This is an optimization exercise on Yosys and OpenROAD, whose aim is small area, not a production implementation. Where RTL was checked, it was by simulation tests only, not by an equivalence proof against the original. Some runs may be left out. An edit can pass the tests and still lose a function that they never use. Only the layout flow was run in runs 2 and 4; the RTL was not checked for function there. The flow treats the clock pin as an ideal source, which a real chip does not have.

==> flow/design.v <==
module my_fifo #(
                   parameter DATA_W           = 128      ,         
                   parameter DEPTH            = 10      ,         
                   parameter UPP_TH           = 4      ,         
                   parameter LOW_TH           = 2                
                )
                (
                   input                   clk         ,         
                   input                   rstn        ,         
                   input                   i_wren      ,         
                   input  [DATA_W - 1 : 0] i_wrdata    ,         
                   output                  o_alm_full  ,         
                   output                  o_full      ,         
                   input                   i_rden      ,         
                   output [DATA_W - 1 : 0] o_rddata    ,         
                   output                  o_alm_empty ,         
                   output                  o_empty               
                );
localparam AW = $clog2(DEPTH);
logic [DEPTH - 1 : 0] wrsel_rg  ;         
logic [DEPTH - 1 : 0] rdsel_rg  ;         
logic [AW        : 0] dcount_rg ;         
wire full_s  = (dcount_rg == DEPTH);
wire empty_s = (dcount_rg == 0);
wire wren_s  = i_wren & ~full_s;
wire rden_s  = i_rden & ~empty_s;
always @ (posedge clk) begin
   if (!rstn) begin
      wrsel_rg  <= 1;
      rdsel_rg  <= 1;
      dcount_rg <= 0;
   end
   else begin
      if (wren_s) wrsel_rg <= {wrsel_rg[DEPTH - 2 : 0], wrsel_rg[DEPTH - 1]};
      if (rden_s) rdsel_rg <= {rdsel_rg[DEPTH - 2 : 0], rdsel_rg[DEPTH - 1]};
      if (wren_s && !rden_s)      dcount_rg <= dcount_rg + 1;
      else if (!wren_s && rden_s) dcount_rg <= dcount_rg - 1;
   end
end
logic [DATA_W - 1 : 0] rddata_s;
genvar g;
generate
   for (g = 0; g < DEPTH; g++) begin : g_word
      logic [DATA_W - 1 : 0] data_rg;
      always @ (posedge clk)
         if (wren_s & wrsel_rg[g]) data_rg <= i_wrdata;
   end
endgenerate
always_comb begin
   rddata_s = '0;
   rddata_s = rddata_s | ({DATA_W{rdsel_rg[0]}} & g_word[0].data_rg);
   rddata_s = rddata_s | ({DATA_W{rdsel_rg[1]}} & g_word[1].data_rg);
   rddata_s = rddata_s | ({DATA_W{rdsel_rg[2]}} & g_word[2].data_rg);
   rddata_s = rddata_s | ({DATA_W{rdsel_rg[3]}} & g_word[3].data_rg);
   rddata_s = rddata_s | ({DATA_W{rdsel_rg[4]}} & g_word[4].data_rg);
   rddata_s = rddata_s | ({DATA_W{rdsel_rg[5]}} & g_word[5].data_rg);
   rddata_s = rddata_s | ({DATA_W{rdsel_rg[6]}} & g_word[6].data_rg);
   rddata_s = rddata_s | ({DATA_W{rdsel_rg[7]}} & g_word[7].data_rg);
   rddata_s = rddata_s | ({DATA_W{rdsel_rg[8]}} & g_word[8].data_rg);
   rddata_s = rddata_s | ({DATA_W{rdsel_rg[9]}} & g_word[9].data_rg);
end
assign o_full      = full_s;
assign o_empty     = empty_s;
assign o_alm_full  = (dcount_rg > UPP_TH);
assign o_alm_empty = (dcount_rg < LOW_TH);
assign o_rddata    = rddata_s;
endmodule
==> flow/run.sh <==
#!/bin/bash
# synth_recipe.tcl (not shown) runs the flow's synth.tcl, then flattens the netlist and writes it again
# the make line also repeats each setting of config.mk as NAME=value (left out here)
make -C /OpenROAD-flow-scripts/flow DESIGN_CONFIG=/design/flow/config.mk WORK_HOME=/design/flow/orfs CLKGATE_MAP_FILE= SYNTH_SCRIPT=/design/flow/synth_recipe.tcl finish
==> flow/config.mk <==
export PLATFORM = sky130hd
export DESIGN_NAME = my_fifo
export DESIGN_NICKNAME = my_fifo
export VERILOG_FILES = /design/flow/design.v
export SDC_FILE = /design/flow/constraint.sdc
export NUM_CORES = 4
export LEC_CHECK = 0
export CAP_MARGIN = 20
export CORE_MARGIN = 2
export CORE_UTILIZATION = 40
export SLEW_MARGIN = 20
==> flow/constraint.sdc <==
create_clock -name core_clock -period 5.0 [get_ports {clk}]
set_input_delay 1.0000 -clock core_clock [delete_from_list [all_inputs] [get_ports {clk}]]
set_output_delay 1.0000 -clock core_clock [all_outputs]
set_load 0.01 [all_outputs]
Run 1, register map, names as in the netlist:
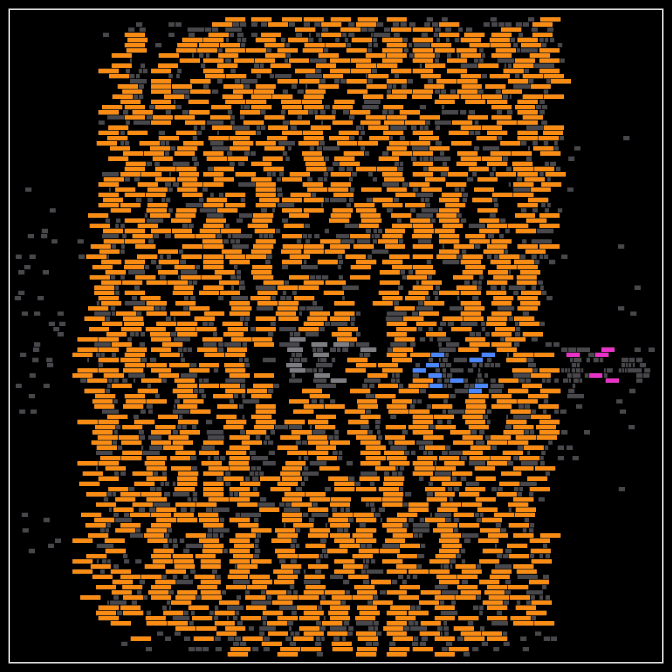
| name in the netlist | color | placed flops |
|---|---|---|
| wrsel_rg | blue | 10 |
| g_word.data_rg | orange | 1280 |
| dcount_rg | magenta | 5 |
not colored: 10

Run 1, clock network drawn from the DEF:
Bar = 100 µm.
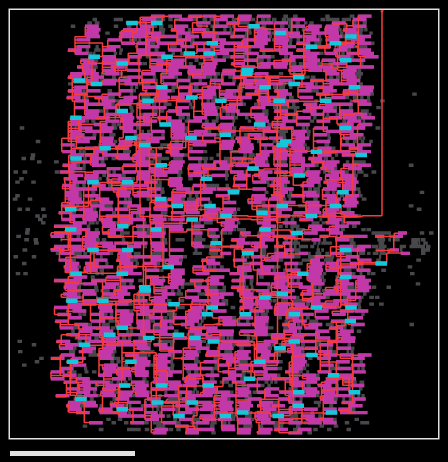
[clock wires] red | length: 13400 µm
[clock drivers] cyan | count: 121
[flip-flops] magenta | count: 1305
routed clock nets: 122

Run 1, metal layers overlaid:
Bar = 100 µm. Only two layers are drawn.
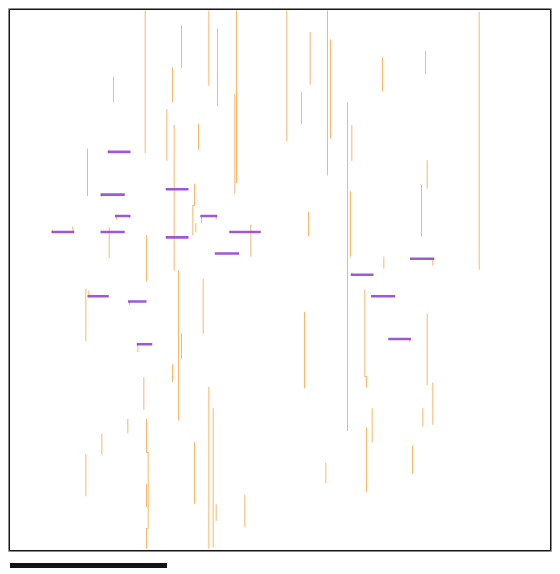
| layer | color | wire length |
|---|---|---|
| metal 5 | purple | 213 µm |
| metal 4 | orange | 2490 µm |

==> out/results.env, run 1 <==
REG2REG_FROM='dcount_rg[0]'
MAIN_COMBINATIONAL_CELL_FAMILY_BY_AREA_AFTER_SYNTHESIS='compound AO/OA/AOI/OAI gates'
FINALWORSTSETUPSLACK_NS=0.848
FINALWIRELENGTH_MM=121
FIRST_PASS_GRT_WIRE_LENGTH_MM=173
SEQ_CELLS=1305
FILLCELLCOUNT=9280
COMMONEST_REGISTER_CELL_AFTER_SYNTHESIS='sky130_fd_sc_hd__edfxtp_1'
R2R_END='dcount_rg[3]'
PLACE_WS_NS=1.52
PATH_DELAY_FAMILY='flip-flops'
FLOORPLAN.IO_PINS=264
GROUTE.LAYER.MET3.USAGE=0.0429
STATUS='timing/DRC/antenna clean'
POST_CTS_HOLD_BUFFER_COUNT=0
ANTENNA_LEFT=0
YS_ASYNC_SR_FRACTION=0
CTS_BUFFER_COUNT=121
MET2ROUTEDLENGTH_MM=58.1
CLOCK_TREE.ROOT_CELL='sky130_fd_sc_hd__clkbuf_16'
DRC=0
ANTENNA_CELLS=3
TIGHTESTPINTRANSITION_NS=1.08
R2R_SETUP_SLACK_NS=1.69
MAX_CAP_CHECK_VIOLATION_COUNT=0
SYNTHMOSTINSTANTIATEDCELL='sky130_fd_sc_hd__edfxtp_1'
NUMBER_OF_REGISTER_BITS_INFERRED_BY_SYNTHESIS=1305
TIMING_MAX_TRANSITION_VIOLATIONS_FINAL=0
GRT_MAX_DEGREE=87
MAPPEDNETLISTAREA_MM2=0.0461
WL_MET1_MM=50.1
LAYOUT_COMMON_CELLS='1280 x sky130_fd_sc_hd__edfxtp_1, 384 x sky130_fd_sc_hd__a22oi_1, 263 x sky130_fd_sc_hd__clkdlybuf4s50_1'
FLOORPLAN.INITIALDENSITY=0.403
STARTPOINT_CLASS_OF_THE_CRITICAL_PATH='register'
SYNTHCELLS=2309
FF_LATCH_AREA_MM2=0.0390
FIRST_GLOBAL_VIAS=25006
HOLD_VIOL=0
FIN_CRIT_NS=4.15
BUF_SHARE=0.0625
FINALCOREUTILIZATION=0.479
VIAS=24636
SUM_OF_BUFFERS_AND_INVERTERS_ON_THE_CRITICAL_PATH=2
TIMING.HOLD.WS_NS=0.478
SEQ-CELL-SHARE=0.711
WORST_EP_ARRIVAL_TIME_NS=3.15
YOSYS-MUX-AREA-FRACTION=0.00260
SYNTH_TOP_AREA_FRAC=0.833
SHARE_OF_CELL_AREA_TAKEN_BY_MULTI_INPUT_LOGIC_GATES=0.120
SYNTH.LARGEST_AREA_CELL='sky130_fd_sc_hd__edfxtp_1'
MET2_USAGE=0.328
MULTIINPUTCOMBCELLCOUNT=855
CRIT_PATH_TOP_DELAY_CELL='sky130_fd_sc_hd__dfxtp_4'
CATEGORY_OF_THE_WORST_SETUP_PATH_CAPTURE_POINT='output port'
FINAL_NETS=2736
FINAL_MIN_PERIOD_OVER_CLOCK_PERIOD=0.830
ROWS=124
CORE_AREA_MM2=0.114
PLACE_AREA_MM2=0.0509
NUMBER_OF_FLIP_FLOPS_UNDER_THE_LARGEST_REGISTER_NAME=1280
DR.FIRST_ITER.DRC_COUNT=2545
N_ALL_INVERTERS=2
SETUP-TNS-FINAL_NS=0
LARGESTREGISTERS='g_word.data_rg x1280, rdsel_rg x10, wrsel_rg x10'
FINAL_LAYOUT_SIZE_SUFFIX_GT1_FRAC=0.0897
SYNTH_SEQ_AREA_SHARE=0.844
DESIGN.DIE.AREA_MM2=0.118
TIMING.FMAX_MHz=241
SIMPLE_GATE_AREA_SHARE_OF_THE_YOSYS_NETLIST=0.0243
SYNTH_COMPOUND_GATE_AREA_SHARE=0.114
DRT_PASS1_ITERATIONS=7
LARGEST-REGISTER='g_word.data_rg'
CLASS_OF_THE_WORST_HOLD_PATH='reg -> reg'
WL_MET3_MM=10.1
HOLD_END='wrsel_rg[0]'
SYNTH-ADDER-AREA-SHARE=0.00152
POST_SYNTH_MAIN_AREA_CONTRIBUTORS='sky130_fd_sc_hd__edfxtp_1 83%, sky130_fd_sc_hd__a22oi_1 6.3%, sky130_fd_sc_hd__a221oi_1 2.4%, sky130_fd_sc_hd__a22o_1 2.4%, sky130_fd_sc_hd__nand4_1 1.7%'
CRIT_CELLS=5
WORSTSETUPSTARTPOINT='rdsel_rg[0]'
AVGROUTEDWIREPERCELL_UM=28.7
SYNTH_TOP_CELLS_BY_COUNT='1280 x sky130_fd_sc_hd__edfxtp_1, 384 x sky130_fd_sc_hd__a22oi_1, 128 x sky130_fd_sc_hd__a221oi_1, 128 x sky130_fd_sc_hd__a22o_1, 128 x sky130_fd_sc_hd__nand4_1'
POSTCTSSETUPREPAIRBUFS=0
CLOCK_CELL_SHARE_OF_AREA=0.0714
CP_CELL_SEQUENCE='buf_12 -> a22o_1 -> a221oi_1 -> nand4_1 -> clkdlybuf4s50_1'
CRITICAL-PATH-MAX-STAGE-DELAY_NS=1.02
CLKSINKCOUNT=1305
RSZ0062_AT_GRT='no'
POSTCTSRESIZEDCELLS=0
BUFFERS_EXCL_CLOCK=314
TIMING.CRITICAL_PATH.REQUIRED_NS=4.00
CLOCK_BUFFERS=159
COMMONEST_NON_FILL_NON_TAP_CELL_IN_THE_LAYOUT='sky130_fd_sc_hd__edfxtp_1'
SYNTH_ENABLE_FLOP_CELLS=1280
OVERALL_OVERFLOW_REMAINING_AFTER_GLOBAL_ROUTE=0
DPL.CELL_COUNT=3988
SETUP.WORST_PATH.END='o_rddata[10]'
GP_ROUTABILITY_CONGESTION=0.744
POST-DP-HPWL_MM=61.0
GRTUSAGETOTAL=0.202
DIE_WIDTH_UM=344
WORSTSKEWPAIRLATENCY_NS=0.70
SETUP.WORST_PATH.CLASS='reg -> out'
FINAL_CELLS=4212
MULTIINPUTGATEAREA_MM2=0.00660
BIGGESTCELLCATEGORY='registers'
R2R_WORST_PATH_DEPTH=9
TRITONCTS_CLOCK_TREE='built'
CLOCK_TREE.HTREE_LEVEL_COUNT=3
AREA.GROWTH.SYNTH_TO_FINAL_PCT=18.9
RELSLEWSLACK=0.277
SYNTH_XOR_XNOR_AREA_SHARE=0.000380
MIN_FROM='wrsel_rg[0]'
VIAS_PER_CELL=5.85
SYNTH-WARNING-COUNT=1
GLOBALROUTE.BUSIESTLAYER='met2'
PORT_BUFFERS=263
MAXUSEDROUTINGLAYER='met5'
REPORT.FINAL.SETUP_VIOL=0
WORSTHOLDPATHCELLS=2
FINCLKSKEW_NS=0.0157
SYNTHESIS.NETS=2446
SYN_AVG_CELL_AREA_UM2=20.0
TAPS=1512
DIEHEIGHT_UM=344
DESIGN_AREA_MM2=0.0548
ANTENNA_FOUND_INITIAL=21
SYNTH_CELL_TYPES=37
GRTUSAGEMET1=0.277
WORST_SETUP_HOLD_PATH_CLK_SLEW_NS=0.06
CLOCKBUFFERDEPTH=3
LARGEST_DRIVER_FANOUT_ON_THE_CRITICAL_PATH=56
==> run 1 -> run 2 <==
--- a/flow/design.v
+++ b/flow/design.v
@@ -46,22 +46,28 @@
          if (wren_s & wrsel_rg[g]) data_rg <= i_wrdata;
    end
 endgenerate
-always_comb begin
-   rddata_s = '0;
-   rddata_s = rddata_s | ({DATA_W{rdsel_rg[0]}} & g_word[0].data_rg);
-   rddata_s = rddata_s | ({DATA_W{rdsel_rg[1]}} & g_word[1].data_rg);
-   rddata_s = rddata_s | ({DATA_W{rdsel_rg[2]}} & g_word[2].data_rg);
-   rddata_s = rddata_s | ({DATA_W{rdsel_rg[3]}} & g_word[3].data_rg);
-   rddata_s = rddata_s | ({DATA_W{rdsel_rg[4]}} & g_word[4].data_rg);
-   rddata_s = rddata_s | ({DATA_W{rdsel_rg[5]}} & g_word[5].data_rg);
-   rddata_s = rddata_s | ({DATA_W{rdsel_rg[6]}} & g_word[6].data_rg);
-   rddata_s = rddata_s | ({DATA_W{rdsel_rg[7]}} & g_word[7].data_rg);
-   rddata_s = rddata_s | ({DATA_W{rdsel_rg[8]}} & g_word[8].data_rg);
-   rddata_s = rddata_s | ({DATA_W{rdsel_rg[9]}} & g_word[9].data_rg);
-end
+genvar b;
+generate
+   for (b = 0; b < DATA_W; b++) begin : g_bit
+      logic [2 : 0] grp_n;
+      my_fifo_aoi222 u_g0 (.a({g_word[0].data_rg[b], g_word[1].data_rg[b], g_word[2].data_rg[b]}),
+                           .s(rdsel_rg[2 : 0]), .y(grp_n[0]));
+      my_fifo_aoi222 u_g1 (.a({g_word[3].data_rg[b], g_word[4].data_rg[b], g_word[5].data_rg[b]}),
+                           .s(rdsel_rg[5 : 3]), .y(grp_n[1]));
+      my_fifo_aoi222 u_g2 (.a({g_word[6].data_rg[b], g_word[7].data_rg[b], g_word[8].data_rg[b]}),
+                           .s(rdsel_rg[8 : 6]), .y(grp_n[2]));
+      my_fifo_tail   u_t  (.g(grp_n), .a(g_word[9].data_rg[b]), .s(rdsel_rg[9]), .y(rddata_s[b]));
+   end
+endgenerate
 assign o_full      = full_s;
 assign o_empty     = empty_s;
 assign o_alm_full  = (dcount_rg > UPP_TH);
 assign o_alm_empty = (dcount_rg < LOW_TH);
 assign o_rddata    = rddata_s;
 endmodule
+module my_fifo_aoi222 (input [2 : 0] a, input [2 : 0] s, output y);
+   assign y = ~((a[0] & s[2]) | (a[1] & s[1]) | (a[2] & s[0]));
+endmodule
+module my_fifo_tail (input [2 : 0] g, input a, input s, output y);
+   assign y = ~(g[0] & g[1] & g[2] & ~(a & s));
+endmodule
--- a/flow/config.mk
+++ b/flow/config.mk
@@ -9,3 +9,4 @@
 export CORE_MARGIN = 2
 export CORE_UTILIZATION = 40
 export SLEW_MARGIN = 20
+export SYNTH_HIERARCHICAL = 1
Run 2, metal layers overlaid:
Bar = 100 µm. Only two layers are drawn.
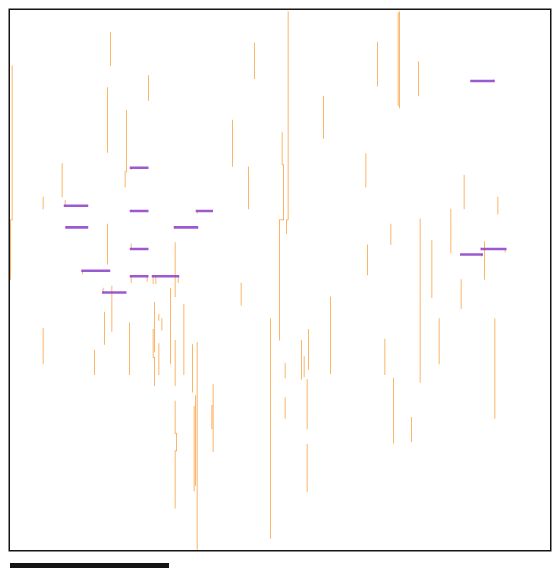
| layer | color | wire length |
|---|---|---|
| metal 4 | orange | 2480 µm |
| metal 5 | purple | 178 µm |

==> run 2 against run 1 <==
Synthesized cell count shrank 12%. Count of clock-buffer cells in the layout grew 8. Via count decreased by 1.7%. Sequential cell count unchanged. Largest cell class unchanged. Wire length down 3.1%. Register-to-register slack improved by 0.10 ns. Non-clock buffer count is 16 higher. Clock skew grew 0.013 ns. Die area fell by 2.9%. Core utilization up 1.2 points.
==> out/results.env, run 2 <==
MULTIINPUTGATEAREA_MM2=0.00579
SYNTH-WARNING-COUNT=7
BIGGESTCELLCATEGORY='registers'
RELSLEWSLACK=0.391
CLOCK_BUFFERS=167
OVERALL_OVERFLOW_REMAINING_AFTER_GLOBAL_ROUTE=0
REG2REG_FROM='dcount_rg[0]'
YOSYS-MUX-AREA-FRACTION=0.00268
HOLD_VIOL=0
SETUP.WORST_PATH.CLASS='reg -> out'
GROUTE.LAYER.MET3.USAGE=0.0488
TIMING.FMAX_MHz=240
TIGHTESTPINTRANSITION_NS=0.910
FINAL_LAYOUT_SIZE_SUFFIX_GT1_FRAC=0.107
TAPS=1488
CP_CELL_SEQUENCE='buf_4 -> a222oi_1 -> nand4_1 -> clkdlybuf4s50_1'
FINAL_NETS=2639
CLKSINKCOUNT=1305
DRT_PASS1_ITERATIONS=14
CLOCK_TREE.HTREE_LEVEL_COUNT=4
WL_MET1_MM=45.7
PLACE_WS_NS=1.49
CLOCK_TREE.ROOT_CELL='sky130_fd_sc_hd__clkbuf_16'
GRT_MAX_DEGREE=87
PLACE_AREA_MM2=0.0501
GRTUSAGEMET1=0.256
CRITICAL-PATH-MAX-STAGE-DELAY_NS=0.83
GP_ROUTABILITY_CONGESTION=0.735
REPORT.FINAL.SETUP_VIOL=0
POST_SYNTH_MAIN_AREA_CONTRIBUTORS='sky130_fd_sc_hd__edfxtp_1 86%, sky130_fd_sc_hd__a222oi_1 8.6%, sky130_fd_sc_hd__nand4_1 1.8%, sky130_fd_sc_hd__nand2_1 1.1%, sky130_fd_sc_hd__dfxtp_1 1.1%'
MAX_CAP_CHECK_VIOLATION_COUNT=0
SEQ-CELL-SHARE=0.716
TIMING_MAX_TRANSITION_VIOLATIONS_FINAL=0
DIE_WIDTH_UM=339
VIAS=24222
SYNTH_TOP_CELLS_BY_COUNT='1280 x sky130_fd_sc_hd__edfxtp_1, 384 x sky130_fd_sc_hd__a222oi_1, 134 x sky130_fd_sc_hd__nand2_1'
SEQ_CELLS=1305
STARTPOINT_CLASS_OF_THE_CRITICAL_PATH='register'
DESIGN.DIE.AREA_MM2=0.115
POST_CTS_HOLD_BUFFER_COUNT=0
FINCLKSKEW_NS=0.0284
CLOCK_CELL_SHARE_OF_AREA=0.0802
MAIN_COMBINATIONAL_CELL_FAMILY_BY_AREA_AFTER_SYNTHESIS='compound AO/OA/AOI/OAI gates'
SYNTHCELLS=2041
MAPPEDNETLISTAREA_MM2=0.0448
MAXUSEDROUTINGLAYER='met5'
STATUS='timing/DRC/antenna clean'
SHARE_OF_CELL_AREA_TAKEN_BY_MULTI_INPUT_LOGIC_GATES=0.106
CATEGORY_OF_THE_WORST_SETUP_PATH_CAPTURE_POINT='output port'
WORSTHOLDPATHCELLS=2
CRIT_CELLS=4
ANTENNA_FOUND_INITIAL=24
ANTENNA_CELLS=12
FILLCELLCOUNT=8949
SYNTH_SEQ_AREA_SHARE=0.870
CLASS_OF_THE_WORST_HOLD_PATH='reg -> reg'
FIRST_PASS_GRT_WIRE_LENGTH_MM=170
LARGESTREGISTERS='g_word.data_rg x1280, rdsel_rg x10, wrsel_rg x10'
SYNTH.LARGEST_AREA_CELL='sky130_fd_sc_hd__edfxtp_1'
SYNTH_ENABLE_FLOP_CELLS=1280
LAYOUT_COMMON_CELLS='1280 x sky130_fd_sc_hd__edfxtp_1, 384 x sky130_fd_sc_hd__a222oi_1, 263 x sky130_fd_sc_hd__clkdlybuf4s50_1, 138 x sky130_fd_sc_hd__clkbuf_16, 134 x sky130_fd_sc_hd__nand2_1'
CORE_AREA_MM2=0.111
ROWS=122
R2R_WORST_PATH_DEPTH=9
SUM_OF_BUFFERS_AND_INVERTERS_ON_THE_CRITICAL_PATH=2
WORST_SETUP_HOLD_PATH_CLK_SLEW_NS=0.06
ANTENNA_LEFT=0
SYNTHMOSTINSTANTIATEDCELL='sky130_fd_sc_hd__edfxtp_1'
SIMPLE_GATE_AREA_SHARE_OF_THE_YOSYS_NETLIST=0.0358
DESIGN_AREA_MM2=0.0545
DR.FIRST_ITER.DRC_COUNT=3322
POSTCTSRESIZEDCELLS=0
SYNTH_TOP_AREA_FRAC=0.858
CTS_BUFFER_COUNT=136
GLOBALROUTE.BUSIESTLAYER='met2'
FINAL_MIN_PERIOD_OVER_CLOCK_PERIOD=0.834
COMMONEST_NON_FILL_NON_TAP_CELL_IN_THE_LAYOUT='sky130_fd_sc_hd__edfxtp_1'
N_ALL_INVERTERS=2
RSZ0062_AT_GRT='no'
NUMBER_OF_REGISTER_BITS_INFERRED_BY_SYNTHESIS=1305
WORSTSETUPSTARTPOINT='rdsel_rg[3]'
BUFFERS_EXCL_CLOCK=330
LARGEST_DRIVER_FANOUT_ON_THE_CRITICAL_PATH=47
AREA.GROWTH.SYNTH_TO_FINAL_PCT=21.6
SETUP.WORST_PATH.END='o_rddata[58]'
SYNTH_COMPOUND_GATE_AREA_SHARE=0.0889
YS_ASYNC_SR_FRACTION=0
LARGEST-REGISTER='g_word.data_rg'
DPL.CELL_COUNT=3852
R2R_SETUP_SLACK_NS=1.79
MET2_USAGE=0.341
SYNTH_XOR_XNOR_AREA_SHARE=0.000391
HOLD_END='wrsel_rg[0]'
PATH_DELAY_FAMILY='buffers and inverters'
POSTCTSSETUPREPAIRBUFS=0
CLOCKBUFFERDEPTH=3
SYNTHESIS.NETS=2178
WORSTSKEWPAIRLATENCY_NS=0.74
COMMONEST_REGISTER_CELL_AFTER_SYNTHESIS='sky130_fd_sc_hd__edfxtp_1'
AVGROUTEDWIREPERCELL_UM=28.5
SYNTH_CELL_TYPES=33
FINALWIRELENGTH_MM=117
GRTUSAGETOTAL=0.201
DIEHEIGHT_UM=339
DRC=0
FIRST_GLOBAL_VIAS=25071
FLOORPLAN.INITIALDENSITY=0.404
POST-DP-HPWL_MM=64.3
NUMBER_OF_FLIP_FLOPS_UNDER_THE_LARGEST_REGISTER_NAME=1280
SYNTH-ADDER-AREA-SHARE=0.00156
TIMING.HOLD.WS_NS=0.485
FF_LATCH_AREA_MM2=0.0390
TIMING.CRITICAL_PATH.REQUIRED_NS=4.00
MULTIINPUTCOMBCELLCOUNT=727
PORT_BUFFERS=263
VIAS_PER_CELL=5.89
Run 2, critical path on the layout:
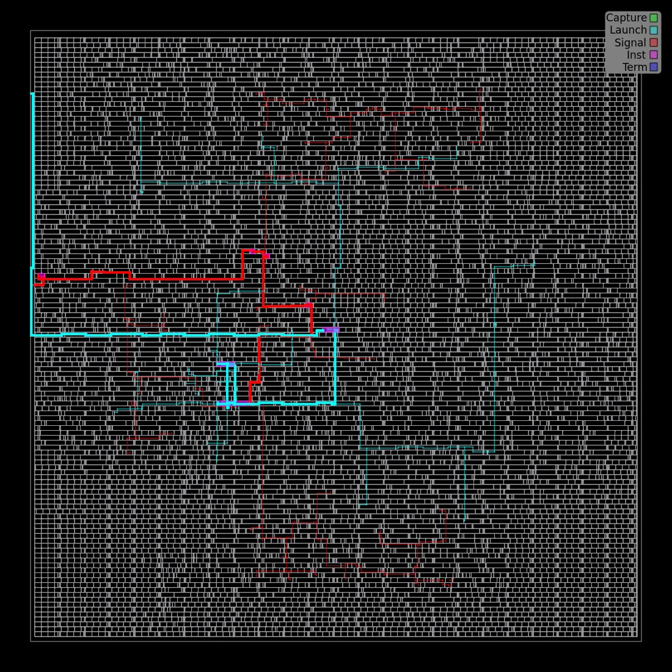
Final Util: 0.491
final worst path period need: 4.17 ns
Sum Neg Setup Slack: 0 ns
number of standard cells in the final layout excluding fillers: 4109
post-layout worst setup margin: 0.828 ns

==> run 2 -> run 3 <==
--- a/flow/design.v
+++ b/flow/design.v
@@ -42,8 +42,12 @@
 generate
    for (g = 0; g < DEPTH; g++) begin : g_word
       logic [DATA_W - 1 : 0] data_rg;
+      logic [DATA_W - 1 : 0] next_s;
+      wire we_s   = wren_s & wrsel_rg[g];
+      wire hold_s = ~we_s;
+      my_fifo_ao22 #(.W(DATA_W)) u_hold (.a(i_wrdata), .sa(we_s), .b(data_rg), .sb(hold_s), .y(next_s));
       always @ (posedge clk)
-         if (wren_s & wrsel_rg[g]) data_rg <= i_wrdata;
+         data_rg <= next_s;
    end
 endgenerate
 genvar b;
@@ -71,3 +75,6 @@
 module my_fifo_tail (input [2 : 0] g, input a, input s, output y);
    assign y = ~(g[0] & g[1] & g[2] & ~(a & s));
 endmodule
+module my_fifo_ao22 #(parameter W = 1) (input [W - 1 : 0] a, input sa, input [W - 1 : 0] b, input sb, output [W - 1 : 0] y);
+   assign y = ({W{sa}} & a) | ({W{sb}} & b);
+endmodule
Run 3, critical path on the layout:
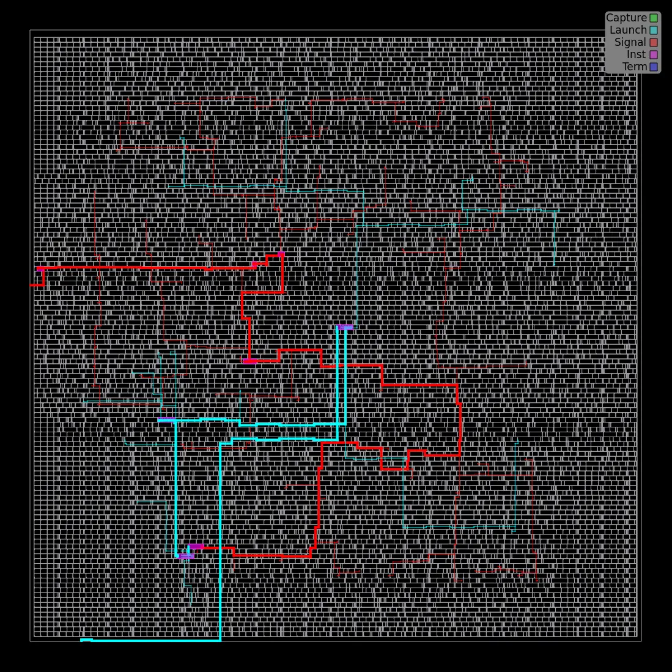
Final Util: 0.473
number of standard cells in the final layout excluding fillers: 5411
final worst path period need: 4.43 ns
post-layout worst setup margin: 0.573 ns

==> run 3 against run 2 <==
Still clean. Worst setup slack worse by 0.26 ns. Fmax down 5.8%. Global-route usage increased by 5.9 points. Largest cell class unchanged.
==> out/results.env, run 3 <==
WORST_SETUP_HOLD_PATH_CLK_SLEW_NS=0.05
ANTENNA_LEFT=0
ANTENNA_FOUND_INITIAL=19
MET2_USAGE=0.417
SYNTH_ENABLE_FLOP_CELLS=0
CATEGORY_OF_THE_WORST_SETUP_PATH_CAPTURE_POINT='output port'
SEQ_CELLS=1305
STARTPOINT_CLASS_OF_THE_CRITICAL_PATH='register'
TIMING.HOLD.WS_NS=0.468
FILLCELLCOUNT=10033
CLOCK_TREE.HTREE_LEVEL_COUNT=4
MET2ROUTEDLENGTH_MM=73.2
SYNTHCELLS=3611
HOLD_END='g_word[9].data_rg[37]'
SYNTH_XOR_XNOR_AREA_SHARE=0.000385
FINAL_MIN_PERIOD_OVER_CLOCK_PERIOD=0.885
GROUTE.LAYER.MET3.USAGE=0.0486
CLOCK_CELL_SHARE_OF_AREA=0.0858
FINALWIRELENGTH_MM=158
WL_MET3_MM=13.1
YOSYS-MUX-AREA-FRACTION=0.00264
POSTCTSRESIZEDCELLS=0
SYNTH_TOP_AREA_FRAC=0.574
FLOORPLAN.INITIALDENSITY=0.404
DRC=0
GLOBALROUTE.BUSIESTLAYER='met2'
WL_MET1_MM=67.3
PLACE_AREA_MM2=0.0487
MAIN_COMBINATIONAL_CELL_FAMILY_BY_AREA_AFTER_SYNTHESIS='compound AO/OA/AOI/OAI gates'
CTS_BUFFER_COUNT=138
POST_CTS_HOLD_BUFFER_COUNT=0
SYNTH_COMPOUND_GATE_AREA_SHARE=0.333
R2R_SETUP_SLACK_NS=1.35
POSTCTSSETUPREPAIRBUFS=0
DRT_PASS1_ITERATIONS=9
FINAL_NETS=3936
SYNTH_TOP_CELLS_BY_COUNT='1305 x sky130_fd_sc_hd__dfxtp_1, 1280 x sky130_fd_sc_hd__a22o_1, 384 x sky130_fd_sc_hd__a222oi_1'
CRIT_CELLS=4
PLACE_WS_NS=1.03
PORT_BUFFERS=263
MULTIINPUTGATEAREA_MM2=0.0170
SHARE_OF_CELL_AREA_TAKEN_BY_MULTI_INPUT_LOGIC_GATES=0.319
ROWS=123
FIRST_PASS_GRT_WIRE_LENGTH_MM=234
BUF_SHARE=0.0662
GRT_MAX_DEGREE=130
LARGEST-REGISTER='g_word.data_rg'
SYN_AVG_CELL_AREA_UM2=12.6
SYNTH-ADDER-AREA-SHARE=0.00154
RSZ0062_AT_GRT='no'
ANTENNA_CELLS=5
REG2REG_FROM='dcount_rg[0]'
VIAS_PER_CELL=6.63
GP_ROUTABILITY_CONGESTION=0.739
TAPS=1500
DESIGN_AREA_MM2=0.0532
SYNTH_SEQ_AREA_SHARE=0.574
SYNTH.LARGEST_AREA_CELL='sky130_fd_sc_hd__dfxtp_1'
SETUP.WORST_PATH.END='o_rddata[31]'
OVERALL_OVERFLOW_REMAINING_AFTER_GLOBAL_ROUTE=0
CLOCKBUFFERDEPTH=3
POST_SYNTH_MAIN_AREA_CONTRIBUTORS='sky130_fd_sc_hd__dfxtp_1 57%, sky130_fd_sc_hd__a22o_1 25%, sky130_fd_sc_hd__a222oi_1 8.4%, sky130_fd_sc_hd__buf_6 3.7%, sky130_fd_sc_hd__nand4_1 1.8%'
MULTIINPUTCOMBCELLCOUNT=2007
TIMING_MAX_TRANSITION_VIOLATIONS_FINAL=0
AVGROUTEDWIREPERCELL_UM=29.3
MAX_CAP_CHECK_VIOLATION_COUNT=0
SETUP.WORST_PATH.CLASS='reg -> out'
GRTUSAGETOTAL=0.260
VIAS=35850
WORSTSETUPSTARTPOINT='rdsel_rg[8]'
YS_ASYNC_SR_FRACTION=0
DIE_WIDTH_UM=341
PATH_DELAY_FAMILY='buffers and inverters'
CRIT_PATH_TOP_DELAY_CELL='sky130_fd_sc_hd__dfxtp_4'
BIGGESTCELLCATEGORY='registers'
MAPPEDNETLISTAREA_MM2=0.0455
SIMPLE_GATE_AREA_SHARE_OF_THE_YOSYS_NETLIST=0.0336
FLOORPLAN.IO_PINS=264
WORSTHOLDPATHCELLS=1
SUM_OF_BUFFERS_AND_INVERTERS_ON_THE_CRITICAL_PATH=2
FIRST_GLOBAL_VIAS=35358
MIN_FROM='g_word[9].data_rg[37]'
CP_CELL_SEQUENCE='buf_12 -> a222oi_1 -> nand4_1 -> clkdlybuf4s50_1'
COMMONEST_REGISTER_CELL_AFTER_SYNTHESIS='sky130_fd_sc_hd__dfxtp_1'
DR.FIRST_ITER.DRC_COUNT=5175
CORE_AREA_MM2=0.113
N_ALL_INVERTERS=12
WORST_EP_ARRIVAL_TIME_NS=3.43
TRITONCTS_CLOCK_TREE='built'
COMMONEST_NON_FILL_NON_TAP_CELL_IN_THE_LAYOUT='sky130_fd_sc_hd__dfxtp_1'
DIEHEIGHT_UM=341
FINAL_LAYOUT_SIZE_SUFFIX_GT1_FRAC=0.0794
SYNTHMOSTINSTANTIATEDCELL='sky130_fd_sc_hd__dfxtp_1'
CLOCK_TREE.ROOT_CELL='sky130_fd_sc_hd__clkbuf_16'
REPORT.FINAL.SETUP_VIOL=0
STATUS='timing/DRC/antenna clean'
LAYOUT_COMMON_CELLS='1295 x sky130_fd_sc_hd__dfxtp_1, 1280 x sky130_fd_sc_hd__a22o_1, 384 x sky130_fd_sc_hd__a222oi_1, 263 x sky130_fd_sc_hd__clkdlybuf4s50_1, 143 x sky130_fd_sc_hd__nand2_1'
WORSTSKEWPAIRLATENCY_NS=0.76
SYNTHESIS.NETS=3748
SYNTH-WARNING-COUNT=7
SETUP-TNS-FINAL_NS=0
AREA.GROWTH.SYNTH_TO_FINAL_PCT=16.9
LARGEST_DRIVER_FANOUT_ON_THE_CRITICAL_PATH=59
HOLD_VIOL=0
RELSLEWSLACK=0.243
R2R_WORST_PATH_DEPTH=10
CLKSINKCOUNT=1305
TIGHTESTPINTRANSITION_NS=1.14
POST-DP-HPWL_MM=77.5
DPL.CELL_COUNT=5159
GRTUSAGEMET1=0.349
CLASS_OF_THE_WORST_HOLD_PATH='reg -> reg'
CRITICAL-PATH-MAX-STAGE-DELAY_NS=0.97
SEQ-CELL-SHARE=0.491
FF_LATCH_AREA_MM2=0.0262
TIMING.CRITICAL_PATH.REQUIRED_NS=4.00
NUMBER_OF_FLIP_FLOPS_UNDER_THE_LARGEST_REGISTER_NAME=1280
DESIGN.DIE.AREA_MM2=0.117
FINCLKSKEW_NS=0.0367
CLOCK_BUFFERS=208
LARGESTREGISTERS='g_word.data_rg x1280, rdsel_rg x10, wrsel_rg x10'
MAXUSEDROUTINGLAYER='met5'
NUMBER_OF_REGISTER_BITS_INFERRED_BY_SYNTHESIS=1305
R2R_END='dcount_rg[4]'
TIMING.FMAX_MHz=226
BUFFERS_EXCL_CLOCK=335
SYNTH_CELL_TYPES=33
Run 3, clock network drawn from the DEF:
Bar = 100 µm.
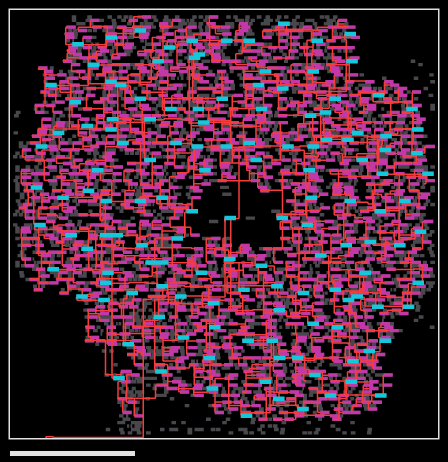
[flip-flops] magenta | count: 1305
[clock wires] red | length: 15700 µm
[clock drivers] cyan | count: 138
routed clock nets: 139
flops lie: spread over the die

==> run 3 -> run 4 <==
==> flow/design.v (replaced) <==
module my_fifo #(
                   parameter DATA_W           = 128      ,         
                   parameter DEPTH            = 10      ,         
                   parameter UPP_TH           = 4      ,         
                   parameter LOW_TH           = 2                
                )
                (
                   input                   clk         ,         
                   input                   rstn        ,         
                   input                   i_wren      ,         
                   input  [DATA_W - 1 : 0] i_wrdata    ,         
                   output                  o_alm_full  ,         
                   output                  o_full      ,         
                   input                   i_rden      ,         
                   output [DATA_W - 1 : 0] o_rddata    ,         
                   output                  o_alm_empty ,         
                   output                  o_empty               
                );
logic [DATA_W - 1        : 0] data_rg [DEPTH] ;         
logic [$clog2(DEPTH) - 1 : 0] wrptr_rg        ;         
logic [$clog2(DEPTH) - 1 : 0] rdptr_rg        ;         
logic [$clog2(DEPTH)     : 0] dcount_rg       ;         
logic                         wren_s          ;         
logic                         rden_s          ;         
logic                         full_s          ;         
logic                         empty_s         ;         
always @ (posedge clk) begin
   if (!rstn) begin      
      for (int i = 0; i < DEPTH; i++) data_rg[i] <= '0 ;
      wrptr_rg  <= 0              ;
      rdptr_rg  <= 0              ;      
      dcount_rg <= 0              ;
   end
   else begin   
      if (wren_s) begin                          
         data_rg [wrptr_rg] <= i_wrdata ;         
         if (wrptr_rg == DEPTH - 1) begin
            wrptr_rg <= 0               ;         
         end
         else begin
            wrptr_rg <= wrptr_rg + 1    ;         
         end
      end
      if (rden_s) begin         
         if (rdptr_rg == DEPTH - 1) begin
            rdptr_rg <= 0               ;         
         end
         else begin
            rdptr_rg <= rdptr_rg + 1    ;         
         end
      end
      if (wren_s && !rden_s) begin                
         dcount_rg <= dcount_rg + 1 ;
      end                    
      else if (!wren_s && rden_s) begin           
         dcount_rg <= dcount_rg - 1 ;         
      end
   end
end
assign full_s      = (dcount_rg == DEPTH) ? 1'b1 : 0                ; 
assign empty_s     = (dcount_rg == 0    ) ? 1'b1 : 0                ;
assign wren_s      = i_wren & !full_s                               ;  
assign rden_s      = i_rden & !empty_s                              ;
assign o_full      = full_s                             ;
assign o_empty     = empty_s                                        ;
assign o_alm_full  = ((dcount_rg > UPP_TH) ? 1'b1 : 0)              ;
assign o_alm_empty = (dcount_rg < LOW_TH) ? 1'b1 : 0                ;  
assign o_rddata    = data_rg [rdptr_rg]                             ;   
endmodule
--- a/flow/config.mk
+++ b/flow/config.mk
@@ -9,4 +9,3 @@
 export CORE_MARGIN = 2
 export CORE_UTILIZATION = 40
 export SLEW_MARGIN = 20
-export SYNTH_HIERARCHICAL = 1
Run 4, critical path on the layout:
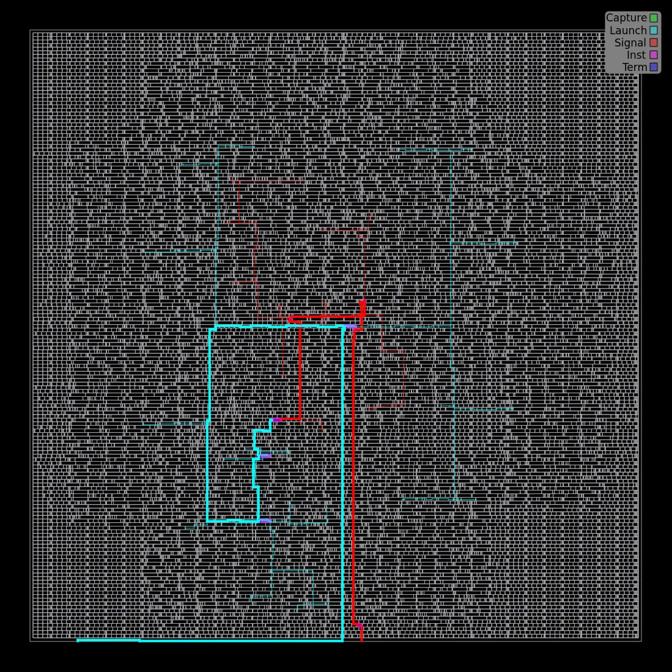
number of standard cells in the final layout excluding fillers: 8050
Final Util: 0.465

==> run 4 against run 3 <==
Still clean on timing, DRC and antenna. Wire length is 42% higher. Global-route usage is 4.9 points lower. Core utilization is 0.73 points lower. Cell count is 49% higher. Count of clock-buffer cells in the layout is 56 higher. Critical path type unchanged. Largest cell class unchanged.
==> out/results.env, run 4 <==
CRIT_PATH_TOP_DELAY_CELL='sky130_fd_sc_hd__dfxtp_1'
CLKSINKCOUNT=2065
YOSYS-MUX-AREA-FRACTION=0.138
MAX_CAP_CHECK_VIOLATION_COUNT=0
R2R_SETUP_SLACK_NS=1.96
CLOCK_BUFFERS=264
R2R_WORST_PATH_DEPTH=9
CRITICAL-PATH-MAX-STAGE-DELAY_NS=0.80
POSTCTSSETUPREPAIRBUFS=0
GLOBALROUTE.BUSIESTLAYER='met2'
SYNTH-WARNING-COUNT=1
COMMONEST_NON_FILL_NON_TAP_CELL_IN_THE_LAYOUT='sky130_fd_sc_hd__edfxtp_1'
TIMING_MAX_TRANSITION_VIOLATIONS_FINAL=0
LARGEST_DRIVER_FANOUT_ON_THE_CRITICAL_PATH=16
R2R_END='dcount_rg[4]'
TIGHTESTPINTRANSITION_NS=1.06
GROUTE.LAYER.MET3.USAGE=0.0431
DRT_PASS1_ITERATIONS=5
SYNTH_CELL_TYPES=46
POST_CTS_HOLD_BUFFER_COUNT=0
SYNTH_ENABLE_FLOP_CELLS=2048
FF_LATCH_AREA_MM2=0.0619
FILLCELLCOUNT=17766
CLOCKBUFFERDEPTH=3
PLACE_WS_NS=0.813
LAYOUT_COMMON_CELLS='2048 x sky130_fd_sc_hd__edfxtp_1, 1064 x sky130_fd_sc_hd__nor2_1, 512 x sky130_fd_sc_hd__mux4_2, 263 x sky130_fd_sc_hd__clkdlybuf4s50_1, 214 x sky130_fd_sc_hd__a22oi_1'
FLOORPLAN.IO_PINS=264
MET2ROUTEDLENGTH_MM=107
GRT_MAX_DEGREE=129
SETUP-TNS-FINAL_NS=0
SETUP.WORST_PATH.END='o_rddata[78]'
SYNTHCELLS=4818
BUF_SHARE=0.0470
POST-DP-HPWL_MM=117
SYNTH_COMPOUND_GATE_AREA_SHARE=0.0243
WL_MET3_MM=18.1
N_ALL_INVERTERS=135
PLACE_AREA_MM2=0.0907
WORSTHOLDPATHCELLS=2
FINCLKSKEW_NS=0.0274
SYN_AVG_CELL_AREA_UM2=17.4
ROWS=168
REPORT.FINAL.SETUP_VIOL=0
PORT_BUFFERS=263
CLOCK_TREE.ROOT_CELL='sky130_fd_sc_hd__clkbuf_16'
TIMING.CRITICAL_PATH.REQUIRED_NS=4.00
SYNTH_TOP_CELLS_BY_COUNT='2048 x sky130_fd_sc_hd__edfxtp_1, 1069 x sky130_fd_sc_hd__nor2_1, 512 x sky130_fd_sc_hd__mux4_2'
DR.FIRST_ITER.DRC_COUNT=4932
MET2_USAGE=0.337
VIAS_PER_CELL=5.57
DIE_WIDTH_UM=462
DIEHEIGHT_UM=462
MAIN_COMBINATIONAL_CELL_FAMILY_BY_AREA_AFTER_SYNTHESIS='multiplexers'
SYNTH_XOR_XNOR_AREA_SHARE=0.000313
REG2REG_FROM='dcount_rg[0]'
GRTUSAGETOTAL=0.211
WL_MET1_MM=93.8
WORSTSKEWPAIRLATENCY_NS=0.86
SYNTH_SEQ_AREA_SHARE=0.738
ANTENNA_LEFT=0
ANTENNA_FOUND_INITIAL=11
BIGGESTCELLCATEGORY='registers'
POST_SYNTH_MAIN_AREA_CONTRIBUTORS='sky130_fd_sc_hd__edfxtp_1 73%, sky130_fd_sc_hd__mux4_2 14%, sky130_fd_sc_hd__nor2_1 4.8%, sky130_fd_sc_hd__a22oi_1 1.9%, sky130_fd_sc_hd__and2_1 0.97%'
HOLD_VIOL=0
TRITONCTS_CLOCK_TREE='built'
WORST_SETUP_HOLD_PATH_CLK_SLEW_NS=0.06
RELSLEWSLACK=0.293
NUMBER_OF_FLIP_FLOPS_UNDER_THE_LARGEST_REGISTER_NAME=2048
BUFFERS_EXCL_CLOCK=378
FIRST_GLOBAL_VIAS=46141
TIMING.FMAX_MHz=209
DPL.CELL_COUNT=7683
MAPPEDNETLISTAREA_MM2=0.0838
AVGROUTEDWIREPERCELL_UM=27.9
NUMBER_OF_REGISTER_BITS_INFERRED_BY_SYNTHESIS=2065
MIN_FROM='dcount_rg[4]'
OVERALL_OVERFLOW_REMAINING_AFTER_GLOBAL_ROUTE=0
AREA.GROWTH.SYNTH_TO_FINAL_PCT=16.0
TAPS=2805
CLASS_OF_THE_WORST_HOLD_PATH='reg -> reg'
FINAL_LAYOUT_SIZE_SUFFIX_GT1_FRAC=0.198
GRTUSAGEMET1=0.295
LARGEST-REGISTER='data_rg'
RSZ0062_AT_GRT='no'
SETUP.WORST_PATH.CLASS='reg -> out'
SUM_OF_BUFFERS_AND_INVERTERS_ON_THE_CRITICAL_PATH=1
STATUS='timing/DRC/antenna clean'
SYNTHESIS.NETS=4955
STARTPOINT_CLASS_OF_THE_CRITICAL_PATH='register'
FIN_CRIT_NS=4.79
FINALWIRELENGTH_MM=225
MULTIINPUTCOMBCELLCOUNT=2300
SYNTH_TOP_AREA_FRAC=0.734
DRC=0
PATH_DELAY_FAMILY='simple AND/OR/NAND/NOR gates'
Run 4, clock network drawn from the DEF:
Bar = 100 µm.
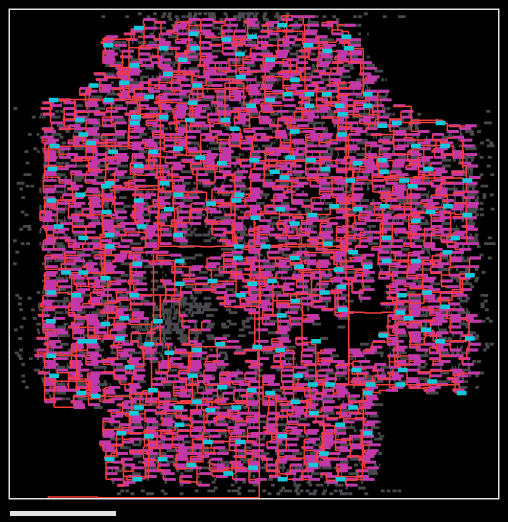
[clock wires] red | length: 23.8 mm
[flip-flops] magenta | count: 2065
[clock drivers] cyan | count: 206
flops lie: spread over the die

==> run 4 -> run 5 <==
==> flow/design.v (replaced) <==
module my_fifo #(
                   parameter DATA_W           = 128      ,         
                   parameter DEPTH            = 10      ,         
                   parameter UPP_TH           = 4      ,         
                   parameter LOW_TH           = 2                
                )
                (
                   input                   clk         ,         
                   input                   rstn        ,         
                   input                   i_wren      ,         
                   input  [DATA_W - 1 : 0] i_wrdata    ,         
                   output                  o_alm_full  ,         
                   output                  o_full      ,         
                   input                   i_rden      ,         
                   output [DATA_W - 1 : 0] o_rddata    ,         
                   output                  o_alm_empty ,         
                   output                  o_empty               
                );
localparam CW = $clog2(DEPTH + 1);                
logic [CW - 1 : 0] dcount_rg ;                    
logic [DEPTH - 1 : 0] pol_rg ;                    
wire full_s  = (dcount_rg == DEPTH);
wire empty_s = (dcount_rg == 0);
wire wren_s  = i_wren & ~full_s;
wire rden_s  = i_rden & ~empty_s;
wire [CW - 1 : 0] wrpos_s = rden_s ? dcount_rg - 1'b1 : dcount_rg;
logic [DEPTH - 1 : 0] ld_s;                       
logic [DEPTH - 1 : 0] sh_s;                       
logic [DEPTH - 1 : 0] hd_s;                       
always_comb begin
   for (int i = 0; i < DEPTH; i++) begin
      ld_s[i] = wren_s & (wrpos_s == i);
      sh_s[i] = (i < DEPTH - 1) ? rden_s & ~ld_s[i] : 1'b0;
      hd_s[i] = ~(ld_s[i] | sh_s[i]);
   end
end
always @ (posedge clk) begin
   if (!rstn) begin
      dcount_rg <= 0;
   end
   else begin
      if (wren_s && !rden_s)      dcount_rg <= dcount_rg + 1'b1;
      else if (!wren_s && rden_s) dcount_rg <= dcount_rg - 1'b1;
   end
end
always @ (posedge clk)
   for (int i = 0; i < DEPTH; i++)
      pol_rg[i] <= ld_s[i] | (sh_s[i] ? ~pol_rg[(i < DEPTH - 1) ? i + 1 : i] : ~pol_rg[i]);
genvar g, b;
generate
   for (g = 0; g < DEPTH; g++) begin : g_word
      logic [DATA_W - 1 : 0] data_rg;
      logic [DATA_W - 1 : 0] next_s;
      always @ (posedge clk)
         data_rg <= next_s;
   end
   for (g = 0; g < DEPTH - 1; g++) begin : g_mid
      for (b = 0; b < DATA_W; b++) begin : g_bit
         my_fifo_aoi222 u_next (.a({g_word[g].data_rg[b], g_word[g + 1].data_rg[b], i_wrdata[b]}),
                                .s({hd_s[g], sh_s[g], ld_s[g]}), .y(g_word[g].next_s[b]));
      end
   end
endgenerate
my_fifo_oai22 #(.W(DATA_W)) u_last (.a(i_wrdata), .an(~ld_s[DEPTH - 1]), .b(g_word[DEPTH - 1].data_rg),
                                    .bn(ld_s[DEPTH - 1]), .y(g_word[DEPTH - 1].next_s));
assign o_full      = full_s;
assign o_empty     = empty_s;
assign o_alm_full  = (dcount_rg > UPP_TH);
assign o_alm_empty = (dcount_rg < LOW_TH);
my_fifo_xor #(.W(DATA_W)) u_out (.a(g_word[0].data_rg), .s(pol_rg[0]), .y(o_rddata));
endmodule
module my_fifo_aoi222 (input [2 : 0] a, input [2 : 0] s, output y);
   assign y = ~((a[0] & s[0]) | (a[1] & s[1]) | (a[2] & s[2]));
endmodule
module my_fifo_oai22 #(parameter W = 1) (input [W - 1 : 0] a, input an, input [W - 1 : 0] b, input bn, output [W - 1 : 0] y);
   assign y = ~((a | {W{an}}) & (b | {W{bn}}));
endmodule
module my_fifo_xor #(parameter W = 1) (input [W - 1 : 0] a, input s, output [W - 1 : 0] y);
   assign y = a ^ {W{s}};
endmodule
==> flow/flow/run.sh (new file) <==
#!/bin/bash
# The standard layout, with each port buffered by the smallest buffer (buf_1)
# instead of the cell buffer_ports picks by default. ORFS writes each step's
# full log under orfs/logs/; make's own output goes to standard.log.
set -euo pipefail
export BUFFER_PORTS_ARGS="-buffer_cell sky130_fd_sc_hd__buf_1"
bash standard.sh > standard.log 2>&1
==> flow/standard.sh (new file) <==
#!/bin/bash
# synth_recipe.tcl (not shown) runs the flow's synth.tcl, then flattens the netlist and writes it again
# the make line also repeats each setting of config.mk as NAME=value (left out here)
make -C /OpenROAD-flow-scripts/flow DESIGN_CONFIG=/design/flow/config.mk WORK_HOME=/design/flow/orfs CLKGATE_MAP_FILE= SYNTH_SCRIPT=/design/flow/synth_recipe.tcl "${@:-finish}"
--- a/flow/config.mk
+++ b/flow/config.mk
@@ -8,4 +8,8 @@
 export CAP_MARGIN = 20
 export CORE_MARGIN = 2
 export CORE_UTILIZATION = 40
+export CTS_BUF_LIST = sky130_fd_sc_hd__clkbuf_16
+export CTS_CLUSTER_DIAMETER = 100
+export CTS_CLUSTER_SIZE = 24
 export SLEW_MARGIN = 20
+export SYNTH_HIERARCHICAL = 1
removed: flow/run.sh
Run 5, register map, names as in the netlist:
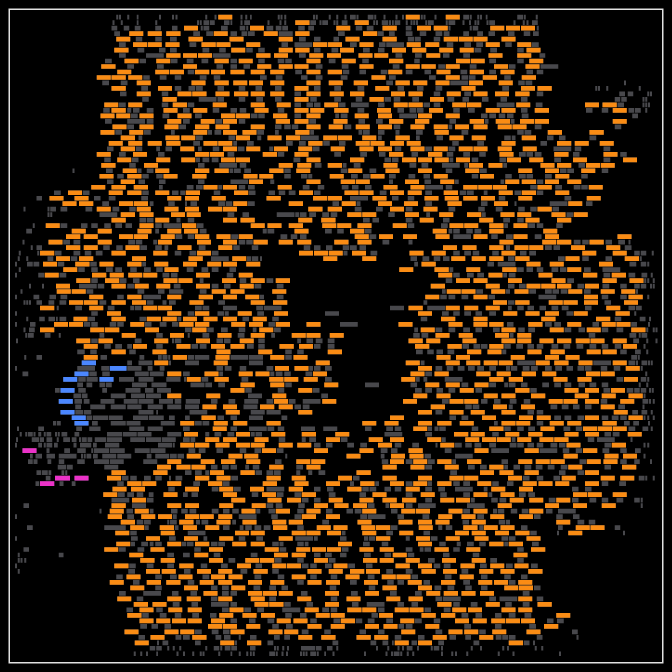
| name in the netlist | color | placed flops | where |
|---|---|---|---|
| dcount_rg | magenta | 4 | bottom left |
| g_word.data_rg | orange | 1280 | spread over the die |
| pol_rg | blue | 10 | left middle |
Seq. cell area: 0.0259 mm²
Seq area share: 0.563
Final Util: 0.454

==> run 5 against run 4 <==
Area after synthesis fell by 51%. Count of clock-buffer cells in the layout is 203 lower. First-iteration DRC count increased by 62%. Largest cell class unchanged. Still clean. Sequential cell count decreased by 771. Register-to-register slack worse by 0.75 ns. Critical path depth increased by 4. Via count fell by 27%. Critical endpoint is now g_word[6].data_rg[78].
==> out/results.env, run 5 <==
ANTENNA_FOUND_INITIAL=12
NUMBER_OF_REGISTER_BITS_INFERRED_BY_SYNTHESIS=1294
GRTUSAGEMET1=0.327
GROUTE.LAYER.MET3.USAGE=0.0421
FILLCELLCOUNT=9402
MAXUSEDROUTINGLAYER='met5'
WORST_EP_ARRIVAL_TIME_NS=4.35
R2R_WORST_PATH_DEPTH=8
SEQ_CELLS=1294
COMMONEST_NON_FILL_NON_TAP_CELL_IN_THE_LAYOUT='sky130_fd_sc_hd__dfxtp_1'
SYNTHMOSTINSTANTIATEDCELL='sky130_fd_sc_hd__dfxtp_1'
PATH_DELAY_FAMILY='compound AO/OA/AOI/OAI gates'
MAIN_COMBINATIONAL_CELL_FAMILY_BY_AREA_AFTER_SYNTHESIS='compound AO/OA/AOI/OAI gates'
FIRST_PASS_GRT_WIRE_LENGTH_MM=190
MAX_CAP_CHECK_VIOLATION_COUNT=0
DPL.CELL_COUNT=4509
GLOBALROUTE.BUSIESTLAYER='met2'
WL_MET1_MM=56.2
AREA.GROWTH.SYNTH_TO_FINAL_PCT=13.0
STATUS='timing/DRC/antenna clean'
WORST_SETUP_HOLD_PATH_CLK_SLEW_NS=0.09
TIMING.CRITICAL_PATH.REQUIRED_NS=5.56
FLOORPLAN.IO_PINS=264
SYNTH_ENABLE_FLOP_CELLS=0
SYNTH_TOP_CELLS_BY_COUNT='1294 x sky130_fd_sc_hd__dfxtp_1, 1152 x sky130_fd_sc_hd__a222oi_1, 130 x sky130_fd_sc_hd__xor2_1'
FINAL_CELLS=4577
LARGEST_DRIVER_FANOUT_ON_THE_CRITICAL_PATH=43
CATEGORY_OF_THE_WORST_SETUP_PATH_CAPTURE_POINT='register'
VIAS=32789
FINAL_NETS=3339
WORSTSKEWPAIRLATENCY_NS=0.67
SETUP.WORST_PATH.CLASS='reg -> reg'
DESIGN_AREA_MM2=0.0460
SYN_AVG_CELL_AREA_UM2=14.2
MULTIINPUTCOMBCELLCOUNT=1506
FIN_CRIT_NS=3.79
HOLD_VIOL=0
CLOCK_TREE.HTREE_LEVEL_COUNT=2
DR.FIRST_ITER.DRC_COUNT=8007
CRIT_PATH_TOP_DELAY_CELL='sky130_fd_sc_hd__a21oi_4'
ROWS=117
CTS_BUFFER_COUNT=60
WORSTSETUPSTARTPOINT='dcount_rg[0]'
GP_ROUTABILITY_CONGESTION=0.723
SETUP-TNS-FINAL_NS=0
PLACE_AREA_MM2=0.0444
DESIGN.DIE.AREA_MM2=0.104
TAPS=1368
PLACE_WS_NS=1.17
TRITONCTS_CLOCK_TREE='built'
SYNTH_COMPOUND_GATE_AREA_SHARE=0.310
OVERALL_OVERFLOW_REMAINING_AFTER_GLOBAL_ROUTE=0
YS_ASYNC_SR_FRACTION=0
STARTPOINT_CLASS_OF_THE_CRITICAL_PATH='register'
MET2ROUTEDLENGTH_MM=55.8
TIMING_MAX_TRANSITION_VIOLATIONS_FINAL=0
BUFFERS_EXCL_CLOCK=334
LARGEST-REGISTER='g_word.data_rg'
DIEHEIGHT_UM=323
R2R_END='g_word[6].data_rg[78]'
WORSTHOLDPATHCELLS=1
SYNTHCELLS=2864
RSZ0062_AT_GRT='no'
BIGGESTCELLCATEGORY='registers'
REPORT.FINAL.SETUP_VIOL=0
RELSLEWSLACK=0.281
SYNTH_CELL_TYPES=44
FINCLKSKEW_NS=0.0208
SYNTH_SEQ_AREA_SHARE=0.636
SYNTH.LARGEST_AREA_CELL='sky130_fd_sc_hd__dfxtp_1'
SYNTH_XOR_XNOR_AREA_SHARE=0.0288
VIAS_PER_CELL=7.16
N_ALL_INVERTERS=7
LAYOUT_COMMON_CELLS='1292 x sky130_fd_sc_hd__dfxtp_1, 1152 x sky130_fd_sc_hd__a222oi_1, 263 x sky130_fd_sc_hd__buf_1, 130 x sky130_fd_sc_hd__xor2_1, 128 x sky130_fd_sc_hd__o22ai_1'
GRTUSAGETOTAL=0.228
FINALWORSTSETUPSLACK_NS=1.21
BUF_SHARE=0.0466
CLOCK_CELL_SHARE_OF_AREA=0.0344
POST_SYNTH_MAIN_AREA_CONTRIBUTORS='sky130_fd_sc_hd__dfxtp_1 64%, sky130_fd_sc_hd__a222oi_1 28%, sky130_fd_sc_hd__xor2_1 2.8%, sky130_fd_sc_hd__o22ai_1 2.0%, sky130_fd_sc_hd__buf_12 0.64%'
FIRST_GLOBAL_VIAS=30852
CRITICAL-PATH-MAX-STAGE-DELAY_NS=0.89
SHARE_OF_CELL_AREA_TAKEN_BY_MULTI_INPUT_LOGIC_GATES=0.318
PORT_BUFFERS=263
POSTCTSRESIZEDCELLS=0
LARGESTREGISTERS='g_word.data_rg x1280, pol_rg x10, dcount_rg x4'
CRIT_CELLS=8
COMMONEST_REGISTER_CELL_AFTER_SYNTHESIS='sky130_fd_sc_hd__dfxtp_1'
SYNTHESIS.NETS=3000
SYNTH-ADDER-AREA-SHARE=0.00123
CLOCKBUFFERDEPTH=3
FINAL_LAYOUT_SIZE_SUFFIX_GT1_FRAC=0.0577
SETUP.WORST_PATH.END='g_word[6].data_rg[78]'
FINAL_MIN_PERIOD_OVER_CLOCK_PERIOD=0.758
CLKSINKCOUNT=1294
MET2_USAGE=0.357
R2R_SETUP_SLACK_NS=1.21
TIMING.HOLD.WS_NS=0.398
TIMING.FMAX_MHz=264
CLASS_OF_THE_WORST_HOLD_PATH='reg -> reg'
CORE_AREA_MM2=0.101
WL_MET3_MM=10.8
ANTENNA_CELLS=3
SYNTH_TOP_AREA_FRAC=0.636
YOSYS-MUX-AREA-FRACTION=0.00273
POST_CTS_HOLD_BUFFER_COUNT=0
POST-DP-HPWL_MM=63.8
AVGROUTEDWIREPERCELL_UM=27.2
FLOORPLAN.INITIALDENSITY=0.402
DRT_PASS1_ITERATIONS=22
SIMPLE_GATE_AREA_SHARE_OF_THE_YOSYS_NETLIST=0.00541
HOLD_END='pol_rg[9]'
SYNTH-WARNING-COUNT=7
GRT_MAX_DEGREE=129
SUM_OF_BUFFERS_AND_INVERTERS_ON_THE_CRITICAL_PATH=2
FINALWIRELENGTH_MM=125
CLOCK_TREE.ROOT_CELL='sky130_fd_sc_hd__clkbuf_16'
MULTIINPUTGATEAREA_MM2=0.0146
DRC=0
REG2REG_FROM='dcount_rg[0]'
CLOCK_BUFFERS=61
NUMBER_OF_FLIP_FLOPS_UNDER_THE_LARGEST_REGISTER_NAME=1280
POSTCTSSETUPREPAIRBUFS=0
CP_CELL_SEQUENCE='inv_8 -> ha_4 -> or3b_4 -> and2_4 -> a21oi_4 -> a31oi_4 -> buf_12 -> a222oi_1'
MAPPEDNETLISTAREA_MM2=0.0407
ANTENNA_LEFT=0
MIN_FROM='pol_rg[9]'
TIGHTESTPINTRANSITION_NS=1.08
DIE_WIDTH_UM=323
Run 5, metal layers overlaid:
Bar = 100 µm. Only two layers are drawn.
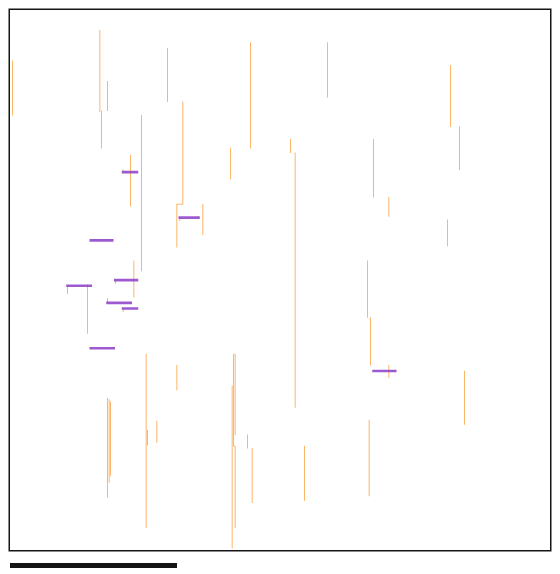
| layer | color | wire length |
|---|---|---|
| metal 4 | orange | 1620 µm |
| metal 5 | purple | 108 µm |

==> run 5 -> run 6 <==
==> flow/flow/run.sh (replaced) <==
#!/bin/bash
# The standard layout (standard.sh) with two changes:
#  - each port is buffered by the smallest buffer (buf_1) instead of the cell buffer_ports picks;
#  - after clock tree synthesis, flow/downsize.tcl gives each upsized non-clock cell the smallest
#    drive strength that keeps slew, capacitance and timing within margins (area recovery).
# ORFS writes each step's full log under orfs/logs/; make's own output goes to standard.log.
set -euo pipefail
export BUFFER_PORTS_ARGS="-buffer_cell sky130_fd_sc_hd__buf_1"
export POST_CTS_TCL="$PWD/flow/downsize.tcl"
bash standard.sh > standard.log 2>&1
==> flow/flow/downsize.tcl (new file) <==
# Area recovery after CTS: give each upsized non-clock cell the smallest drive strength of its
# kind that keeps every max-slew and max-capacitance check at least 20% below its limit (the
# margin ORFS's own repair aims for), setup slack at least 0.3 ns and hold slack at least 0.
# Placement-estimated parasitics; the repair after global routing fixes what the estimate missed.
estimate_parasitics -placement
proc ds_ok {} {
  if {[sta::max_slew_check_slack_limit] < min(0.2, $::ds_slew0)} { return 0 }
  if {[sta::max_capacitance_check_slack_limit] < min(0.2, $::ds_cap0)} { return 0 }
  if {[sta::worst_slack_cmd max] < min(0.3e-9, $::ds_setup0)} { return 0 }
  if {[sta::worst_slack_cmd min] < min(0.0, $::ds_hold0)} { return 0 }
  return 1
}
set ::ds_slew0 [sta::max_slew_check_slack_limit]
set ::ds_cap0 [sta::max_capacitance_check_slack_limit]
set ::ds_setup0 [sta::worst_slack_cmd max]
set ::ds_hold0 [sta::worst_slack_cmd min]
puts "downsize: before: slew slack/limit $::ds_slew0, capacitance slack/limit $::ds_cap0, setup slack $::ds_setup0, hold slack $::ds_hold0"
set ds_saved 0.0
set ds_before [ds_ok]
puts "downsize: design ok before: $ds_before"
foreach inst [get_cells *] {
  set ref [get_property $inst ref_name]
  if {![regexp {^(sky130_fd_sc_hd__[a-z0-9]+)_([0-9]+)$} $ref -> base sz]} { continue }
  if {$sz <= 1} { continue }
  if {[regexp {__(clk|df|edf|sdf|dl|tap|fill|decap|conb|diode)} $base]} { continue }
  set dbi [[ord::get_db_block] findInst [get_full_name $inst]]
  if {[$dbi isFixed]} { continue }
  set cur [[$dbi getMaster] getName]
  set a0 [expr {[[$dbi getMaster] getWidth] * [[$dbi getMaster] getHeight] / 1e6}]
  foreach s {0 1 2 3 4 6 8 12} {
    if {$s >= $sz} { break }
    set cand ${base}_$s
    set m [[ord::get_db] findMaster $cand]
    if {$m eq "NULL" || $m eq ""} { continue }
    if {[llength [get_lib_cells -quiet */$cand]] == 0} { continue }
    set lc [get_lib_cells */$cand]
    if {[get_property $lc dont_use]} { continue }
    replace_cell $inst $cand
    if {[ds_ok]} {
      set a1 [expr {[$m getWidth] * [$m getHeight] / 1e6}]
      set ds_saved [expr {$ds_saved + $a0 - $a1}]
      break
    }
    replace_cell $inst $cur
  }
}
puts "downsize: saved $ds_saved um2"
detailed_placement
check_placement
Run 6, metal layers overlaid:
Bar = 100 µm. Only two layers are drawn.
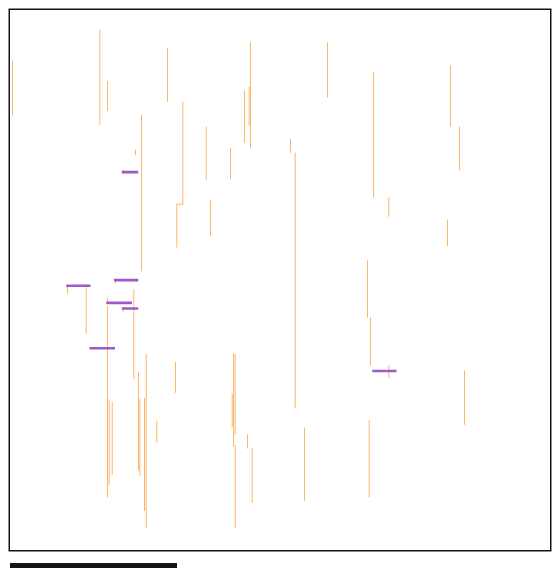
| layer | color | wire length |
|---|---|---|
| metal 5 | purple | 82.8 µm |
| metal 4 | orange | 1890 µm |

==> run 6 against run 5 <==
Count of clock-buffer cells in the layout is the same. Core utilization fell by 0.98 points. Area after synthesis unchanged. Critical path depth is 1 higher. Die area unchanged. Via count up 0.33%. Highest routed layer unchanged.
==> out/results.env, run 6 <==
FF_LATCH_AREA_MM2=0.0259
CORE_AREA_MM2=0.101
YS_ASYNC_SR_FRACTION=0
POST-DP-HPWL_MM=63.8
SIMPLE_GATE_AREA_SHARE_OF_THE_YOSYS_NETLIST=0.00541
DPL.CELL_COUNT=4509
R2R_SETUP_SLACK_NS=0.49
PORT_BUFFERS=263
SYNTH.LARGEST_AREA_CELL='sky130_fd_sc_hd__dfxtp_1'
SYNTHCELLS=2864
CLOCK_CELL_SHARE_OF_AREA=0.0346
SYNTH-ADDER-AREA-SHARE=0.00123
DR.FIRST_ITER.DRC_COUNT=7983
SETUP.WORST_PATH.CLASS='reg -> reg'
PLACE_WS_NS=1.17
AVGROUTEDWIREPERCELL_UM=27.2
SYN_AVG_CELL_AREA_UM2=14.2
GRTUSAGEMET1=0.329
BIGGESTCELLCATEGORY='registers'
MAPPEDNETLISTAREA_MM2=0.0407
COMMONEST_NON_FILL_NON_TAP_CELL_IN_THE_LAYOUT='sky130_fd_sc_hd__dfxtp_1'
CLOCK_BUFFERS=61
WORSTHOLDPATHCELLS=1
SYNTH_XOR_XNOR_AREA_SHARE=0.0288
MAX_CAP_CHECK_VIOLATION_COUNT=0
MULTIINPUTCOMBCELLCOUNT=1506
ANTENNA_CELLS=3
ROWS=117
GLOBALROUTE.BUSIESTLAYER='met2'
LARGEST-REGISTER='g_word.data_rg'
SYNTH_CELL_TYPES=44
VIAS_PER_CELL=7.18
REPORT.FINAL.SETUP_VIOL=0
CRIT_CELLS=9
HOLD_END='pol_rg[9]'
SYNTH_ENABLE_FLOP_CELLS=0
FINAL_LAYOUT_SIZE_SUFFIX_GT1_FRAC=0.0427
SHARE_OF_CELL_AREA_TAKEN_BY_MULTI_INPUT_LOGIC_GATES=0.317
CLASS_OF_THE_WORST_HOLD_PATH='reg -> reg'
SUM_OF_BUFFERS_AND_INVERTERS_ON_THE_CRITICAL_PATH=3
STATUS='timing/DRC/antenna clean'
TIMING.HOLD.WS_NS=0.395
SETUP-TNS-FINAL_NS=0
HOLD_VIOL=0
TIGHTESTPINTRANSITION_NS=1.17
CLKSINKCOUNT=1294
TIMING.CRITICAL_PATH.REQUIRED_NS=5.47
R2R_END='g_word[6].data_rg[94]'
WL_MET1_MM=55.9
SYNTHESIS.NETS=3000
FLOORPLAN.IO_PINS=264
TIMING_MAX_TRANSITION_VIOLATIONS_FINAL=0
FIRST_GLOBAL_VIAS=30874
N_ALL_INVERTERS=7
MET2_USAGE=0.355
GROUTE.LAYER.MET3.USAGE=0.0417
TIMING.FMAX_MHz=222
CP_CELL_SEQUENCE='inv_1 -> ha_1 -> or3b_1 -> and2_2 -> xnor2_2 -> nor4_2 -> buf_6 -> buf_2 -> a222oi_1'
FINAL_MIN_PERIOD_OVER_CLOCK_PERIOD=0.902
FINCLKSKEW_NS=0.0210
DIE_WIDTH_UM=323
PLACE_AREA_MM2=0.0444
WL_MET3_MM=11.1
OVERALL_OVERFLOW_REMAINING_AFTER_GLOBAL_ROUTE=0
GP_ROUTABILITY_CONGESTION=0.723
SETUP.WORST_PATH.END='g_word[6].data_rg[94]'
AREA.GROWTH.SYNTH_TO_FINAL_PCT=10.6
RSZ0062_AT_GRT='no'
COMMONEST_REGISTER_CELL_AFTER_SYNTHESIS='sky130_fd_sc_hd__dfxtp_1'
POST_SYNTH_MAIN_AREA_CONTRIBUTORS='sky130_fd_sc_hd__dfxtp_1 64%, sky130_fd_sc_hd__a222oi_1 28%, sky130_fd_sc_hd__xor2_1 2.8%, sky130_fd_sc_hd__o22ai_1 2.0%, sky130_fd_sc_hd__buf_12 0.64%'
MAIN_COMBINATIONAL_CELL_FAMILY_BY_AREA_AFTER_SYNTHESIS='compound AO/OA/AOI/OAI gates'
WORST_EP_ARRIVAL_TIME_NS=4.98
FINAL_NETS=3341
CATEGORY_OF_THE_WORST_SETUP_PATH_CAPTURE_POINT='register'
MIN_FROM='pol_rg[9]'
WORST_SETUP_HOLD_PATH_CLK_SLEW_NS=0.09
R2R_WORST_PATH_DEPTH=9
BUFFERS_EXCL_CLOCK=336
TAPS=1368
NUMBER_OF_FLIP_FLOPS_UNDER_THE_LARGEST_REGISTER_NAME=1280
SYNTHMOSTINSTANTIATEDCELL='sky130_fd_sc_hd__dfxtp_1'
WORSTSETUPSTARTPOINT='dcount_rg[0]'
LARGEST_DRIVER_FANOUT_ON_THE_CRITICAL_PATH=50
DRC=0
FIRST_PASS_GRT_WIRE_LENGTH_MM=191
DESIGN_AREA_MM2=0.0450
CRITICAL-PATH-MAX-STAGE-DELAY_NS=0.68
LAYOUT_COMMON_CELLS='1292 x sky130_fd_sc_hd__dfxtp_1, 1152 x sky130_fd_sc_hd__a222oi_1, 275 x sky130_fd_sc_hd__buf_1, 130 x sky130_fd_sc_hd__xor2_1, 128 x sky130_fd_sc_hd__o22ai_1'
FINALWIRELENGTH_MM=125
STARTPOINT_CLASS_OF_THE_CRITICAL_PATH='register'
FILLCELLCOUNT=9535
SYNTH_TOP_CELLS_BY_COUNT='1294 x sky130_fd_sc_hd__dfxtp_1, 1152 x sky130_fd_sc_hd__a222oi_1, 130 x sky130_fd_sc_hd__xor2_1'
SYNTH_TOP_AREA_FRAC=0.636
YOSYS-MUX-AREA-FRACTION=0.00273
SEQ_CELLS=1294
MET2ROUTEDLENGTH_MM=55.6
SYNTH_COMPOUND_GATE_AREA_SHARE=0.310
CRIT_PATH_TOP_DELAY_CELL='sky130_fd_sc_hd__buf_2'
VIAS=32898
DIEHEIGHT_UM=323
BUF_SHARE=0.0343
PATH_DELAY_FAMILY='buffers and inverters'
FLOORPLAN.INITIALDENSITY=0.402
ANTENNA_FOUND_INITIAL=10
REG2REG_FROM='dcount_rg[0]'
RELSLEWSLACK=0.217
SEQ-CELL-SHARE=0.575
Run 6, critical path on the layout:
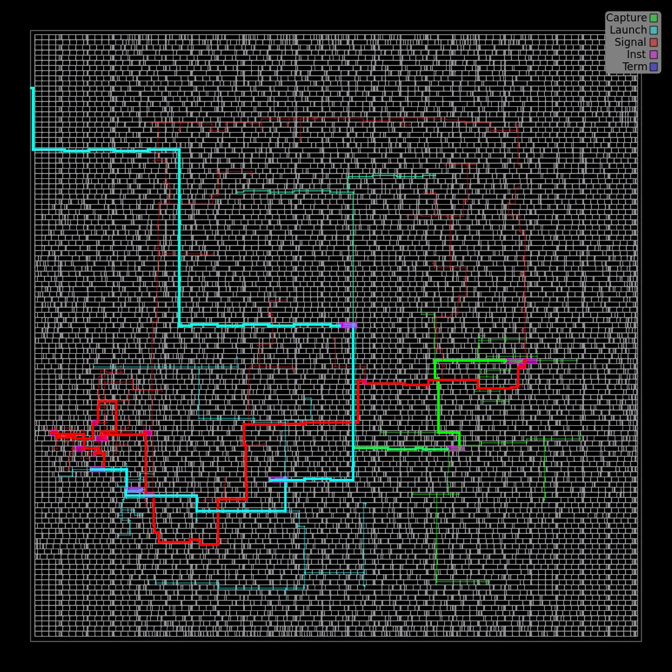
final worst path period need: 4.51 ns
Final Util: 0.444
number of standard cells in the final layout excluding fillers: 4579
post-layout worst setup margin: 0.490 ns

==> run 6 -> run 7 <==
==> flow/flow/run.sh (replaced) <==
#!/bin/bash
set -euo pipefail
export BUFFER_PORTS_ARGS="-buffer_cell sky130_fd_sc_hd__buf_1"
export CTS_ARGS="-sink_clustering_enable -repair_clock_nets -dont_use_dummy_load -buf_list sky130_fd_sc_hd__clkbuf_16 -sink_clustering_size 28 -sink_clustering_max_diameter 100"
export POST_CTS_TCL="$PWD/flow/downsize.tcl"
bash standard.sh > standard.log 2>&1
--- a/flow/config.mk
+++ b/flow/config.mk
@@ -10,6 +10,6 @@
 export CORE_UTILIZATION = 40
 export CTS_BUF_LIST = sky130_fd_sc_hd__clkbuf_16
 export CTS_CLUSTER_DIAMETER = 100
-export CTS_CLUSTER_SIZE = 24
+export CTS_CLUSTER_SIZE = 28
 export SLEW_MARGIN = 20
 export SYNTH_HIERARCHICAL = 1
Run 7, critical path on the layout:
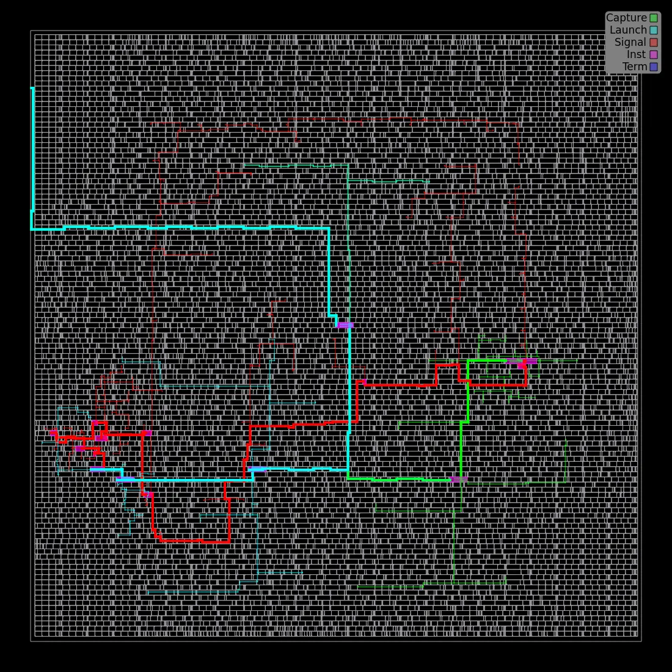
number of standard cells in the final layout excluding fillers: 4567
Final Util: 0.441
post-layout worst setup margin: 0.466 ns
final worst path period need: 4.53 ns

==> run 7 against run 6 <==
Still clean. Die area did not move. Cell count fell by 0.26%. Non-clock buffer count did not move. Register-to-register slack got worse by 0.02 ns. Worst setup slack got worse by 0.025 ns. Clock skew fell by 0.0028 ns. Via count fell by 0.80%. First-iteration DRC count rose by 0.68%. Critical path depth did not move. Sequential share of layout area rose by 0.33 points. Critical path type unchanged. Critical endpoint unchanged. Largest cell class unchanged. Highest routed layer unchanged.
==> out/results.env, run 7 <==
STATUS='timing/DRC/antenna clean'
FIRST_GLOBAL_VIAS=30782
FINAL_LAYOUT_SIZE_SUFFIX_GT1_FRAC=0.0394
FINAL_MIN_PERIOD_OVER_CLOCK_PERIOD=0.907
MAIN_COMBINATIONAL_CELL_FAMILY_BY_AREA_AFTER_SYNTHESIS='compound AO/OA/AOI/OAI gates'
R2R_WORST_PATH_DEPTH=9
FLOORPLAN.INITIALDENSITY=0.402
DRT_PASS1_ITERATIONS=17
PLACE_WS_NS=1.17
AREA.GROWTH.SYNTH_TO_FINAL_PCT=9.93
PATH_DELAY_FAMILY='buffers and inverters'
BUF_SHARE=0.0345
NUMBER_OF_REGISTER_BITS_INFERRED_BY_SYNTHESIS=1294
SYNTH_ENABLE_FLOP_CELLS=0
CP_CELL_SEQUENCE='inv_1 -> ha_1 -> or3b_1 -> and2_2 -> xnor2_2 -> nor4_2 -> buf_6 -> buf_2 -> a222oi_1'
DPL.CELL_COUNT=4509
ANTENNA_CELLS=4
BUFFERS_EXCL_CLOCK=336
HOLD_VIOL=0
DIEHEIGHT_UM=323
GRTUSAGETOTAL=0.227
FILLCELLCOUNT=9568
SEQ_CELLS=1294
N_ALL_INVERTERS=7
STARTPOINT_CLASS_OF_THE_CRITICAL_PATH='register'
WL_MET3_MM=10.8
SYNTHMOSTINSTANTIATEDCELL='sky130_fd_sc_hd__dfxtp_1'
DR.FIRST_ITER.DRC_COUNT=8037
MULTIINPUTGATEAREA_MM2=0.0143
SYNTH-ADDER-AREA-SHARE=0.00123
SETUP.WORST_PATH.END='g_word[6].data_rg[94]'
COMMONEST_NON_FILL_NON_TAP_CELL_IN_THE_LAYOUT='sky130_fd_sc_hd__dfxtp_1'
OVERALL_OVERFLOW_REMAINING_AFTER_GLOBAL_ROUTE=0
CRITICAL-PATH-MAX-STAGE-DELAY_NS=0.68
ANTENNA_LEFT=0
SEQ-CELL-SHARE=0.579
MULTIINPUTCOMBCELLCOUNT=1506
PLACE_AREA_MM2=0.0444
FINAL_NETS=3333
LARGESTREGISTERS='g_word.data_rg x1280, pol_rg x10, dcount_rg x4'
REPORT.FINAL.SETUP_VIOL=0
SYNTH_TOP_CELLS_BY_COUNT='1294 x sky130_fd_sc_hd__dfxtp_1, 1152 x sky130_fd_sc_hd__a222oi_1, 130 x sky130_fd_sc_hd__xor2_1'
TIMING.CRITICAL_PATH.REQUIRED_NS=5.46
TRITONCTS_CLOCK_TREE='built'
MAXUSEDROUTINGLAYER='met5'
LARGEST-REGISTER='g_word.data_rg'
POST_SYNTH_MAIN_AREA_CONTRIBUTORS='sky130_fd_sc_hd__dfxtp_1 64%, sky130_fd_sc_hd__a222oi_1 28%, sky130_fd_sc_hd__xor2_1 2.8%, sky130_fd_sc_hd__o22ai_1 2.0%, sky130_fd_sc_hd__buf_12 0.64%'
RSZ0062_AT_GRT='no'
TIMING.HOLD.WS_NS=0.402
HOLD_END='pol_rg[9]'
SYNTHCELLS=2864
CLOCK_CELL_SHARE_OF_AREA=0.0291
VIAS_PER_CELL=7.15
WORSTSETUPSTARTPOINT='dcount_rg[0]'
SETUP.WORST_PATH.CLASS='reg -> reg'
SIMPLE_GATE_AREA_SHARE_OF_THE_YOSYS_NETLIST=0.00541
TIMING_MAX_TRANSITION_VIOLATIONS_FINAL=0
LAYOUT_COMMON_CELLS='1292 x sky130_fd_sc_hd__dfxtp_1, 1152 x sky130_fd_sc_hd__a222oi_1, 275 x sky130_fd_sc_hd__buf_1, 130 x sky130_fd_sc_hd__xor2_1, 128 x sky130_fd_sc_hd__o22ai_1'
SYN_AVG_CELL_AREA_UM2=14.2
AVGROUTEDWIREPERCELL_UM=27.2
CLASS_OF_THE_WORST_HOLD_PATH='reg -> reg'
SYNTH_TOP_AREA_FRAC=0.636
TIMING.FMAX_MHz=221
R2R_SETUP_SLACK_NS=0.47
DRC=0
REG2REG_FROM='dcount_rg[0]'
R2R_END='g_word[6].data_rg[94]'
FIRST_PASS_GRT_WIRE_LENGTH_MM=190
SYNTH.LARGEST_AREA_CELL='sky130_fd_sc_hd__dfxtp_1'
DESIGN.DIE.AREA_MM2=0.104
FF_LATCH_AREA_MM2=0.0259
WORST_EP_ARRIVAL_TIME_NS=4.99
GP_ROUTABILITY_CONGESTION=0.723
MET2ROUTEDLENGTH_MM=55.4
CORE_AREA_MM2=0.101
SYNTH-WARNING-COUNT=7
CATEGORY_OF_THE_WORST_SETUP_PATH_CAPTURE_POINT='register'
MAPPEDNETLISTAREA_MM2=0.0407
GRT_MAX_DEGREE=129
CLKSINKCOUNT=1294
SYNTHESIS.NETS=3000
CRIT_CELLS=9
DIE_WIDTH_UM=323
POST-DP-HPWL_MM=63.8
CRIT_PATH_TOP_DELAY_CELL='sky130_fd_sc_hd__buf_2'
SYNTH_CELL_TYPES=44
MET2_USAGE=0.354
YS_ASYNC_SR_FRACTION=0
SYNTH_XOR_XNOR_AREA_SHARE=0.0288
PORT_BUFFERS=263
FLOORPLAN.IO_PINS=264
BIGGESTCELLCATEGORY='registers'
TAPS=1368
NUMBER_OF_FLIP_FLOPS_UNDER_THE_LARGEST_REGISTER_NAME=1280
WL_MET1_MM=56.1
SHARE_OF_CELL_AREA_TAKEN_BY_MULTI_INPUT_LOGIC_GATES=0.319
SUM_OF_BUFFERS_AND_INVERTERS_ON_THE_CRITICAL_PATH=3
SYNTH_SEQ_AREA_SHARE=0.636
MIN_FROM='pol_rg[9]'
MAX_CAP_CHECK_VIOLATION_COUNT=0
GRTUSAGEMET1=0.329
TIGHTESTPINTRANSITION_NS=1.17
GROUTE.LAYER.MET3.USAGE=0.0398
SETUP-TNS-FINAL_NS=0
LARGEST_DRIVER_FANOUT_ON_THE_CRITICAL_PATH=50
DESIGN_AREA_MM2=0.0448
SYNTH_COMPOUND_GATE_AREA_SHARE=0.310
CLOCK_BUFFERS=52
FINCLKSKEW_NS=0.0181
ROWS=117
WORSTHOLDPATHCELLS=1
Run 7, metal layers overlaid:
Bar = 100 µm. Only two layers are drawn.
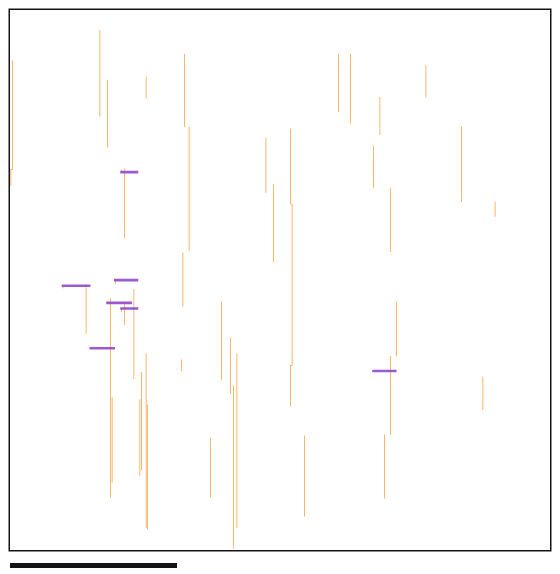
| layer | color | wire length |
|---|---|---|
| metal 5 | purple | 87.4 µm |
| metal 4 | orange | 1920 µm |
routed via count: 32635
aggregate routed wire length: 124 mm

==> run 7 -> run 8 <==
==> flow/flow/run.sh (replaced) <==
#!/bin/bash
# The standard layout (standard.sh) with three changes:
#  - each port is buffered by the smallest buffer (buf_1) instead of the cell buffer_ports picks;
#  - clock tree synthesis builds the tree from buf_12 cells, clusters of at most 26 sinks
#    within 100 um, and no dummy loads;
#  - after clock tree synthesis, flow/downsize.tcl gives each upsized non-clock cell the smallest
#    drive strength that keeps slew, capacitance and timing within margins (area recovery).
# ORFS writes each step's full log under orfs/logs/; make's own output goes to standard.log.
set -euo pipefail
export BUFFER_PORTS_ARGS="-buffer_cell sky130_fd_sc_hd__buf_1"
export CTS_ARGS="-sink_clustering_enable -repair_clock_nets -dont_use_dummy_load -buf_list sky130_fd_sc_hd__buf_12 -sink_clustering_size 26 -sink_clustering_max_diameter 100"
export POST_CTS_TCL="$PWD/flow/downsize.tcl"
bash standard.sh > standard.log 2>&1
--- a/flow/flow/downsize.tcl
+++ b/flow/flow/downsize.tcl
@@ -1,7 +1,8 @@
 # Area recovery after CTS: give each upsized non-clock cell the smallest drive strength of its
 # kind that keeps every max-slew and max-capacitance check at least 20% below its limit (the
 # margin ORFS's own repair aims for), setup slack at least 0.3 ns and hold slack at least 0.
-# Placement-estimated parasitics; the repair after global routing fixes what the estimate missed.
+# Cells on clock nets are left alone. Placement-estimated parasitics; the repair after global
+# routing fixes what the estimate missed.
 estimate_parasitics -placement
 proc ds_ok {} {
   if {[sta::max_slew_check_slack_limit] < min(0.2, $::ds_slew0)} { return 0 }
@@ -25,6 +26,12 @@
   if {[regexp {__(clk|df|edf|sdf|dl|tap|fill|decap|conb|diode)} $base]} { continue }
   set dbi [[ord::get_db_block] findInst [get_full_name $inst]]
   if {[$dbi isFixed]} { continue }
+  set on_clock 0
+  foreach it [$dbi getITerms] {
+    set n [$it getNet]
+    if {$n ne "NULL" && $n ne "" && [$n getSigType] eq "CLOCK"} { set on_clock 1 }
+  }
+  if {$on_clock} { continue }
   set cur [[$dbi getMaster] getName]
   set a0 [expr {[[$dbi getMaster] getWidth] * [[$dbi getMaster] getHeight] / 1e6}]
   foreach s {0 1 2 3 4 6 8 12} {
--- a/flow/config.mk
+++ b/flow/config.mk
@@ -8,8 +8,5 @@
 export CAP_MARGIN = 20
 export CORE_MARGIN = 2
 export CORE_UTILIZATION = 40
-export CTS_BUF_LIST = sky130_fd_sc_hd__clkbuf_16
-export CTS_CLUSTER_DIAMETER = 100
-export CTS_CLUSTER_SIZE = 28
 export SLEW_MARGIN = 20
 export SYNTH_HIERARCHICAL = 1
Run 8, local utilization:
Bar = 100 µm. The die is cut into 32 by 32 equal tiles; dark purple is low, yellow is high, 0 to 100% covered.
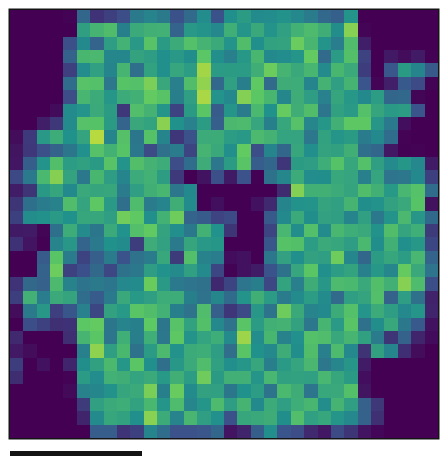
tiles over 75% full: 3.1%
nearly empty tiles: 15%
fullest tile: 89%
mean over tiles: 41%

==> run 8 against run 7 <==
Fmax is 0.54% higher. First-iteration DRC count grew 0.70%. Worst setup slack improved by 0.025 ns. Synthesized cell count is the same. Non-clock buffer count unchanged.
==> out/results.env, run 8 <==
FIN_CRIT_NS=4.51
GRT_MAX_DEGREE=129
SUM_OF_BUFFERS_AND_INVERTERS_ON_THE_CRITICAL_PATH=3
LARGESTREGISTERS='g_word.data_rg x1280, pol_rg x10, dcount_rg x4'
HOLD_VIOL=0
DESIGN.DIE.AREA_MM2=0.104
SYNTH_CELL_TYPES=44
BUFFERS_EXCL_CLOCK=336
NUMBER_OF_REGISTER_BITS_INFERRED_BY_SYNTHESIS=1294
FINAL_NETS=3337
FIRST_PASS_GRT_WIRE_LENGTH_MM=190
WL_MET3_MM=10.9
TIMING_MAX_TRANSITION_VIOLATIONS_FINAL=0
SYNTH_TOP_AREA_FRAC=0.636
DIEHEIGHT_UM=323
POST-DP-HPWL_MM=63.8
FINALWORSTSETUPSLACK_NS=0.490
FINALWIRELENGTH_MM=125
DRT_PASS1_ITERATIONS=15
SYNTHESIS.NETS=3000
MAXUSEDROUTINGLAYER='met5'
ROWS=117
HOLD_END='g_word[8].data_rg[76]'
DR.FIRST_ITER.DRC_COUNT=8093
PATH_DELAY_FAMILY='buffers and inverters'
WORSTSETUPSTARTPOINT='dcount_rg[0]'
FILLCELLCOUNT=9593
ANTENNA_FOUND_INITIAL=10
FINAL_LAYOUT_SIZE_SUFFIX_GT1_FRAC=0.0406
STARTPOINT_CLASS_OF_THE_CRITICAL_PATH='register'
VIAS=32828
R2R_SETUP_SLACK_NS=0.49
OVERALL_OVERFLOW_REMAINING_AFTER_GLOBAL_ROUTE=0
DRC=0
WORST_EP_ARRIVAL_TIME_NS=4.92
RELSLEWSLACK=0.238
FINAL_CELLS=4569
FIRST_GLOBAL_VIAS=30769
STATUS='timing/DRC/antenna clean'
FLOORPLAN.IO_PINS=264
COMMONEST_NON_FILL_NON_TAP_CELL_IN_THE_LAYOUT='sky130_fd_sc_hd__dfxtp_1'
DPL.CELL_COUNT=4509
SYNTH_XOR_XNOR_AREA_SHARE=0.0288
SYNTHMOSTINSTANTIATEDCELL='sky130_fd_sc_hd__dfxtp_1'
RSZ0062_AT_GRT='no'
REPORT.FINAL.SETUP_VIOL=0
CLKSINKCOUNT=1294
YOSYS-MUX-AREA-FRACTION=0.00273
MULTIINPUTGATEAREA_MM2=0.0143
REG2REG_FROM='dcount_rg[0]'
LARGEST_DRIVER_FANOUT_ON_THE_CRITICAL_PATH=50
MAIN_COMBINATIONAL_CELL_FAMILY_BY_AREA_AFTER_SYNTHESIS='compound AO/OA/AOI/OAI gates'
SETUP.WORST_PATH.CLASS='reg -> reg'
BIGGESTCELLCATEGORY='registers'
WORST_SETUP_HOLD_PATH_CLK_SLEW_NS=0.10
SHARE_OF_CELL_AREA_TAKEN_BY_MULTI_INPUT_LOGIC_GATES=0.320
NUMBER_OF_FLIP_FLOPS_UNDER_THE_LARGEST_REGISTER_NAME=1280
CLOCK_CELL_SHARE_OF_AREA=0.0251
FF_LATCH_AREA_MM2=0.0259
SIMPLE_GATE_AREA_SHARE_OF_THE_YOSYS_NETLIST=0.00541
DESIGN_AREA_MM2=0.0446
GRTUSAGETOTAL=0.227
TRITONCTS_CLOCK_TREE='built'
TAPS=1368
CLASS_OF_THE_WORST_HOLD_PATH='reg -> reg'
N_ALL_INVERTERS=7
SYN_AVG_CELL_AREA_UM2=14.2
CATEGORY_OF_THE_WORST_SETUP_PATH_CAPTURE_POINT='register'
PLACE_AREA_MM2=0.0444
CRITICAL-PATH-MAX-STAGE-DELAY_NS=0.68
WL_MET1_MM=55.9
MAX_CAP_CHECK_VIOLATION_COUNT=0
GROUTE.LAYER.MET3.USAGE=0.0369
R2R_END='g_word[6].data_rg[94]'
MET2ROUTEDLENGTH_MM=55.6
SYNTH_SEQ_AREA_SHARE=0.636
GP_ROUTABILITY_CONGESTION=0.723
WORSTSKEWPAIRLATENCY_NS=0.62
GRTUSAGEMET1=0.330
MULTIINPUTCOMBCELLCOUNT=1506
R2R_WORST_PATH_DEPTH=9
SETUP.WORST_PATH.END='g_word[6].data_rg[94]'
PLACE_WS_NS=1.17
MAPPEDNETLISTAREA_MM2=0.0407
ANTENNA_CELLS=2
CRIT_PATH_TOP_DELAY_CELL='sky130_fd_sc_hd__buf_2'
SYNTH.LARGEST_AREA_CELL='sky130_fd_sc_hd__dfxtp_1'
YS_ASYNC_SR_FRACTION=0
GLOBALROUTE.BUSIESTLAYER='met2'
COMMONEST_REGISTER_CELL_AFTER_SYNTHESIS='sky130_fd_sc_hd__dfxtp_1'
LARGEST-REGISTER='g_word.data_rg'
Run 8, register map, names as in the netlist:
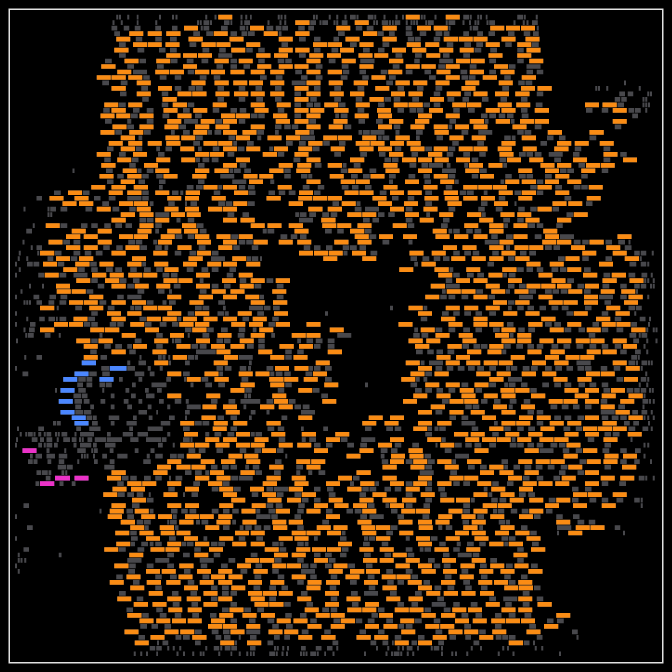
| name in the netlist | color | placed flops | where |
|---|---|---|---|
| g_word.data_rg | orange | 1280 | spread over the die |
| pol_rg | blue | 10 | left middle |
| dcount_rg | magenta | 4 | bottom left |
Seq area share: 0.581
Final Util: 0.440

==> run 8 -> run 9 <==
--- a/flow/design.v
+++ b/flow/design.v
@@ -23,13 +23,15 @@
 wire empty_s = (dcount_rg == 0);
 wire wren_s  = i_wren & ~full_s;
 wire rden_s  = i_rden & ~empty_s;
-wire [CW - 1 : 0] wrpos_s = rden_s ? dcount_rg - 1'b1 : dcount_rg;
+logic [DEPTH : 0] cnt_is_s;                       
+always_comb
+   for (int j = 0; j <= DEPTH; j++) cnt_is_s[j] = (dcount_rg == j);
 logic [DEPTH - 1 : 0] ld_s;                       
 logic [DEPTH - 1 : 0] sh_s;                       
 logic [DEPTH - 1 : 0] hd_s;                       
 always_comb begin
    for (int i = 0; i < DEPTH; i++) begin
-      ld_s[i] = wren_s & (wrpos_s == i);
+      ld_s[i] = wren_s & (rden_s ? cnt_is_s[i + 1] : cnt_is_s[i]);
       sh_s[i] = (i < DEPTH - 1) ? rden_s & ~ld_s[i] : 1'b0;
       hd_s[i] = ~(ld_s[i] | sh_s[i]);
    end
Run 9, critical path on the layout:
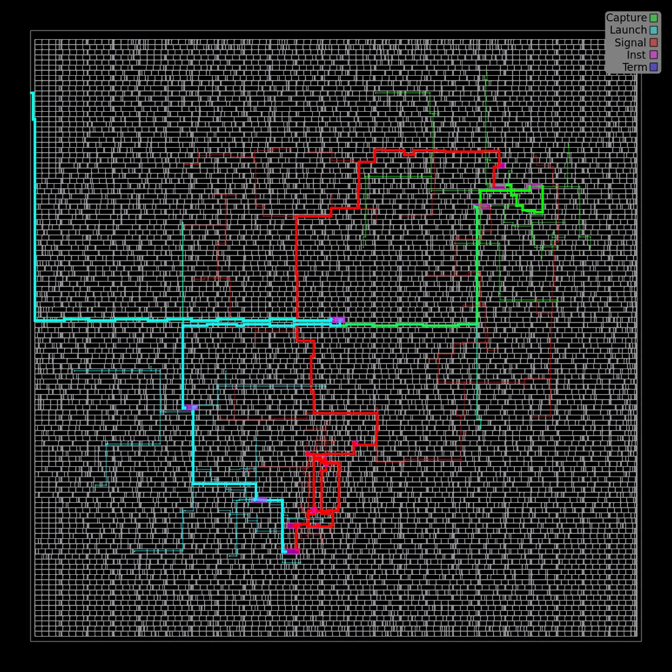
number of standard cells in the final layout excluding fillers: 4556
post-layout worst setup margin: 0.563 ns
Final Util: 0.442
final worst path period need: 4.44 ns

==> run 9 against run 8 <==
Hold slack better by 0.030 ns. Die area down 0.11%. Global-route usage rose by 0.49 points. Worst setup slack improved by 0.073 ns. First-iteration DRC count fell by 2.2%. Cell count decreased by 0.28%. Synthesized cell count barely moved. Register-to-register slack better by 0.07 ns. Clock skew grew 0.0064 ns. Area after synthesis fell by 0.11%. Count of clock-buffer cells in the layout did not move.
==> out/results.env, run 9 <==
SYNTH_XOR_XNOR_AREA_SHARE=0.0280
SYN_AVG_CELL_AREA_UM2=14.2
CLOCK_BUFFERS=56
POST_SYNTH_MAIN_AREA_CONTRIBUTORS='sky130_fd_sc_hd__dfxtp_1 64%, sky130_fd_sc_hd__a222oi_1 28%, sky130_fd_sc_hd__xor2_1 2.8%, sky130_fd_sc_hd__o22ai_1 2.0%, sky130_fd_sc_hd__buf_12 0.64%'
DESIGN.DIE.AREA_MM2=0.104
PORT_BUFFERS=263
TRITONCTS_CLOCK_TREE='built'
REG2REG_FROM='dcount_rg[0]'
CP_CELL_SEQUENCE='inv_1 -> ha_1 -> or3b_1 -> clkinv_2 -> nor2_1 -> buf_1 -> inv_1 -> a21oi_1 -> buf_4 -> a222oi_1'
WL_MET3_MM=10.5
POST-DP-HPWL_MM=62.8
GP_ROUTABILITY_CONGESTION=0.755
SETUP.WORST_PATH.CLASS='reg -> reg'
FLOORPLAN.IO_PINS=264
MAPPEDNETLISTAREA_MM2=0.0407
FINAL_MIN_PERIOD_OVER_CLOCK_PERIOD=0.887
VIAS=32665
SETUP-TNS-FINAL_NS=0
YS_ASYNC_SR_FRACTION=0
MAIN_COMBINATIONAL_CELL_FAMILY_BY_AREA_AFTER_SYNTHESIS='compound AO/OA/AOI/OAI gates'
HOLD_VIOL=0
AVGROUTEDWIREPERCELL_UM=27.8
RELSLEWSLACK=0.192
YOSYS-MUX-AREA-FRACTION=0.000984
LARGESTREGISTERS='g_word.data_rg x1280, pol_rg x10, dcount_rg x4'
GROUTE.LAYER.MET3.USAGE=0.0312
BUF_SHARE=0.0343
GLOBALROUTE.BUSIESTLAYER='met2'
SEQ_CELLS=1294
LARGEST-REGISTER='g_word.data_rg'
DR.FIRST_ITER.DRC_COUNT=7917
SYNTH-ADDER-AREA-SHARE=0.00185
SYNTH_ENABLE_FLOP_CELLS=0
STATUS='timing/DRC/antenna clean'
MET2ROUTEDLENGTH_MM=60.2
SHARE_OF_CELL_AREA_TAKEN_BY_MULTI_INPUT_LOGIC_GATES=0.318
SYNTH_TOP_CELLS_BY_COUNT='1294 x sky130_fd_sc_hd__dfxtp_1, 1152 x sky130_fd_sc_hd__a222oi_1, 129 x sky130_fd_sc_hd__o22ai_1, 129 x sky130_fd_sc_hd__xor2_1, 16 x sky130_fd_sc_hd__buf_6'
DIEHEIGHT_UM=323
SYNTHESIS.NETS=3004
VIAS_PER_CELL=7.17
SYNTH_CELL_TYPES=49
CLKSINKCOUNT=1294
RSZ0062_AT_GRT='no'
MIN_FROM='g_word[3].data_rg[10]'
ROWS=116
PATH_COMMON_CELL='sky130_fd_sc_hd__inv_1'
FF_LATCH_AREA_MM2=0.0259
FLOORPLAN.INITIALDENSITY=0.405
N_ALL_INVERTERS=11
TIMING_MAX_TRANSITION_VIOLATIONS_FINAL=0
FIRST_GLOBAL_VIAS=31056
MULTIINPUTCOMBCELLCOUNT=1509
ANTENNA_LEFT=0
FINAL_NETS=3338
SYNTH_SEQ_AREA_SHARE=0.637
GRTUSAGETOTAL=0.232
FINAL_LAYOUT_SIZE_SUFFIX_GT1_FRAC=0.0363
WORST_EP_ARRIVAL_TIME_NS=4.87
PLACE_WS_NS=1.51
GRTUSAGEMET1=0.314
R2R_END='g_word[5].data_rg[88]'
WORST_SETUP_HOLD_PATH_CLK_SLEW_NS=0.11
COMMONEST_NON_FILL_NON_TAP_CELL_IN_THE_LAYOUT='sky130_fd_sc_hd__dfxtp_1'
OVERALL_OVERFLOW_REMAINING_AFTER_GLOBAL_ROUTE=0
AREA.GROWTH.SYNTH_TO_FINAL_PCT=9.21
GRT_MAX_DEGREE=130
DRT_PASS1_ITERATIONS=19
WORSTSETUPSTARTPOINT='dcount_rg[0]'
R2R_SETUP_SLACK_NS=0.56
TIMING.CRITICAL_PATH.REQUIRED_NS=5.43
WL_MET1_MM=54.0
SYNTHMOSTINSTANTIATEDCELL='sky130_fd_sc_hd__dfxtp_1'
WORSTHOLDPATHCELLS=1
DPL.CELL_COUNT=4497
CORE_AREA_MM2=0.100
ANTENNA_CELLS=1
CRIT_PATH_TOP_DELAY_CELL='sky130_fd_sc_hd__buf_4'
BUFFERS_EXCL_CLOCK=328
SYNTHCELLS=2866
TIMING.FMAX_MHz=225
MAX_CAP_CHECK_VIOLATION_COUNT=0
TAPS=1357
REPORT.FINAL.SETUP_VIOL=0
SIMPLE_GATE_AREA_SHARE_OF_THE_YOSYS_NETLIST=0.00667
TIMING.HOLD.WS_NS=0.425
DIE_WIDTH_UM=323
BIGGESTCELLCATEGORY='registers'
FINALWIRELENGTH_MM=127
COMMONEST_REGISTER_CELL_AFTER_SYNTHESIS='sky130_fd_sc_hd__dfxtp_1'
DRC=0
SYNTH.LARGEST_AREA_CELL='sky130_fd_sc_hd__dfxtp_1'
SYNTH_TOP_AREA_FRAC=0.637
SUM_OF_BUFFERS_AND_INVERTERS_ON_THE_CRITICAL_PATH=5
PLACE_AREA_MM2=0.0439
FILLCELLCOUNT=9517
FIRST_PASS_GRT_WIRE_LENGTH_MM=193
R2R_WORST_PATH_DEPTH=10
MET2_USAGE=0.393
SEQ-CELL-SHARE=0.583
TIGHTESTPINTRANSITION_NS=1.21
CATEGORY_OF_THE_WORST_SETUP_PATH_CAPTURE_POINT='register'
CRITICAL-PATH-MAX-STAGE-DELAY_NS=0.96
PATH_DELAY_FAMILY='buffers and inverters'
STARTPOINT_CLASS_OF_THE_CRITICAL_PATH='register'
ANTENNA_FOUND_INITIAL=5
CRIT_CELLS=10
NUMBER_OF_FLIP_FLOPS_UNDER_THE_LARGEST_REGISTER_NAME=1280
CLASS_OF_THE_WORST_HOLD_PATH='reg -> reg'
HOLD_END='g_word[2].data_rg[10]'
WORSTSKEWPAIRLATENCY_NS=0.62
MULTIINPUTGATEAREA_MM2=0.0141
FINCLKSKEW_NS=0.0510
CLOCK_CELL_SHARE_OF_AREA=0.0252
SYNTH-WARNING-COUNT=7
SETUP.WORST_PATH.END='g_word[5].data_rg[88]'
LAYOUT_COMMON_CELLS='1293 x sky130_fd_sc_hd__dfxtp_1, 1152 x sky130_fd_sc_hd__a222oi_1, 275 x sky130_fd_sc_hd__buf_1, 129 x sky130_fd_sc_hd__o22ai_1, 129 x sky130_fd_sc_hd__xor2_1'
NUMBER_OF_REGISTER_BITS_INFERRED_BY_SYNTHESIS=1294
MAXUSEDROUTINGLAYER='met5'
LARGEST_DRIVER_FANOUT_ON_THE_CRITICAL_PATH=75
SYNTH_COMPOUND_GATE_AREA_SHARE=0.310
DESIGN_AREA_MM2=0.0444
Run 9, clock network drawn from the DEF:
Bar = 100 µm.
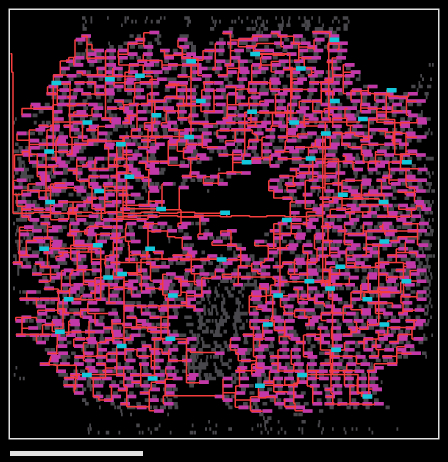
[flip-flops] magenta | count: 1294
[clock drivers] cyan | count: 56
[clock wires] red | length: 12600 µm
routed clock nets: 57

==> run 9 -> run 10 <==
==> flow/flow/run.sh (replaced) <==
#!/bin/bash
# The standard layout (standard.sh) with three changes:
#  - each port is buffered by the smallest buffer (buf_1) instead of the cell buffer_ports picks;
#  - clock tree synthesis builds the tree from buf_12 cells, clusters of at most 28 sinks
#    within 100 um, and no dummy loads;
#  - after clock tree synthesis, flow/downsize.tcl gives each upsized non-clock cell the smallest
#    drive strength that keeps slew, capacitance and timing within margins (area recovery).
# ORFS writes each step's full log under orfs/logs/; make's own output goes to standard.log.
set -euo pipefail
export BUFFER_PORTS_ARGS="-buffer_cell sky130_fd_sc_hd__buf_1"
export CTS_ARGS="-sink_clustering_enable -repair_clock_nets -dont_use_dummy_load -buf_list sky130_fd_sc_hd__buf_12 -sink_clustering_size 28 -sink_clustering_max_diameter 100"
export POST_CTS_TCL="$PWD/flow/downsize.tcl"
bash standard.sh > standard.log 2>&1
Run 10, critical path on the layout:
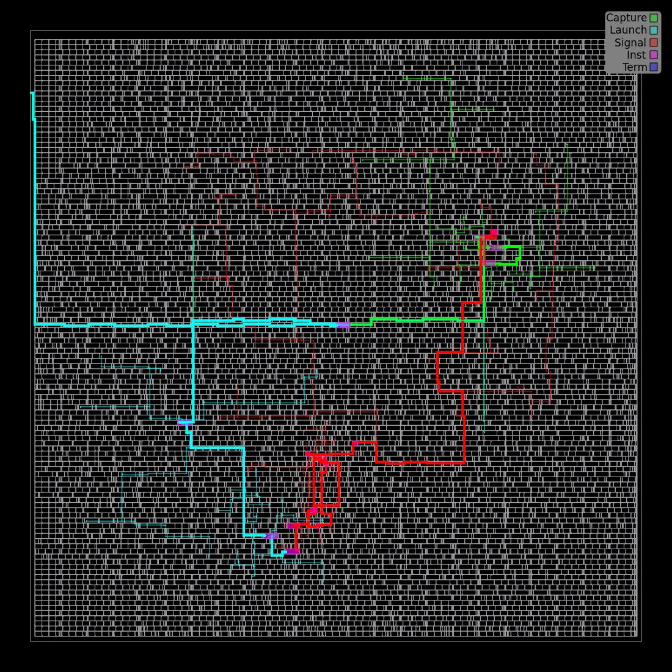
Final Util: 0.442
post-layout worst setup margin: 0.520 ns

==> run 10 against run 9 <==
Hold slack got worse by 0.0020 ns. Fmax fell by 0.95%. Wire length rose by 0.31%. Sequential cell count did not move. Critical path depth did not move. Cell count barely moved. Critical path type unchanged. Critical endpoint is now g_word[5].data_rg[112]. Largest cell class unchanged.
==> out/results.env, run 10 <==
SEQ_CELLS=1294
FINCLKSKEW_NS=0.0285
CP_CELL_SEQUENCE='inv_1 -> ha_1 -> or3b_1 -> clkinv_2 -> nor2_1 -> buf_1 -> inv_1 -> a21oi_1 -> buf_4 -> a222oi_1'
REPORT.FINAL.SETUP_VIOL=0
R2R_WORST_PATH_DEPTH=10
NUMBER_OF_FLIP_FLOPS_UNDER_THE_LARGEST_REGISTER_NAME=1280
RELSLEWSLACK=0.194
AREA.GROWTH.SYNTH_TO_FINAL_PCT=9.02
PLACE_AREA_MM2=0.0439
FILLCELLCOUNT=9508
SETUP.WORST_PATH.CLASS='reg -> reg'
TRITONCTS_CLOCK_TREE='built'
DRT_PASS1_ITERATIONS=17
CLKSINKCOUNT=1294
SETUP-TNS-FINAL_NS=0
LARGESTREGISTERS='g_word.data_rg x1280, pol_rg x10, dcount_rg x4'
TIMING_MAX_TRANSITION_VIOLATIONS_FINAL=0
COMMONEST_NON_FILL_NON_TAP_CELL_IN_THE_LAYOUT='sky130_fd_sc_hd__dfxtp_1'
CRIT_CELLS=10
DPL.CELL_COUNT=4497
DESIGN.DIE.AREA_MM2=0.104
FIN_CRIT_NS=4.48
R2R_END='g_word[5].data_rg[112]'
CORE_AREA_MM2=0.100
SYNTH-ADDER-AREA-SHARE=0.00185
GRTUSAGETOTAL=0.232
VIAS=32659
COMMONEST_REGISTER_CELL_AFTER_SYNTHESIS='sky130_fd_sc_hd__dfxtp_1'
GRT_MAX_DEGREE=130
FLOORPLAN.IO_PINS=264
SEQ-CELL-SHARE=0.584
GP_ROUTABILITY_CONGESTION=0.755
DRC=0
POST-DP-HPWL_MM=62.8
FF_LATCH_AREA_MM2=0.0259
SYNTH_CELL_TYPES=49
CATEGORY_OF_THE_WORST_SETUP_PATH_CAPTURE_POINT='register'
FINAL_CELLS=4552
FINAL_LAYOUT_SIZE_SUFFIX_GT1_FRAC=0.0351
DR.FIRST_ITER.DRC_COUNT=7919
TIGHTESTPINTRANSITION_NS=1.21
PATH_DELAY_FAMILY='buffers and inverters'
STATUS='timing/DRC/antenna clean'
GROUTE.LAYER.MET3.USAGE=0.0324
MET2ROUTEDLENGTH_MM=60.0
MIN_FROM='g_word[7].data_rg[17]'
SYNTH_ENABLE_FLOP_CELLS=0
WORST_SETUP_HOLD_PATH_CLK_SLEW_NS=0.11
WORSTHOLDPATHCELLS=1
MAPPEDNETLISTAREA_MM2=0.0407
TAPS=1357
DESIGN_AREA_MM2=0.0444
NUMBER_OF_REGISTER_BITS_INFERRED_BY_SYNTHESIS=1294
DIEHEIGHT_UM=323
CLASS_OF_THE_WORST_HOLD_PATH='reg -> reg'
GRTUSAGEMET1=0.312
RSZ0062_AT_GRT='no'
MAX_CAP_CHECK_VIOLATION_COUNT=0
WL_MET1_MM=54.0
LARGEST_DRIVER_FANOUT_ON_THE_CRITICAL_PATH=75
N_ALL_INVERTERS=11
HOLD_VIOL=0
YOSYS-MUX-AREA-FRACTION=0.000984
MULTIINPUTCOMBCELLCOUNT=1509
FIRST_GLOBAL_VIAS=31002
MET2_USAGE=0.393
MULTIINPUTGATEAREA_MM2=0.0141
SYNTHESIS.NETS=3004
Run 10, local utilization:
Bar = 100 µm. The die is cut into 32 by 32 equal tiles; dark purple is low, yellow is high, 0 to 100% covered.
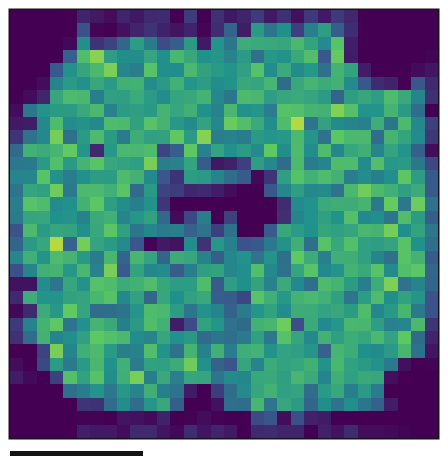
nearly empty tiles: 13%
fullest tile: 89%
tiles over 75% full: 2.4%

## Run 11: large edit since run 10, in outline
flow/design.v: 82 -> 101 lines; modules unchanged: 2
  my_fifo: edited, 73 -> 89 lines
  my_fifo_aoi222: edited, 3 -> 3 lines
  my_fifo_tail: new, 3 lines
==> module my_fifo_tail as of run 11 <==
module my_fifo_tail (input [2 : 0] g, input [1 : 0] a, input [1 : 0] s, output y);
   assign y = ~(g[0] & g[1] & g[2] & ~((a[0] & s[0]) | (a[1] & s[1])));
endmodule
==> module my_fifo_aoi222 as of run 11 <==
module my_fifo_aoi222 (input [2 : 0] a, input [2 : 0] s, output y);
   assign y = ~((a[0] & s[2]) | (a[1] & s[1]) | (a[2] & s[0]));
endmodule
==> flow/flow/run.sh (replaced) <==
#!/bin/bash
# The standard layout, with each port buffered by the smallest buffer (buf_1)
# instead of the cell buffer_ports picks by default. ORFS writes each step's
# full log under orfs/logs/; make's own output goes to standard.log.
set -euo pipefail
export BUFFER_PORTS_ARGS="-buffer_cell sky130_fd_sc_hd__buf_1"
bash standard.sh > standard.log 2>&1
--- a/flow/config.mk
+++ b/flow/config.mk
@@ -9,4 +9,7 @@
 export CORE_MARGIN = 2
 export CORE_UTILIZATION = 40
+export CTS_BUF_LIST = sky130_fd_sc_hd__clkbuf_16
+export CTS_CLUSTER_DIAMETER = 100
+export CTS_CLUSTER_SIZE = 24
 export SLEW_MARGIN = 20
 export SYNTH_HIERARCHICAL = 1
removed: flow/flow/downsize.tcl
Run 11, local utilization:
Bar = 100 µm. The die is cut into 33 by 33 equal tiles; dark purple is low, yellow is high, 0 to 100% covered.
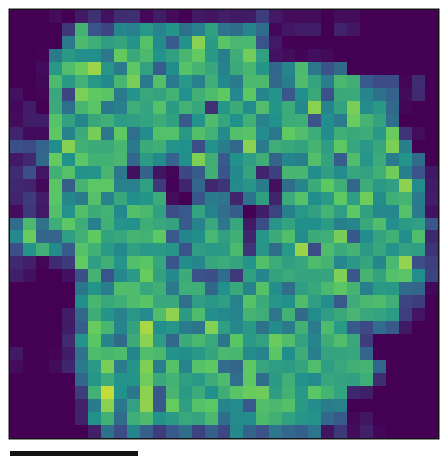
mean over tiles: 40%
tiles over 75% full: 4.4%
nearly empty tiles: 17%
fullest tile: 91%
emptiest ninth of the die: top right

==> run 11 against run 10 <==
Still clean. Worst setup slack better by 0.90 ns. Critical path depth is 7 lower. Via count is 7.8% higher. First-iteration DRC count is 36% lower. Fmax is 25% higher. Register-to-register slack better by 1.1 ns. Highest routed layer unchanged.
==> out/results.env, run 11 <==
CP_CELL_SEQUENCE='buf_12 -> xor2_1 -> buf_1'
SETUP.WORST_PATH.CLASS='reg -> out'
TAPS=1403
CLOCK_BUFFERS=62
SEQ_CELLS=1312
NUMBER_OF_REGISTER_BITS_INFERRED_BY_SYNTHESIS=1312
R2R_SETUP_SLACK_NS=1.65
TIGHTESTPINTRANSITION_NS=1.26
BIGGESTCELLCATEGORY='registers'
RSZ0062_AT_GRT='no'
DRC=0
CRITICAL-PATH-MAX-STAGE-DELAY_NS=0.67
MAXUSEDROUTINGLAYER='met5'
LARGEST-REGISTER='g_word.data_rg'
SYNTH_CELL_TYPES=40
MAX_CAP_CHECK_VIOLATION_COUNT=0
TRITONCTS_CLOCK_TREE='built'
SYNTH-ADDER-AREA-SHARE=0.00173
ANTENNA_CELLS=12
COMMONEST_NON_FILL_NON_TAP_CELL_IN_THE_LAYOUT='sky130_fd_sc_hd__dfxtp_1'
POST_CTS_HOLD_BUFFER_COUNT=0
FLOORPLAN.INITIALDENSITY=0.405
SYNTHMOSTINSTANTIATEDCELL='sky130_fd_sc_hd__dfxtp_1'
LARGESTREGISTERS='g_word.data_rg x1152, head_rg x128'
GRTUSAGEMET1=0.368
NUMBER_OF_FLIP_FLOPS_UNDER_THE_LARGEST_REGISTER_NAME=1152
FILLCELLCOUNT=10074
ANTENNA_LEFT=0
N_ALL_INVERTERS=14
R2R_WORST_PATH_DEPTH=8
SYNTHESIS.NETS=3758
POST_SYNTH_MAIN_AREA_CONTRIBUTORS='sky130_fd_sc_hd__dfxtp_1 60%, sky130_fd_sc_hd__o22ai_1 17%, sky130_fd_sc_hd__a222oi_1 8.9%, sky130_fd_sc_hd__buf_6 3.1%, sky130_fd_sc_hd__xor2_1 2.6%'
SEQ-CELL-SHARE=0.567
PORT_BUFFERS=263
DIEHEIGHT_UM=334
GRT_MAX_DEGREE=131
GLOBALROUTE.BUSIESTLAYER='met2'
PATH_DELAY_FAMILY='buffers and inverters'
CLOCK_TREE.HTREE_LEVEL_COUNT=2
VIAS=35204
SYNTH-WARNING-COUNT=7
WORSTHOLDPATHCELLS=1
SUM_OF_BUFFERS_AND_INVERTERS_ON_THE_CRITICAL_PATH=2
STARTPOINT_CLASS_OF_THE_CRITICAL_PATH='register'
DESIGN.DIE.AREA_MM2=0.111
OVERALL_OVERFLOW_REMAINING_AFTER_GLOBAL_ROUTE=0
CORE_AREA_MM2=0.108
GROUTE.LAYER.MET3.USAGE=0.0471
SYN_AVG_CELL_AREA_UM2=12.0
WORST_SETUP_HOLD_PATH_CLK_SLEW_NS=0.10
TIMING_MAX_TRANSITION_VIOLATIONS_FINAL=0
SYNTH.LARGEST_AREA_CELL='sky130_fd_sc_hd__dfxtp_1'
YOSYS-MUX-AREA-FRACTION=0.000230
WL_MET1_MM=65.8
STATUS='timing/DRC/antenna clean'
SYNTH_SEQ_AREA_SHARE=0.604
REG2REG_FROM='dcount_rg[0]'
SYNTH_ENABLE_FLOP_CELLS=1
RELSLEWSLACK=0.161
SYNTH_COMPOUND_GATE_AREA_SHARE=0.282
MULTIINPUTCOMBCELLCOUNT=2023
TIMING.CRITICAL_PATH.REQUIRED_NS=4.00
MAIN_COMBINATIONAL_CELL_FAMILY_BY_AREA_AFTER_SYNTHESIS='compound AO/OA/AOI/OAI gates'
YS_ASYNC_SR_FRACTION=0
AREA.GROWTH.SYNTH_TO_FINAL_PCT=6.52
HOLD_VIOL=0
CTS_BUFFER_COUNT=60
ANTENNA_FOUND_INITIAL=20
SETUP.WORST_PATH.END='o_rddata[68]'
BUF_SHARE=0.0402
CLOCKBUFFERDEPTH=3
SETUP-TNS-FINAL_NS=0
BUFFERS_EXCL_CLOCK=329
CLKSINKCOUNT=1312
DRT_PASS1_ITERATIONS=10
CLASS_OF_THE_WORST_HOLD_PATH='reg -> reg'
GRTUSAGETOTAL=0.258
FINAL_LAYOUT_SIZE_SUFFIX_GT1_FRAC=0.0438
SYNTH_TOP_CELLS_BY_COUNT='1311 x sky130_fd_sc_hd__dfxtp_1, 1152 x sky130_fd_sc_hd__o22ai_1, 385 x sky130_fd_sc_hd__a222oi_1'
FINALWIRELENGTH_MM=151
MAPPEDNETLISTAREA_MM2=0.0435
FIRST_PASS_GRT_WIRE_LENGTH_MM=224
SIMPLE_GATE_AREA_SHARE_OF_THE_YOSYS_NETLIST=0.0257
POSTCTSRESIZEDCELLS=0
FIRST_GLOBAL_VIAS=34096
DR.FIRST_ITER.DRC_COUNT=5072
DPL.CELL_COUNT=5080
HOLD_END='pol_rg[8]'
CLOCK_CELL_SHARE_OF_AREA=0.0342
WORST_EP_ARRIVAL_TIME_NS=2.58
Run 11, critical path on the layout:
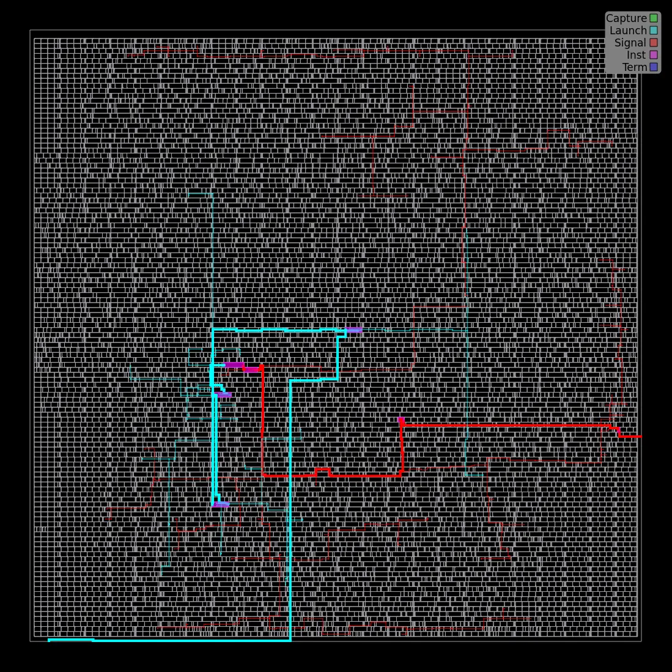
final worst path period need: 3.58 ns
post-layout worst setup margin: 1.42 ns
number of standard cells in the final layout excluding fillers: 5159
Final Util: 0.431


==> gallery <==
Local utilization.
panel A
Bar = 100 µm. The die is cut into 23 by 23 equal tiles; dark purple is low, yellow is high, 0 to 100% covered.
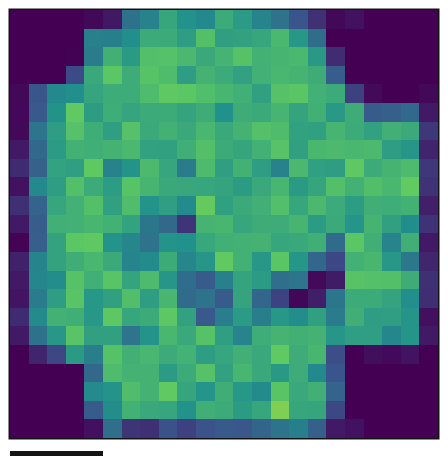
panel B
Bar = 100 µm. The die is cut into 34 by 34 equal tiles; dark purple is low, yellow is high, 0 to 100% covered.
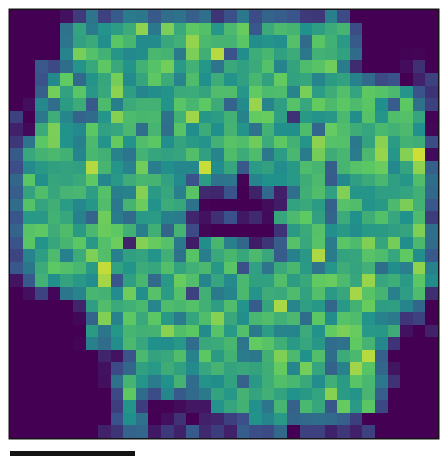
panel C
Bar = 100 µm. The die is cut into 34 by 34 equal tiles; dark purple is low, yellow is high, 0 to 100% covered.
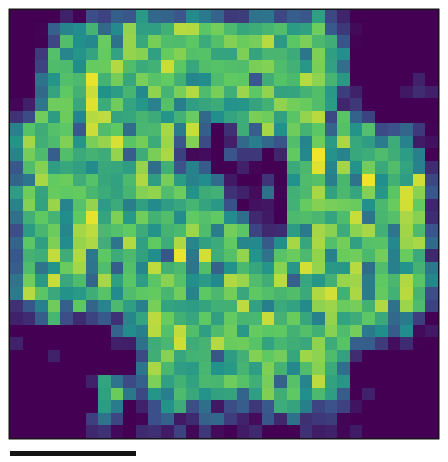
panel D
Bar = 100 µm. The die is cut into 32 by 32 equal tiles; dark purple is low, yellow is high, 0 to 100% covered.
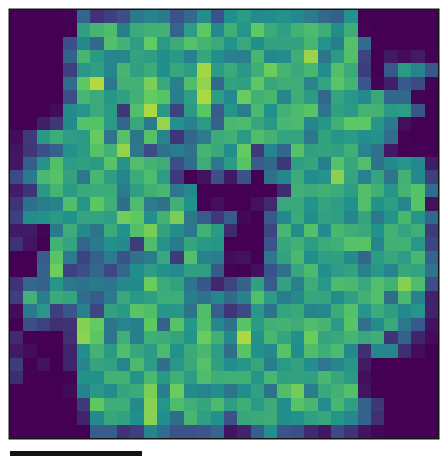
panel E
Bar = 100 µm. The die is cut into 34 by 34 equal tiles; dark purple is low, yellow is high, 0 to 100% covered.
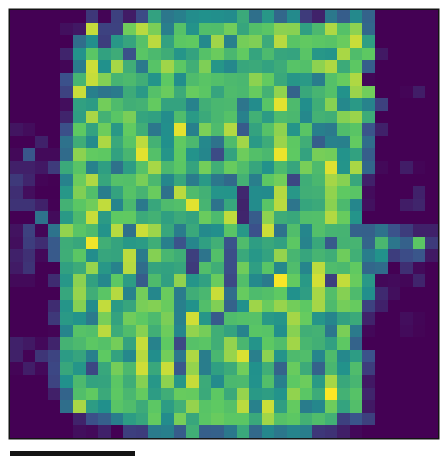
panel F
Bar = 100 µm. The die is cut into 32 by 32 equal tiles; dark purple is low, yellow is high, 0 to 100% covered.
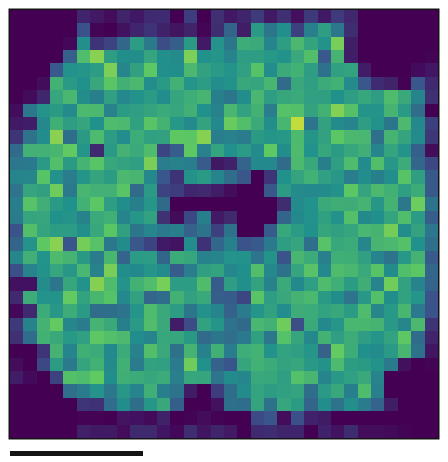
- panel A = run 4
- panel D = run 6
- panel F = run 9
- panel B = run 3
- panel C = run 2
- panel E = run 1
Of these, largest die: panel A

Key to panel D:
fullest tile: 88%
mean over tiles: 42%
nearly empty tiles: 15%
tiles over 75% full: 3.3%

## static timing again, ports no longer ideal
In the flow no input, the clock included, has a driving cell. The finished layouts below were timed again as built, in two steps. Step 1, drivers: a clkbuf_16 drives clk and a buf_2 each remaining input, both assumed. Step 2 also shifts input and output timing later by t, the mid clock arrival at the registers, as if the neighbouring blocks saw the same clock. Three values: no drivers, after step 1, after step 2; two values: the first two.
| run | t, ns | setup WS [ns] | worst setup path at the end | worst register clock-pin slew, ns | worst slew at a driven data input, ns |
|---|---|---|---|---|---|
| run 1 | 0.750 | 0.848 / 0.780 / 1.471 | input to register | 0.06 / 0.06 | 0.16 |
| run 2 | 0.793 | 0.828 / 0.761 / 1.524 | input to register | 0.06 / 0.06 | 0.17 |
| run 3 | 0.821 | 0.573 / 0.498 / 0.986 | input to register | 0.06 / 0.06 | 0.12 |
| run 4 | 0.913 | 0.212 / 0.129 / 0.812 | input to register | 0.07 / 0.07 | 0.17 |
| run 5 | 0.734 | 1.211 / 1.211 / 1.129 | input to register | 0.10 / 0.10 | 0.13 |
| run 6 | 0.734 | 0.490 / 0.490 / 0.490 | register to register | 0.10 / 0.10 | 0.14 |
| run 7 | 0.708 | 0.466 / 0.466 / 0.466 | register to register | 0.11 / 0.11 | 0.12 |
| run 8 | 0.663 | 0.490 / 0.490 / 0.490 | register to register | 0.11 / 0.11 | 0.15 |
| run 9 | 0.662 | 0.563 / 0.563 / 0.073 | input to register | 0.11 / 0.11 | 0.12 |
| run 10 | 0.667 | 0.520 / 0.520 / 0.008 | input to register | 0.12 / 0.12 | 0.13 |
| run 11 | 0.770 | 1.421 / 1.347 / 1.399 | input to register | 0.10 / 0.10 | 0.15 |
After both steps every run listed still meets setup and hold. For run 10, which loses most, drivers alone change the setup slack by 0.000 ns; drivers and shift together by -0.512 ns.
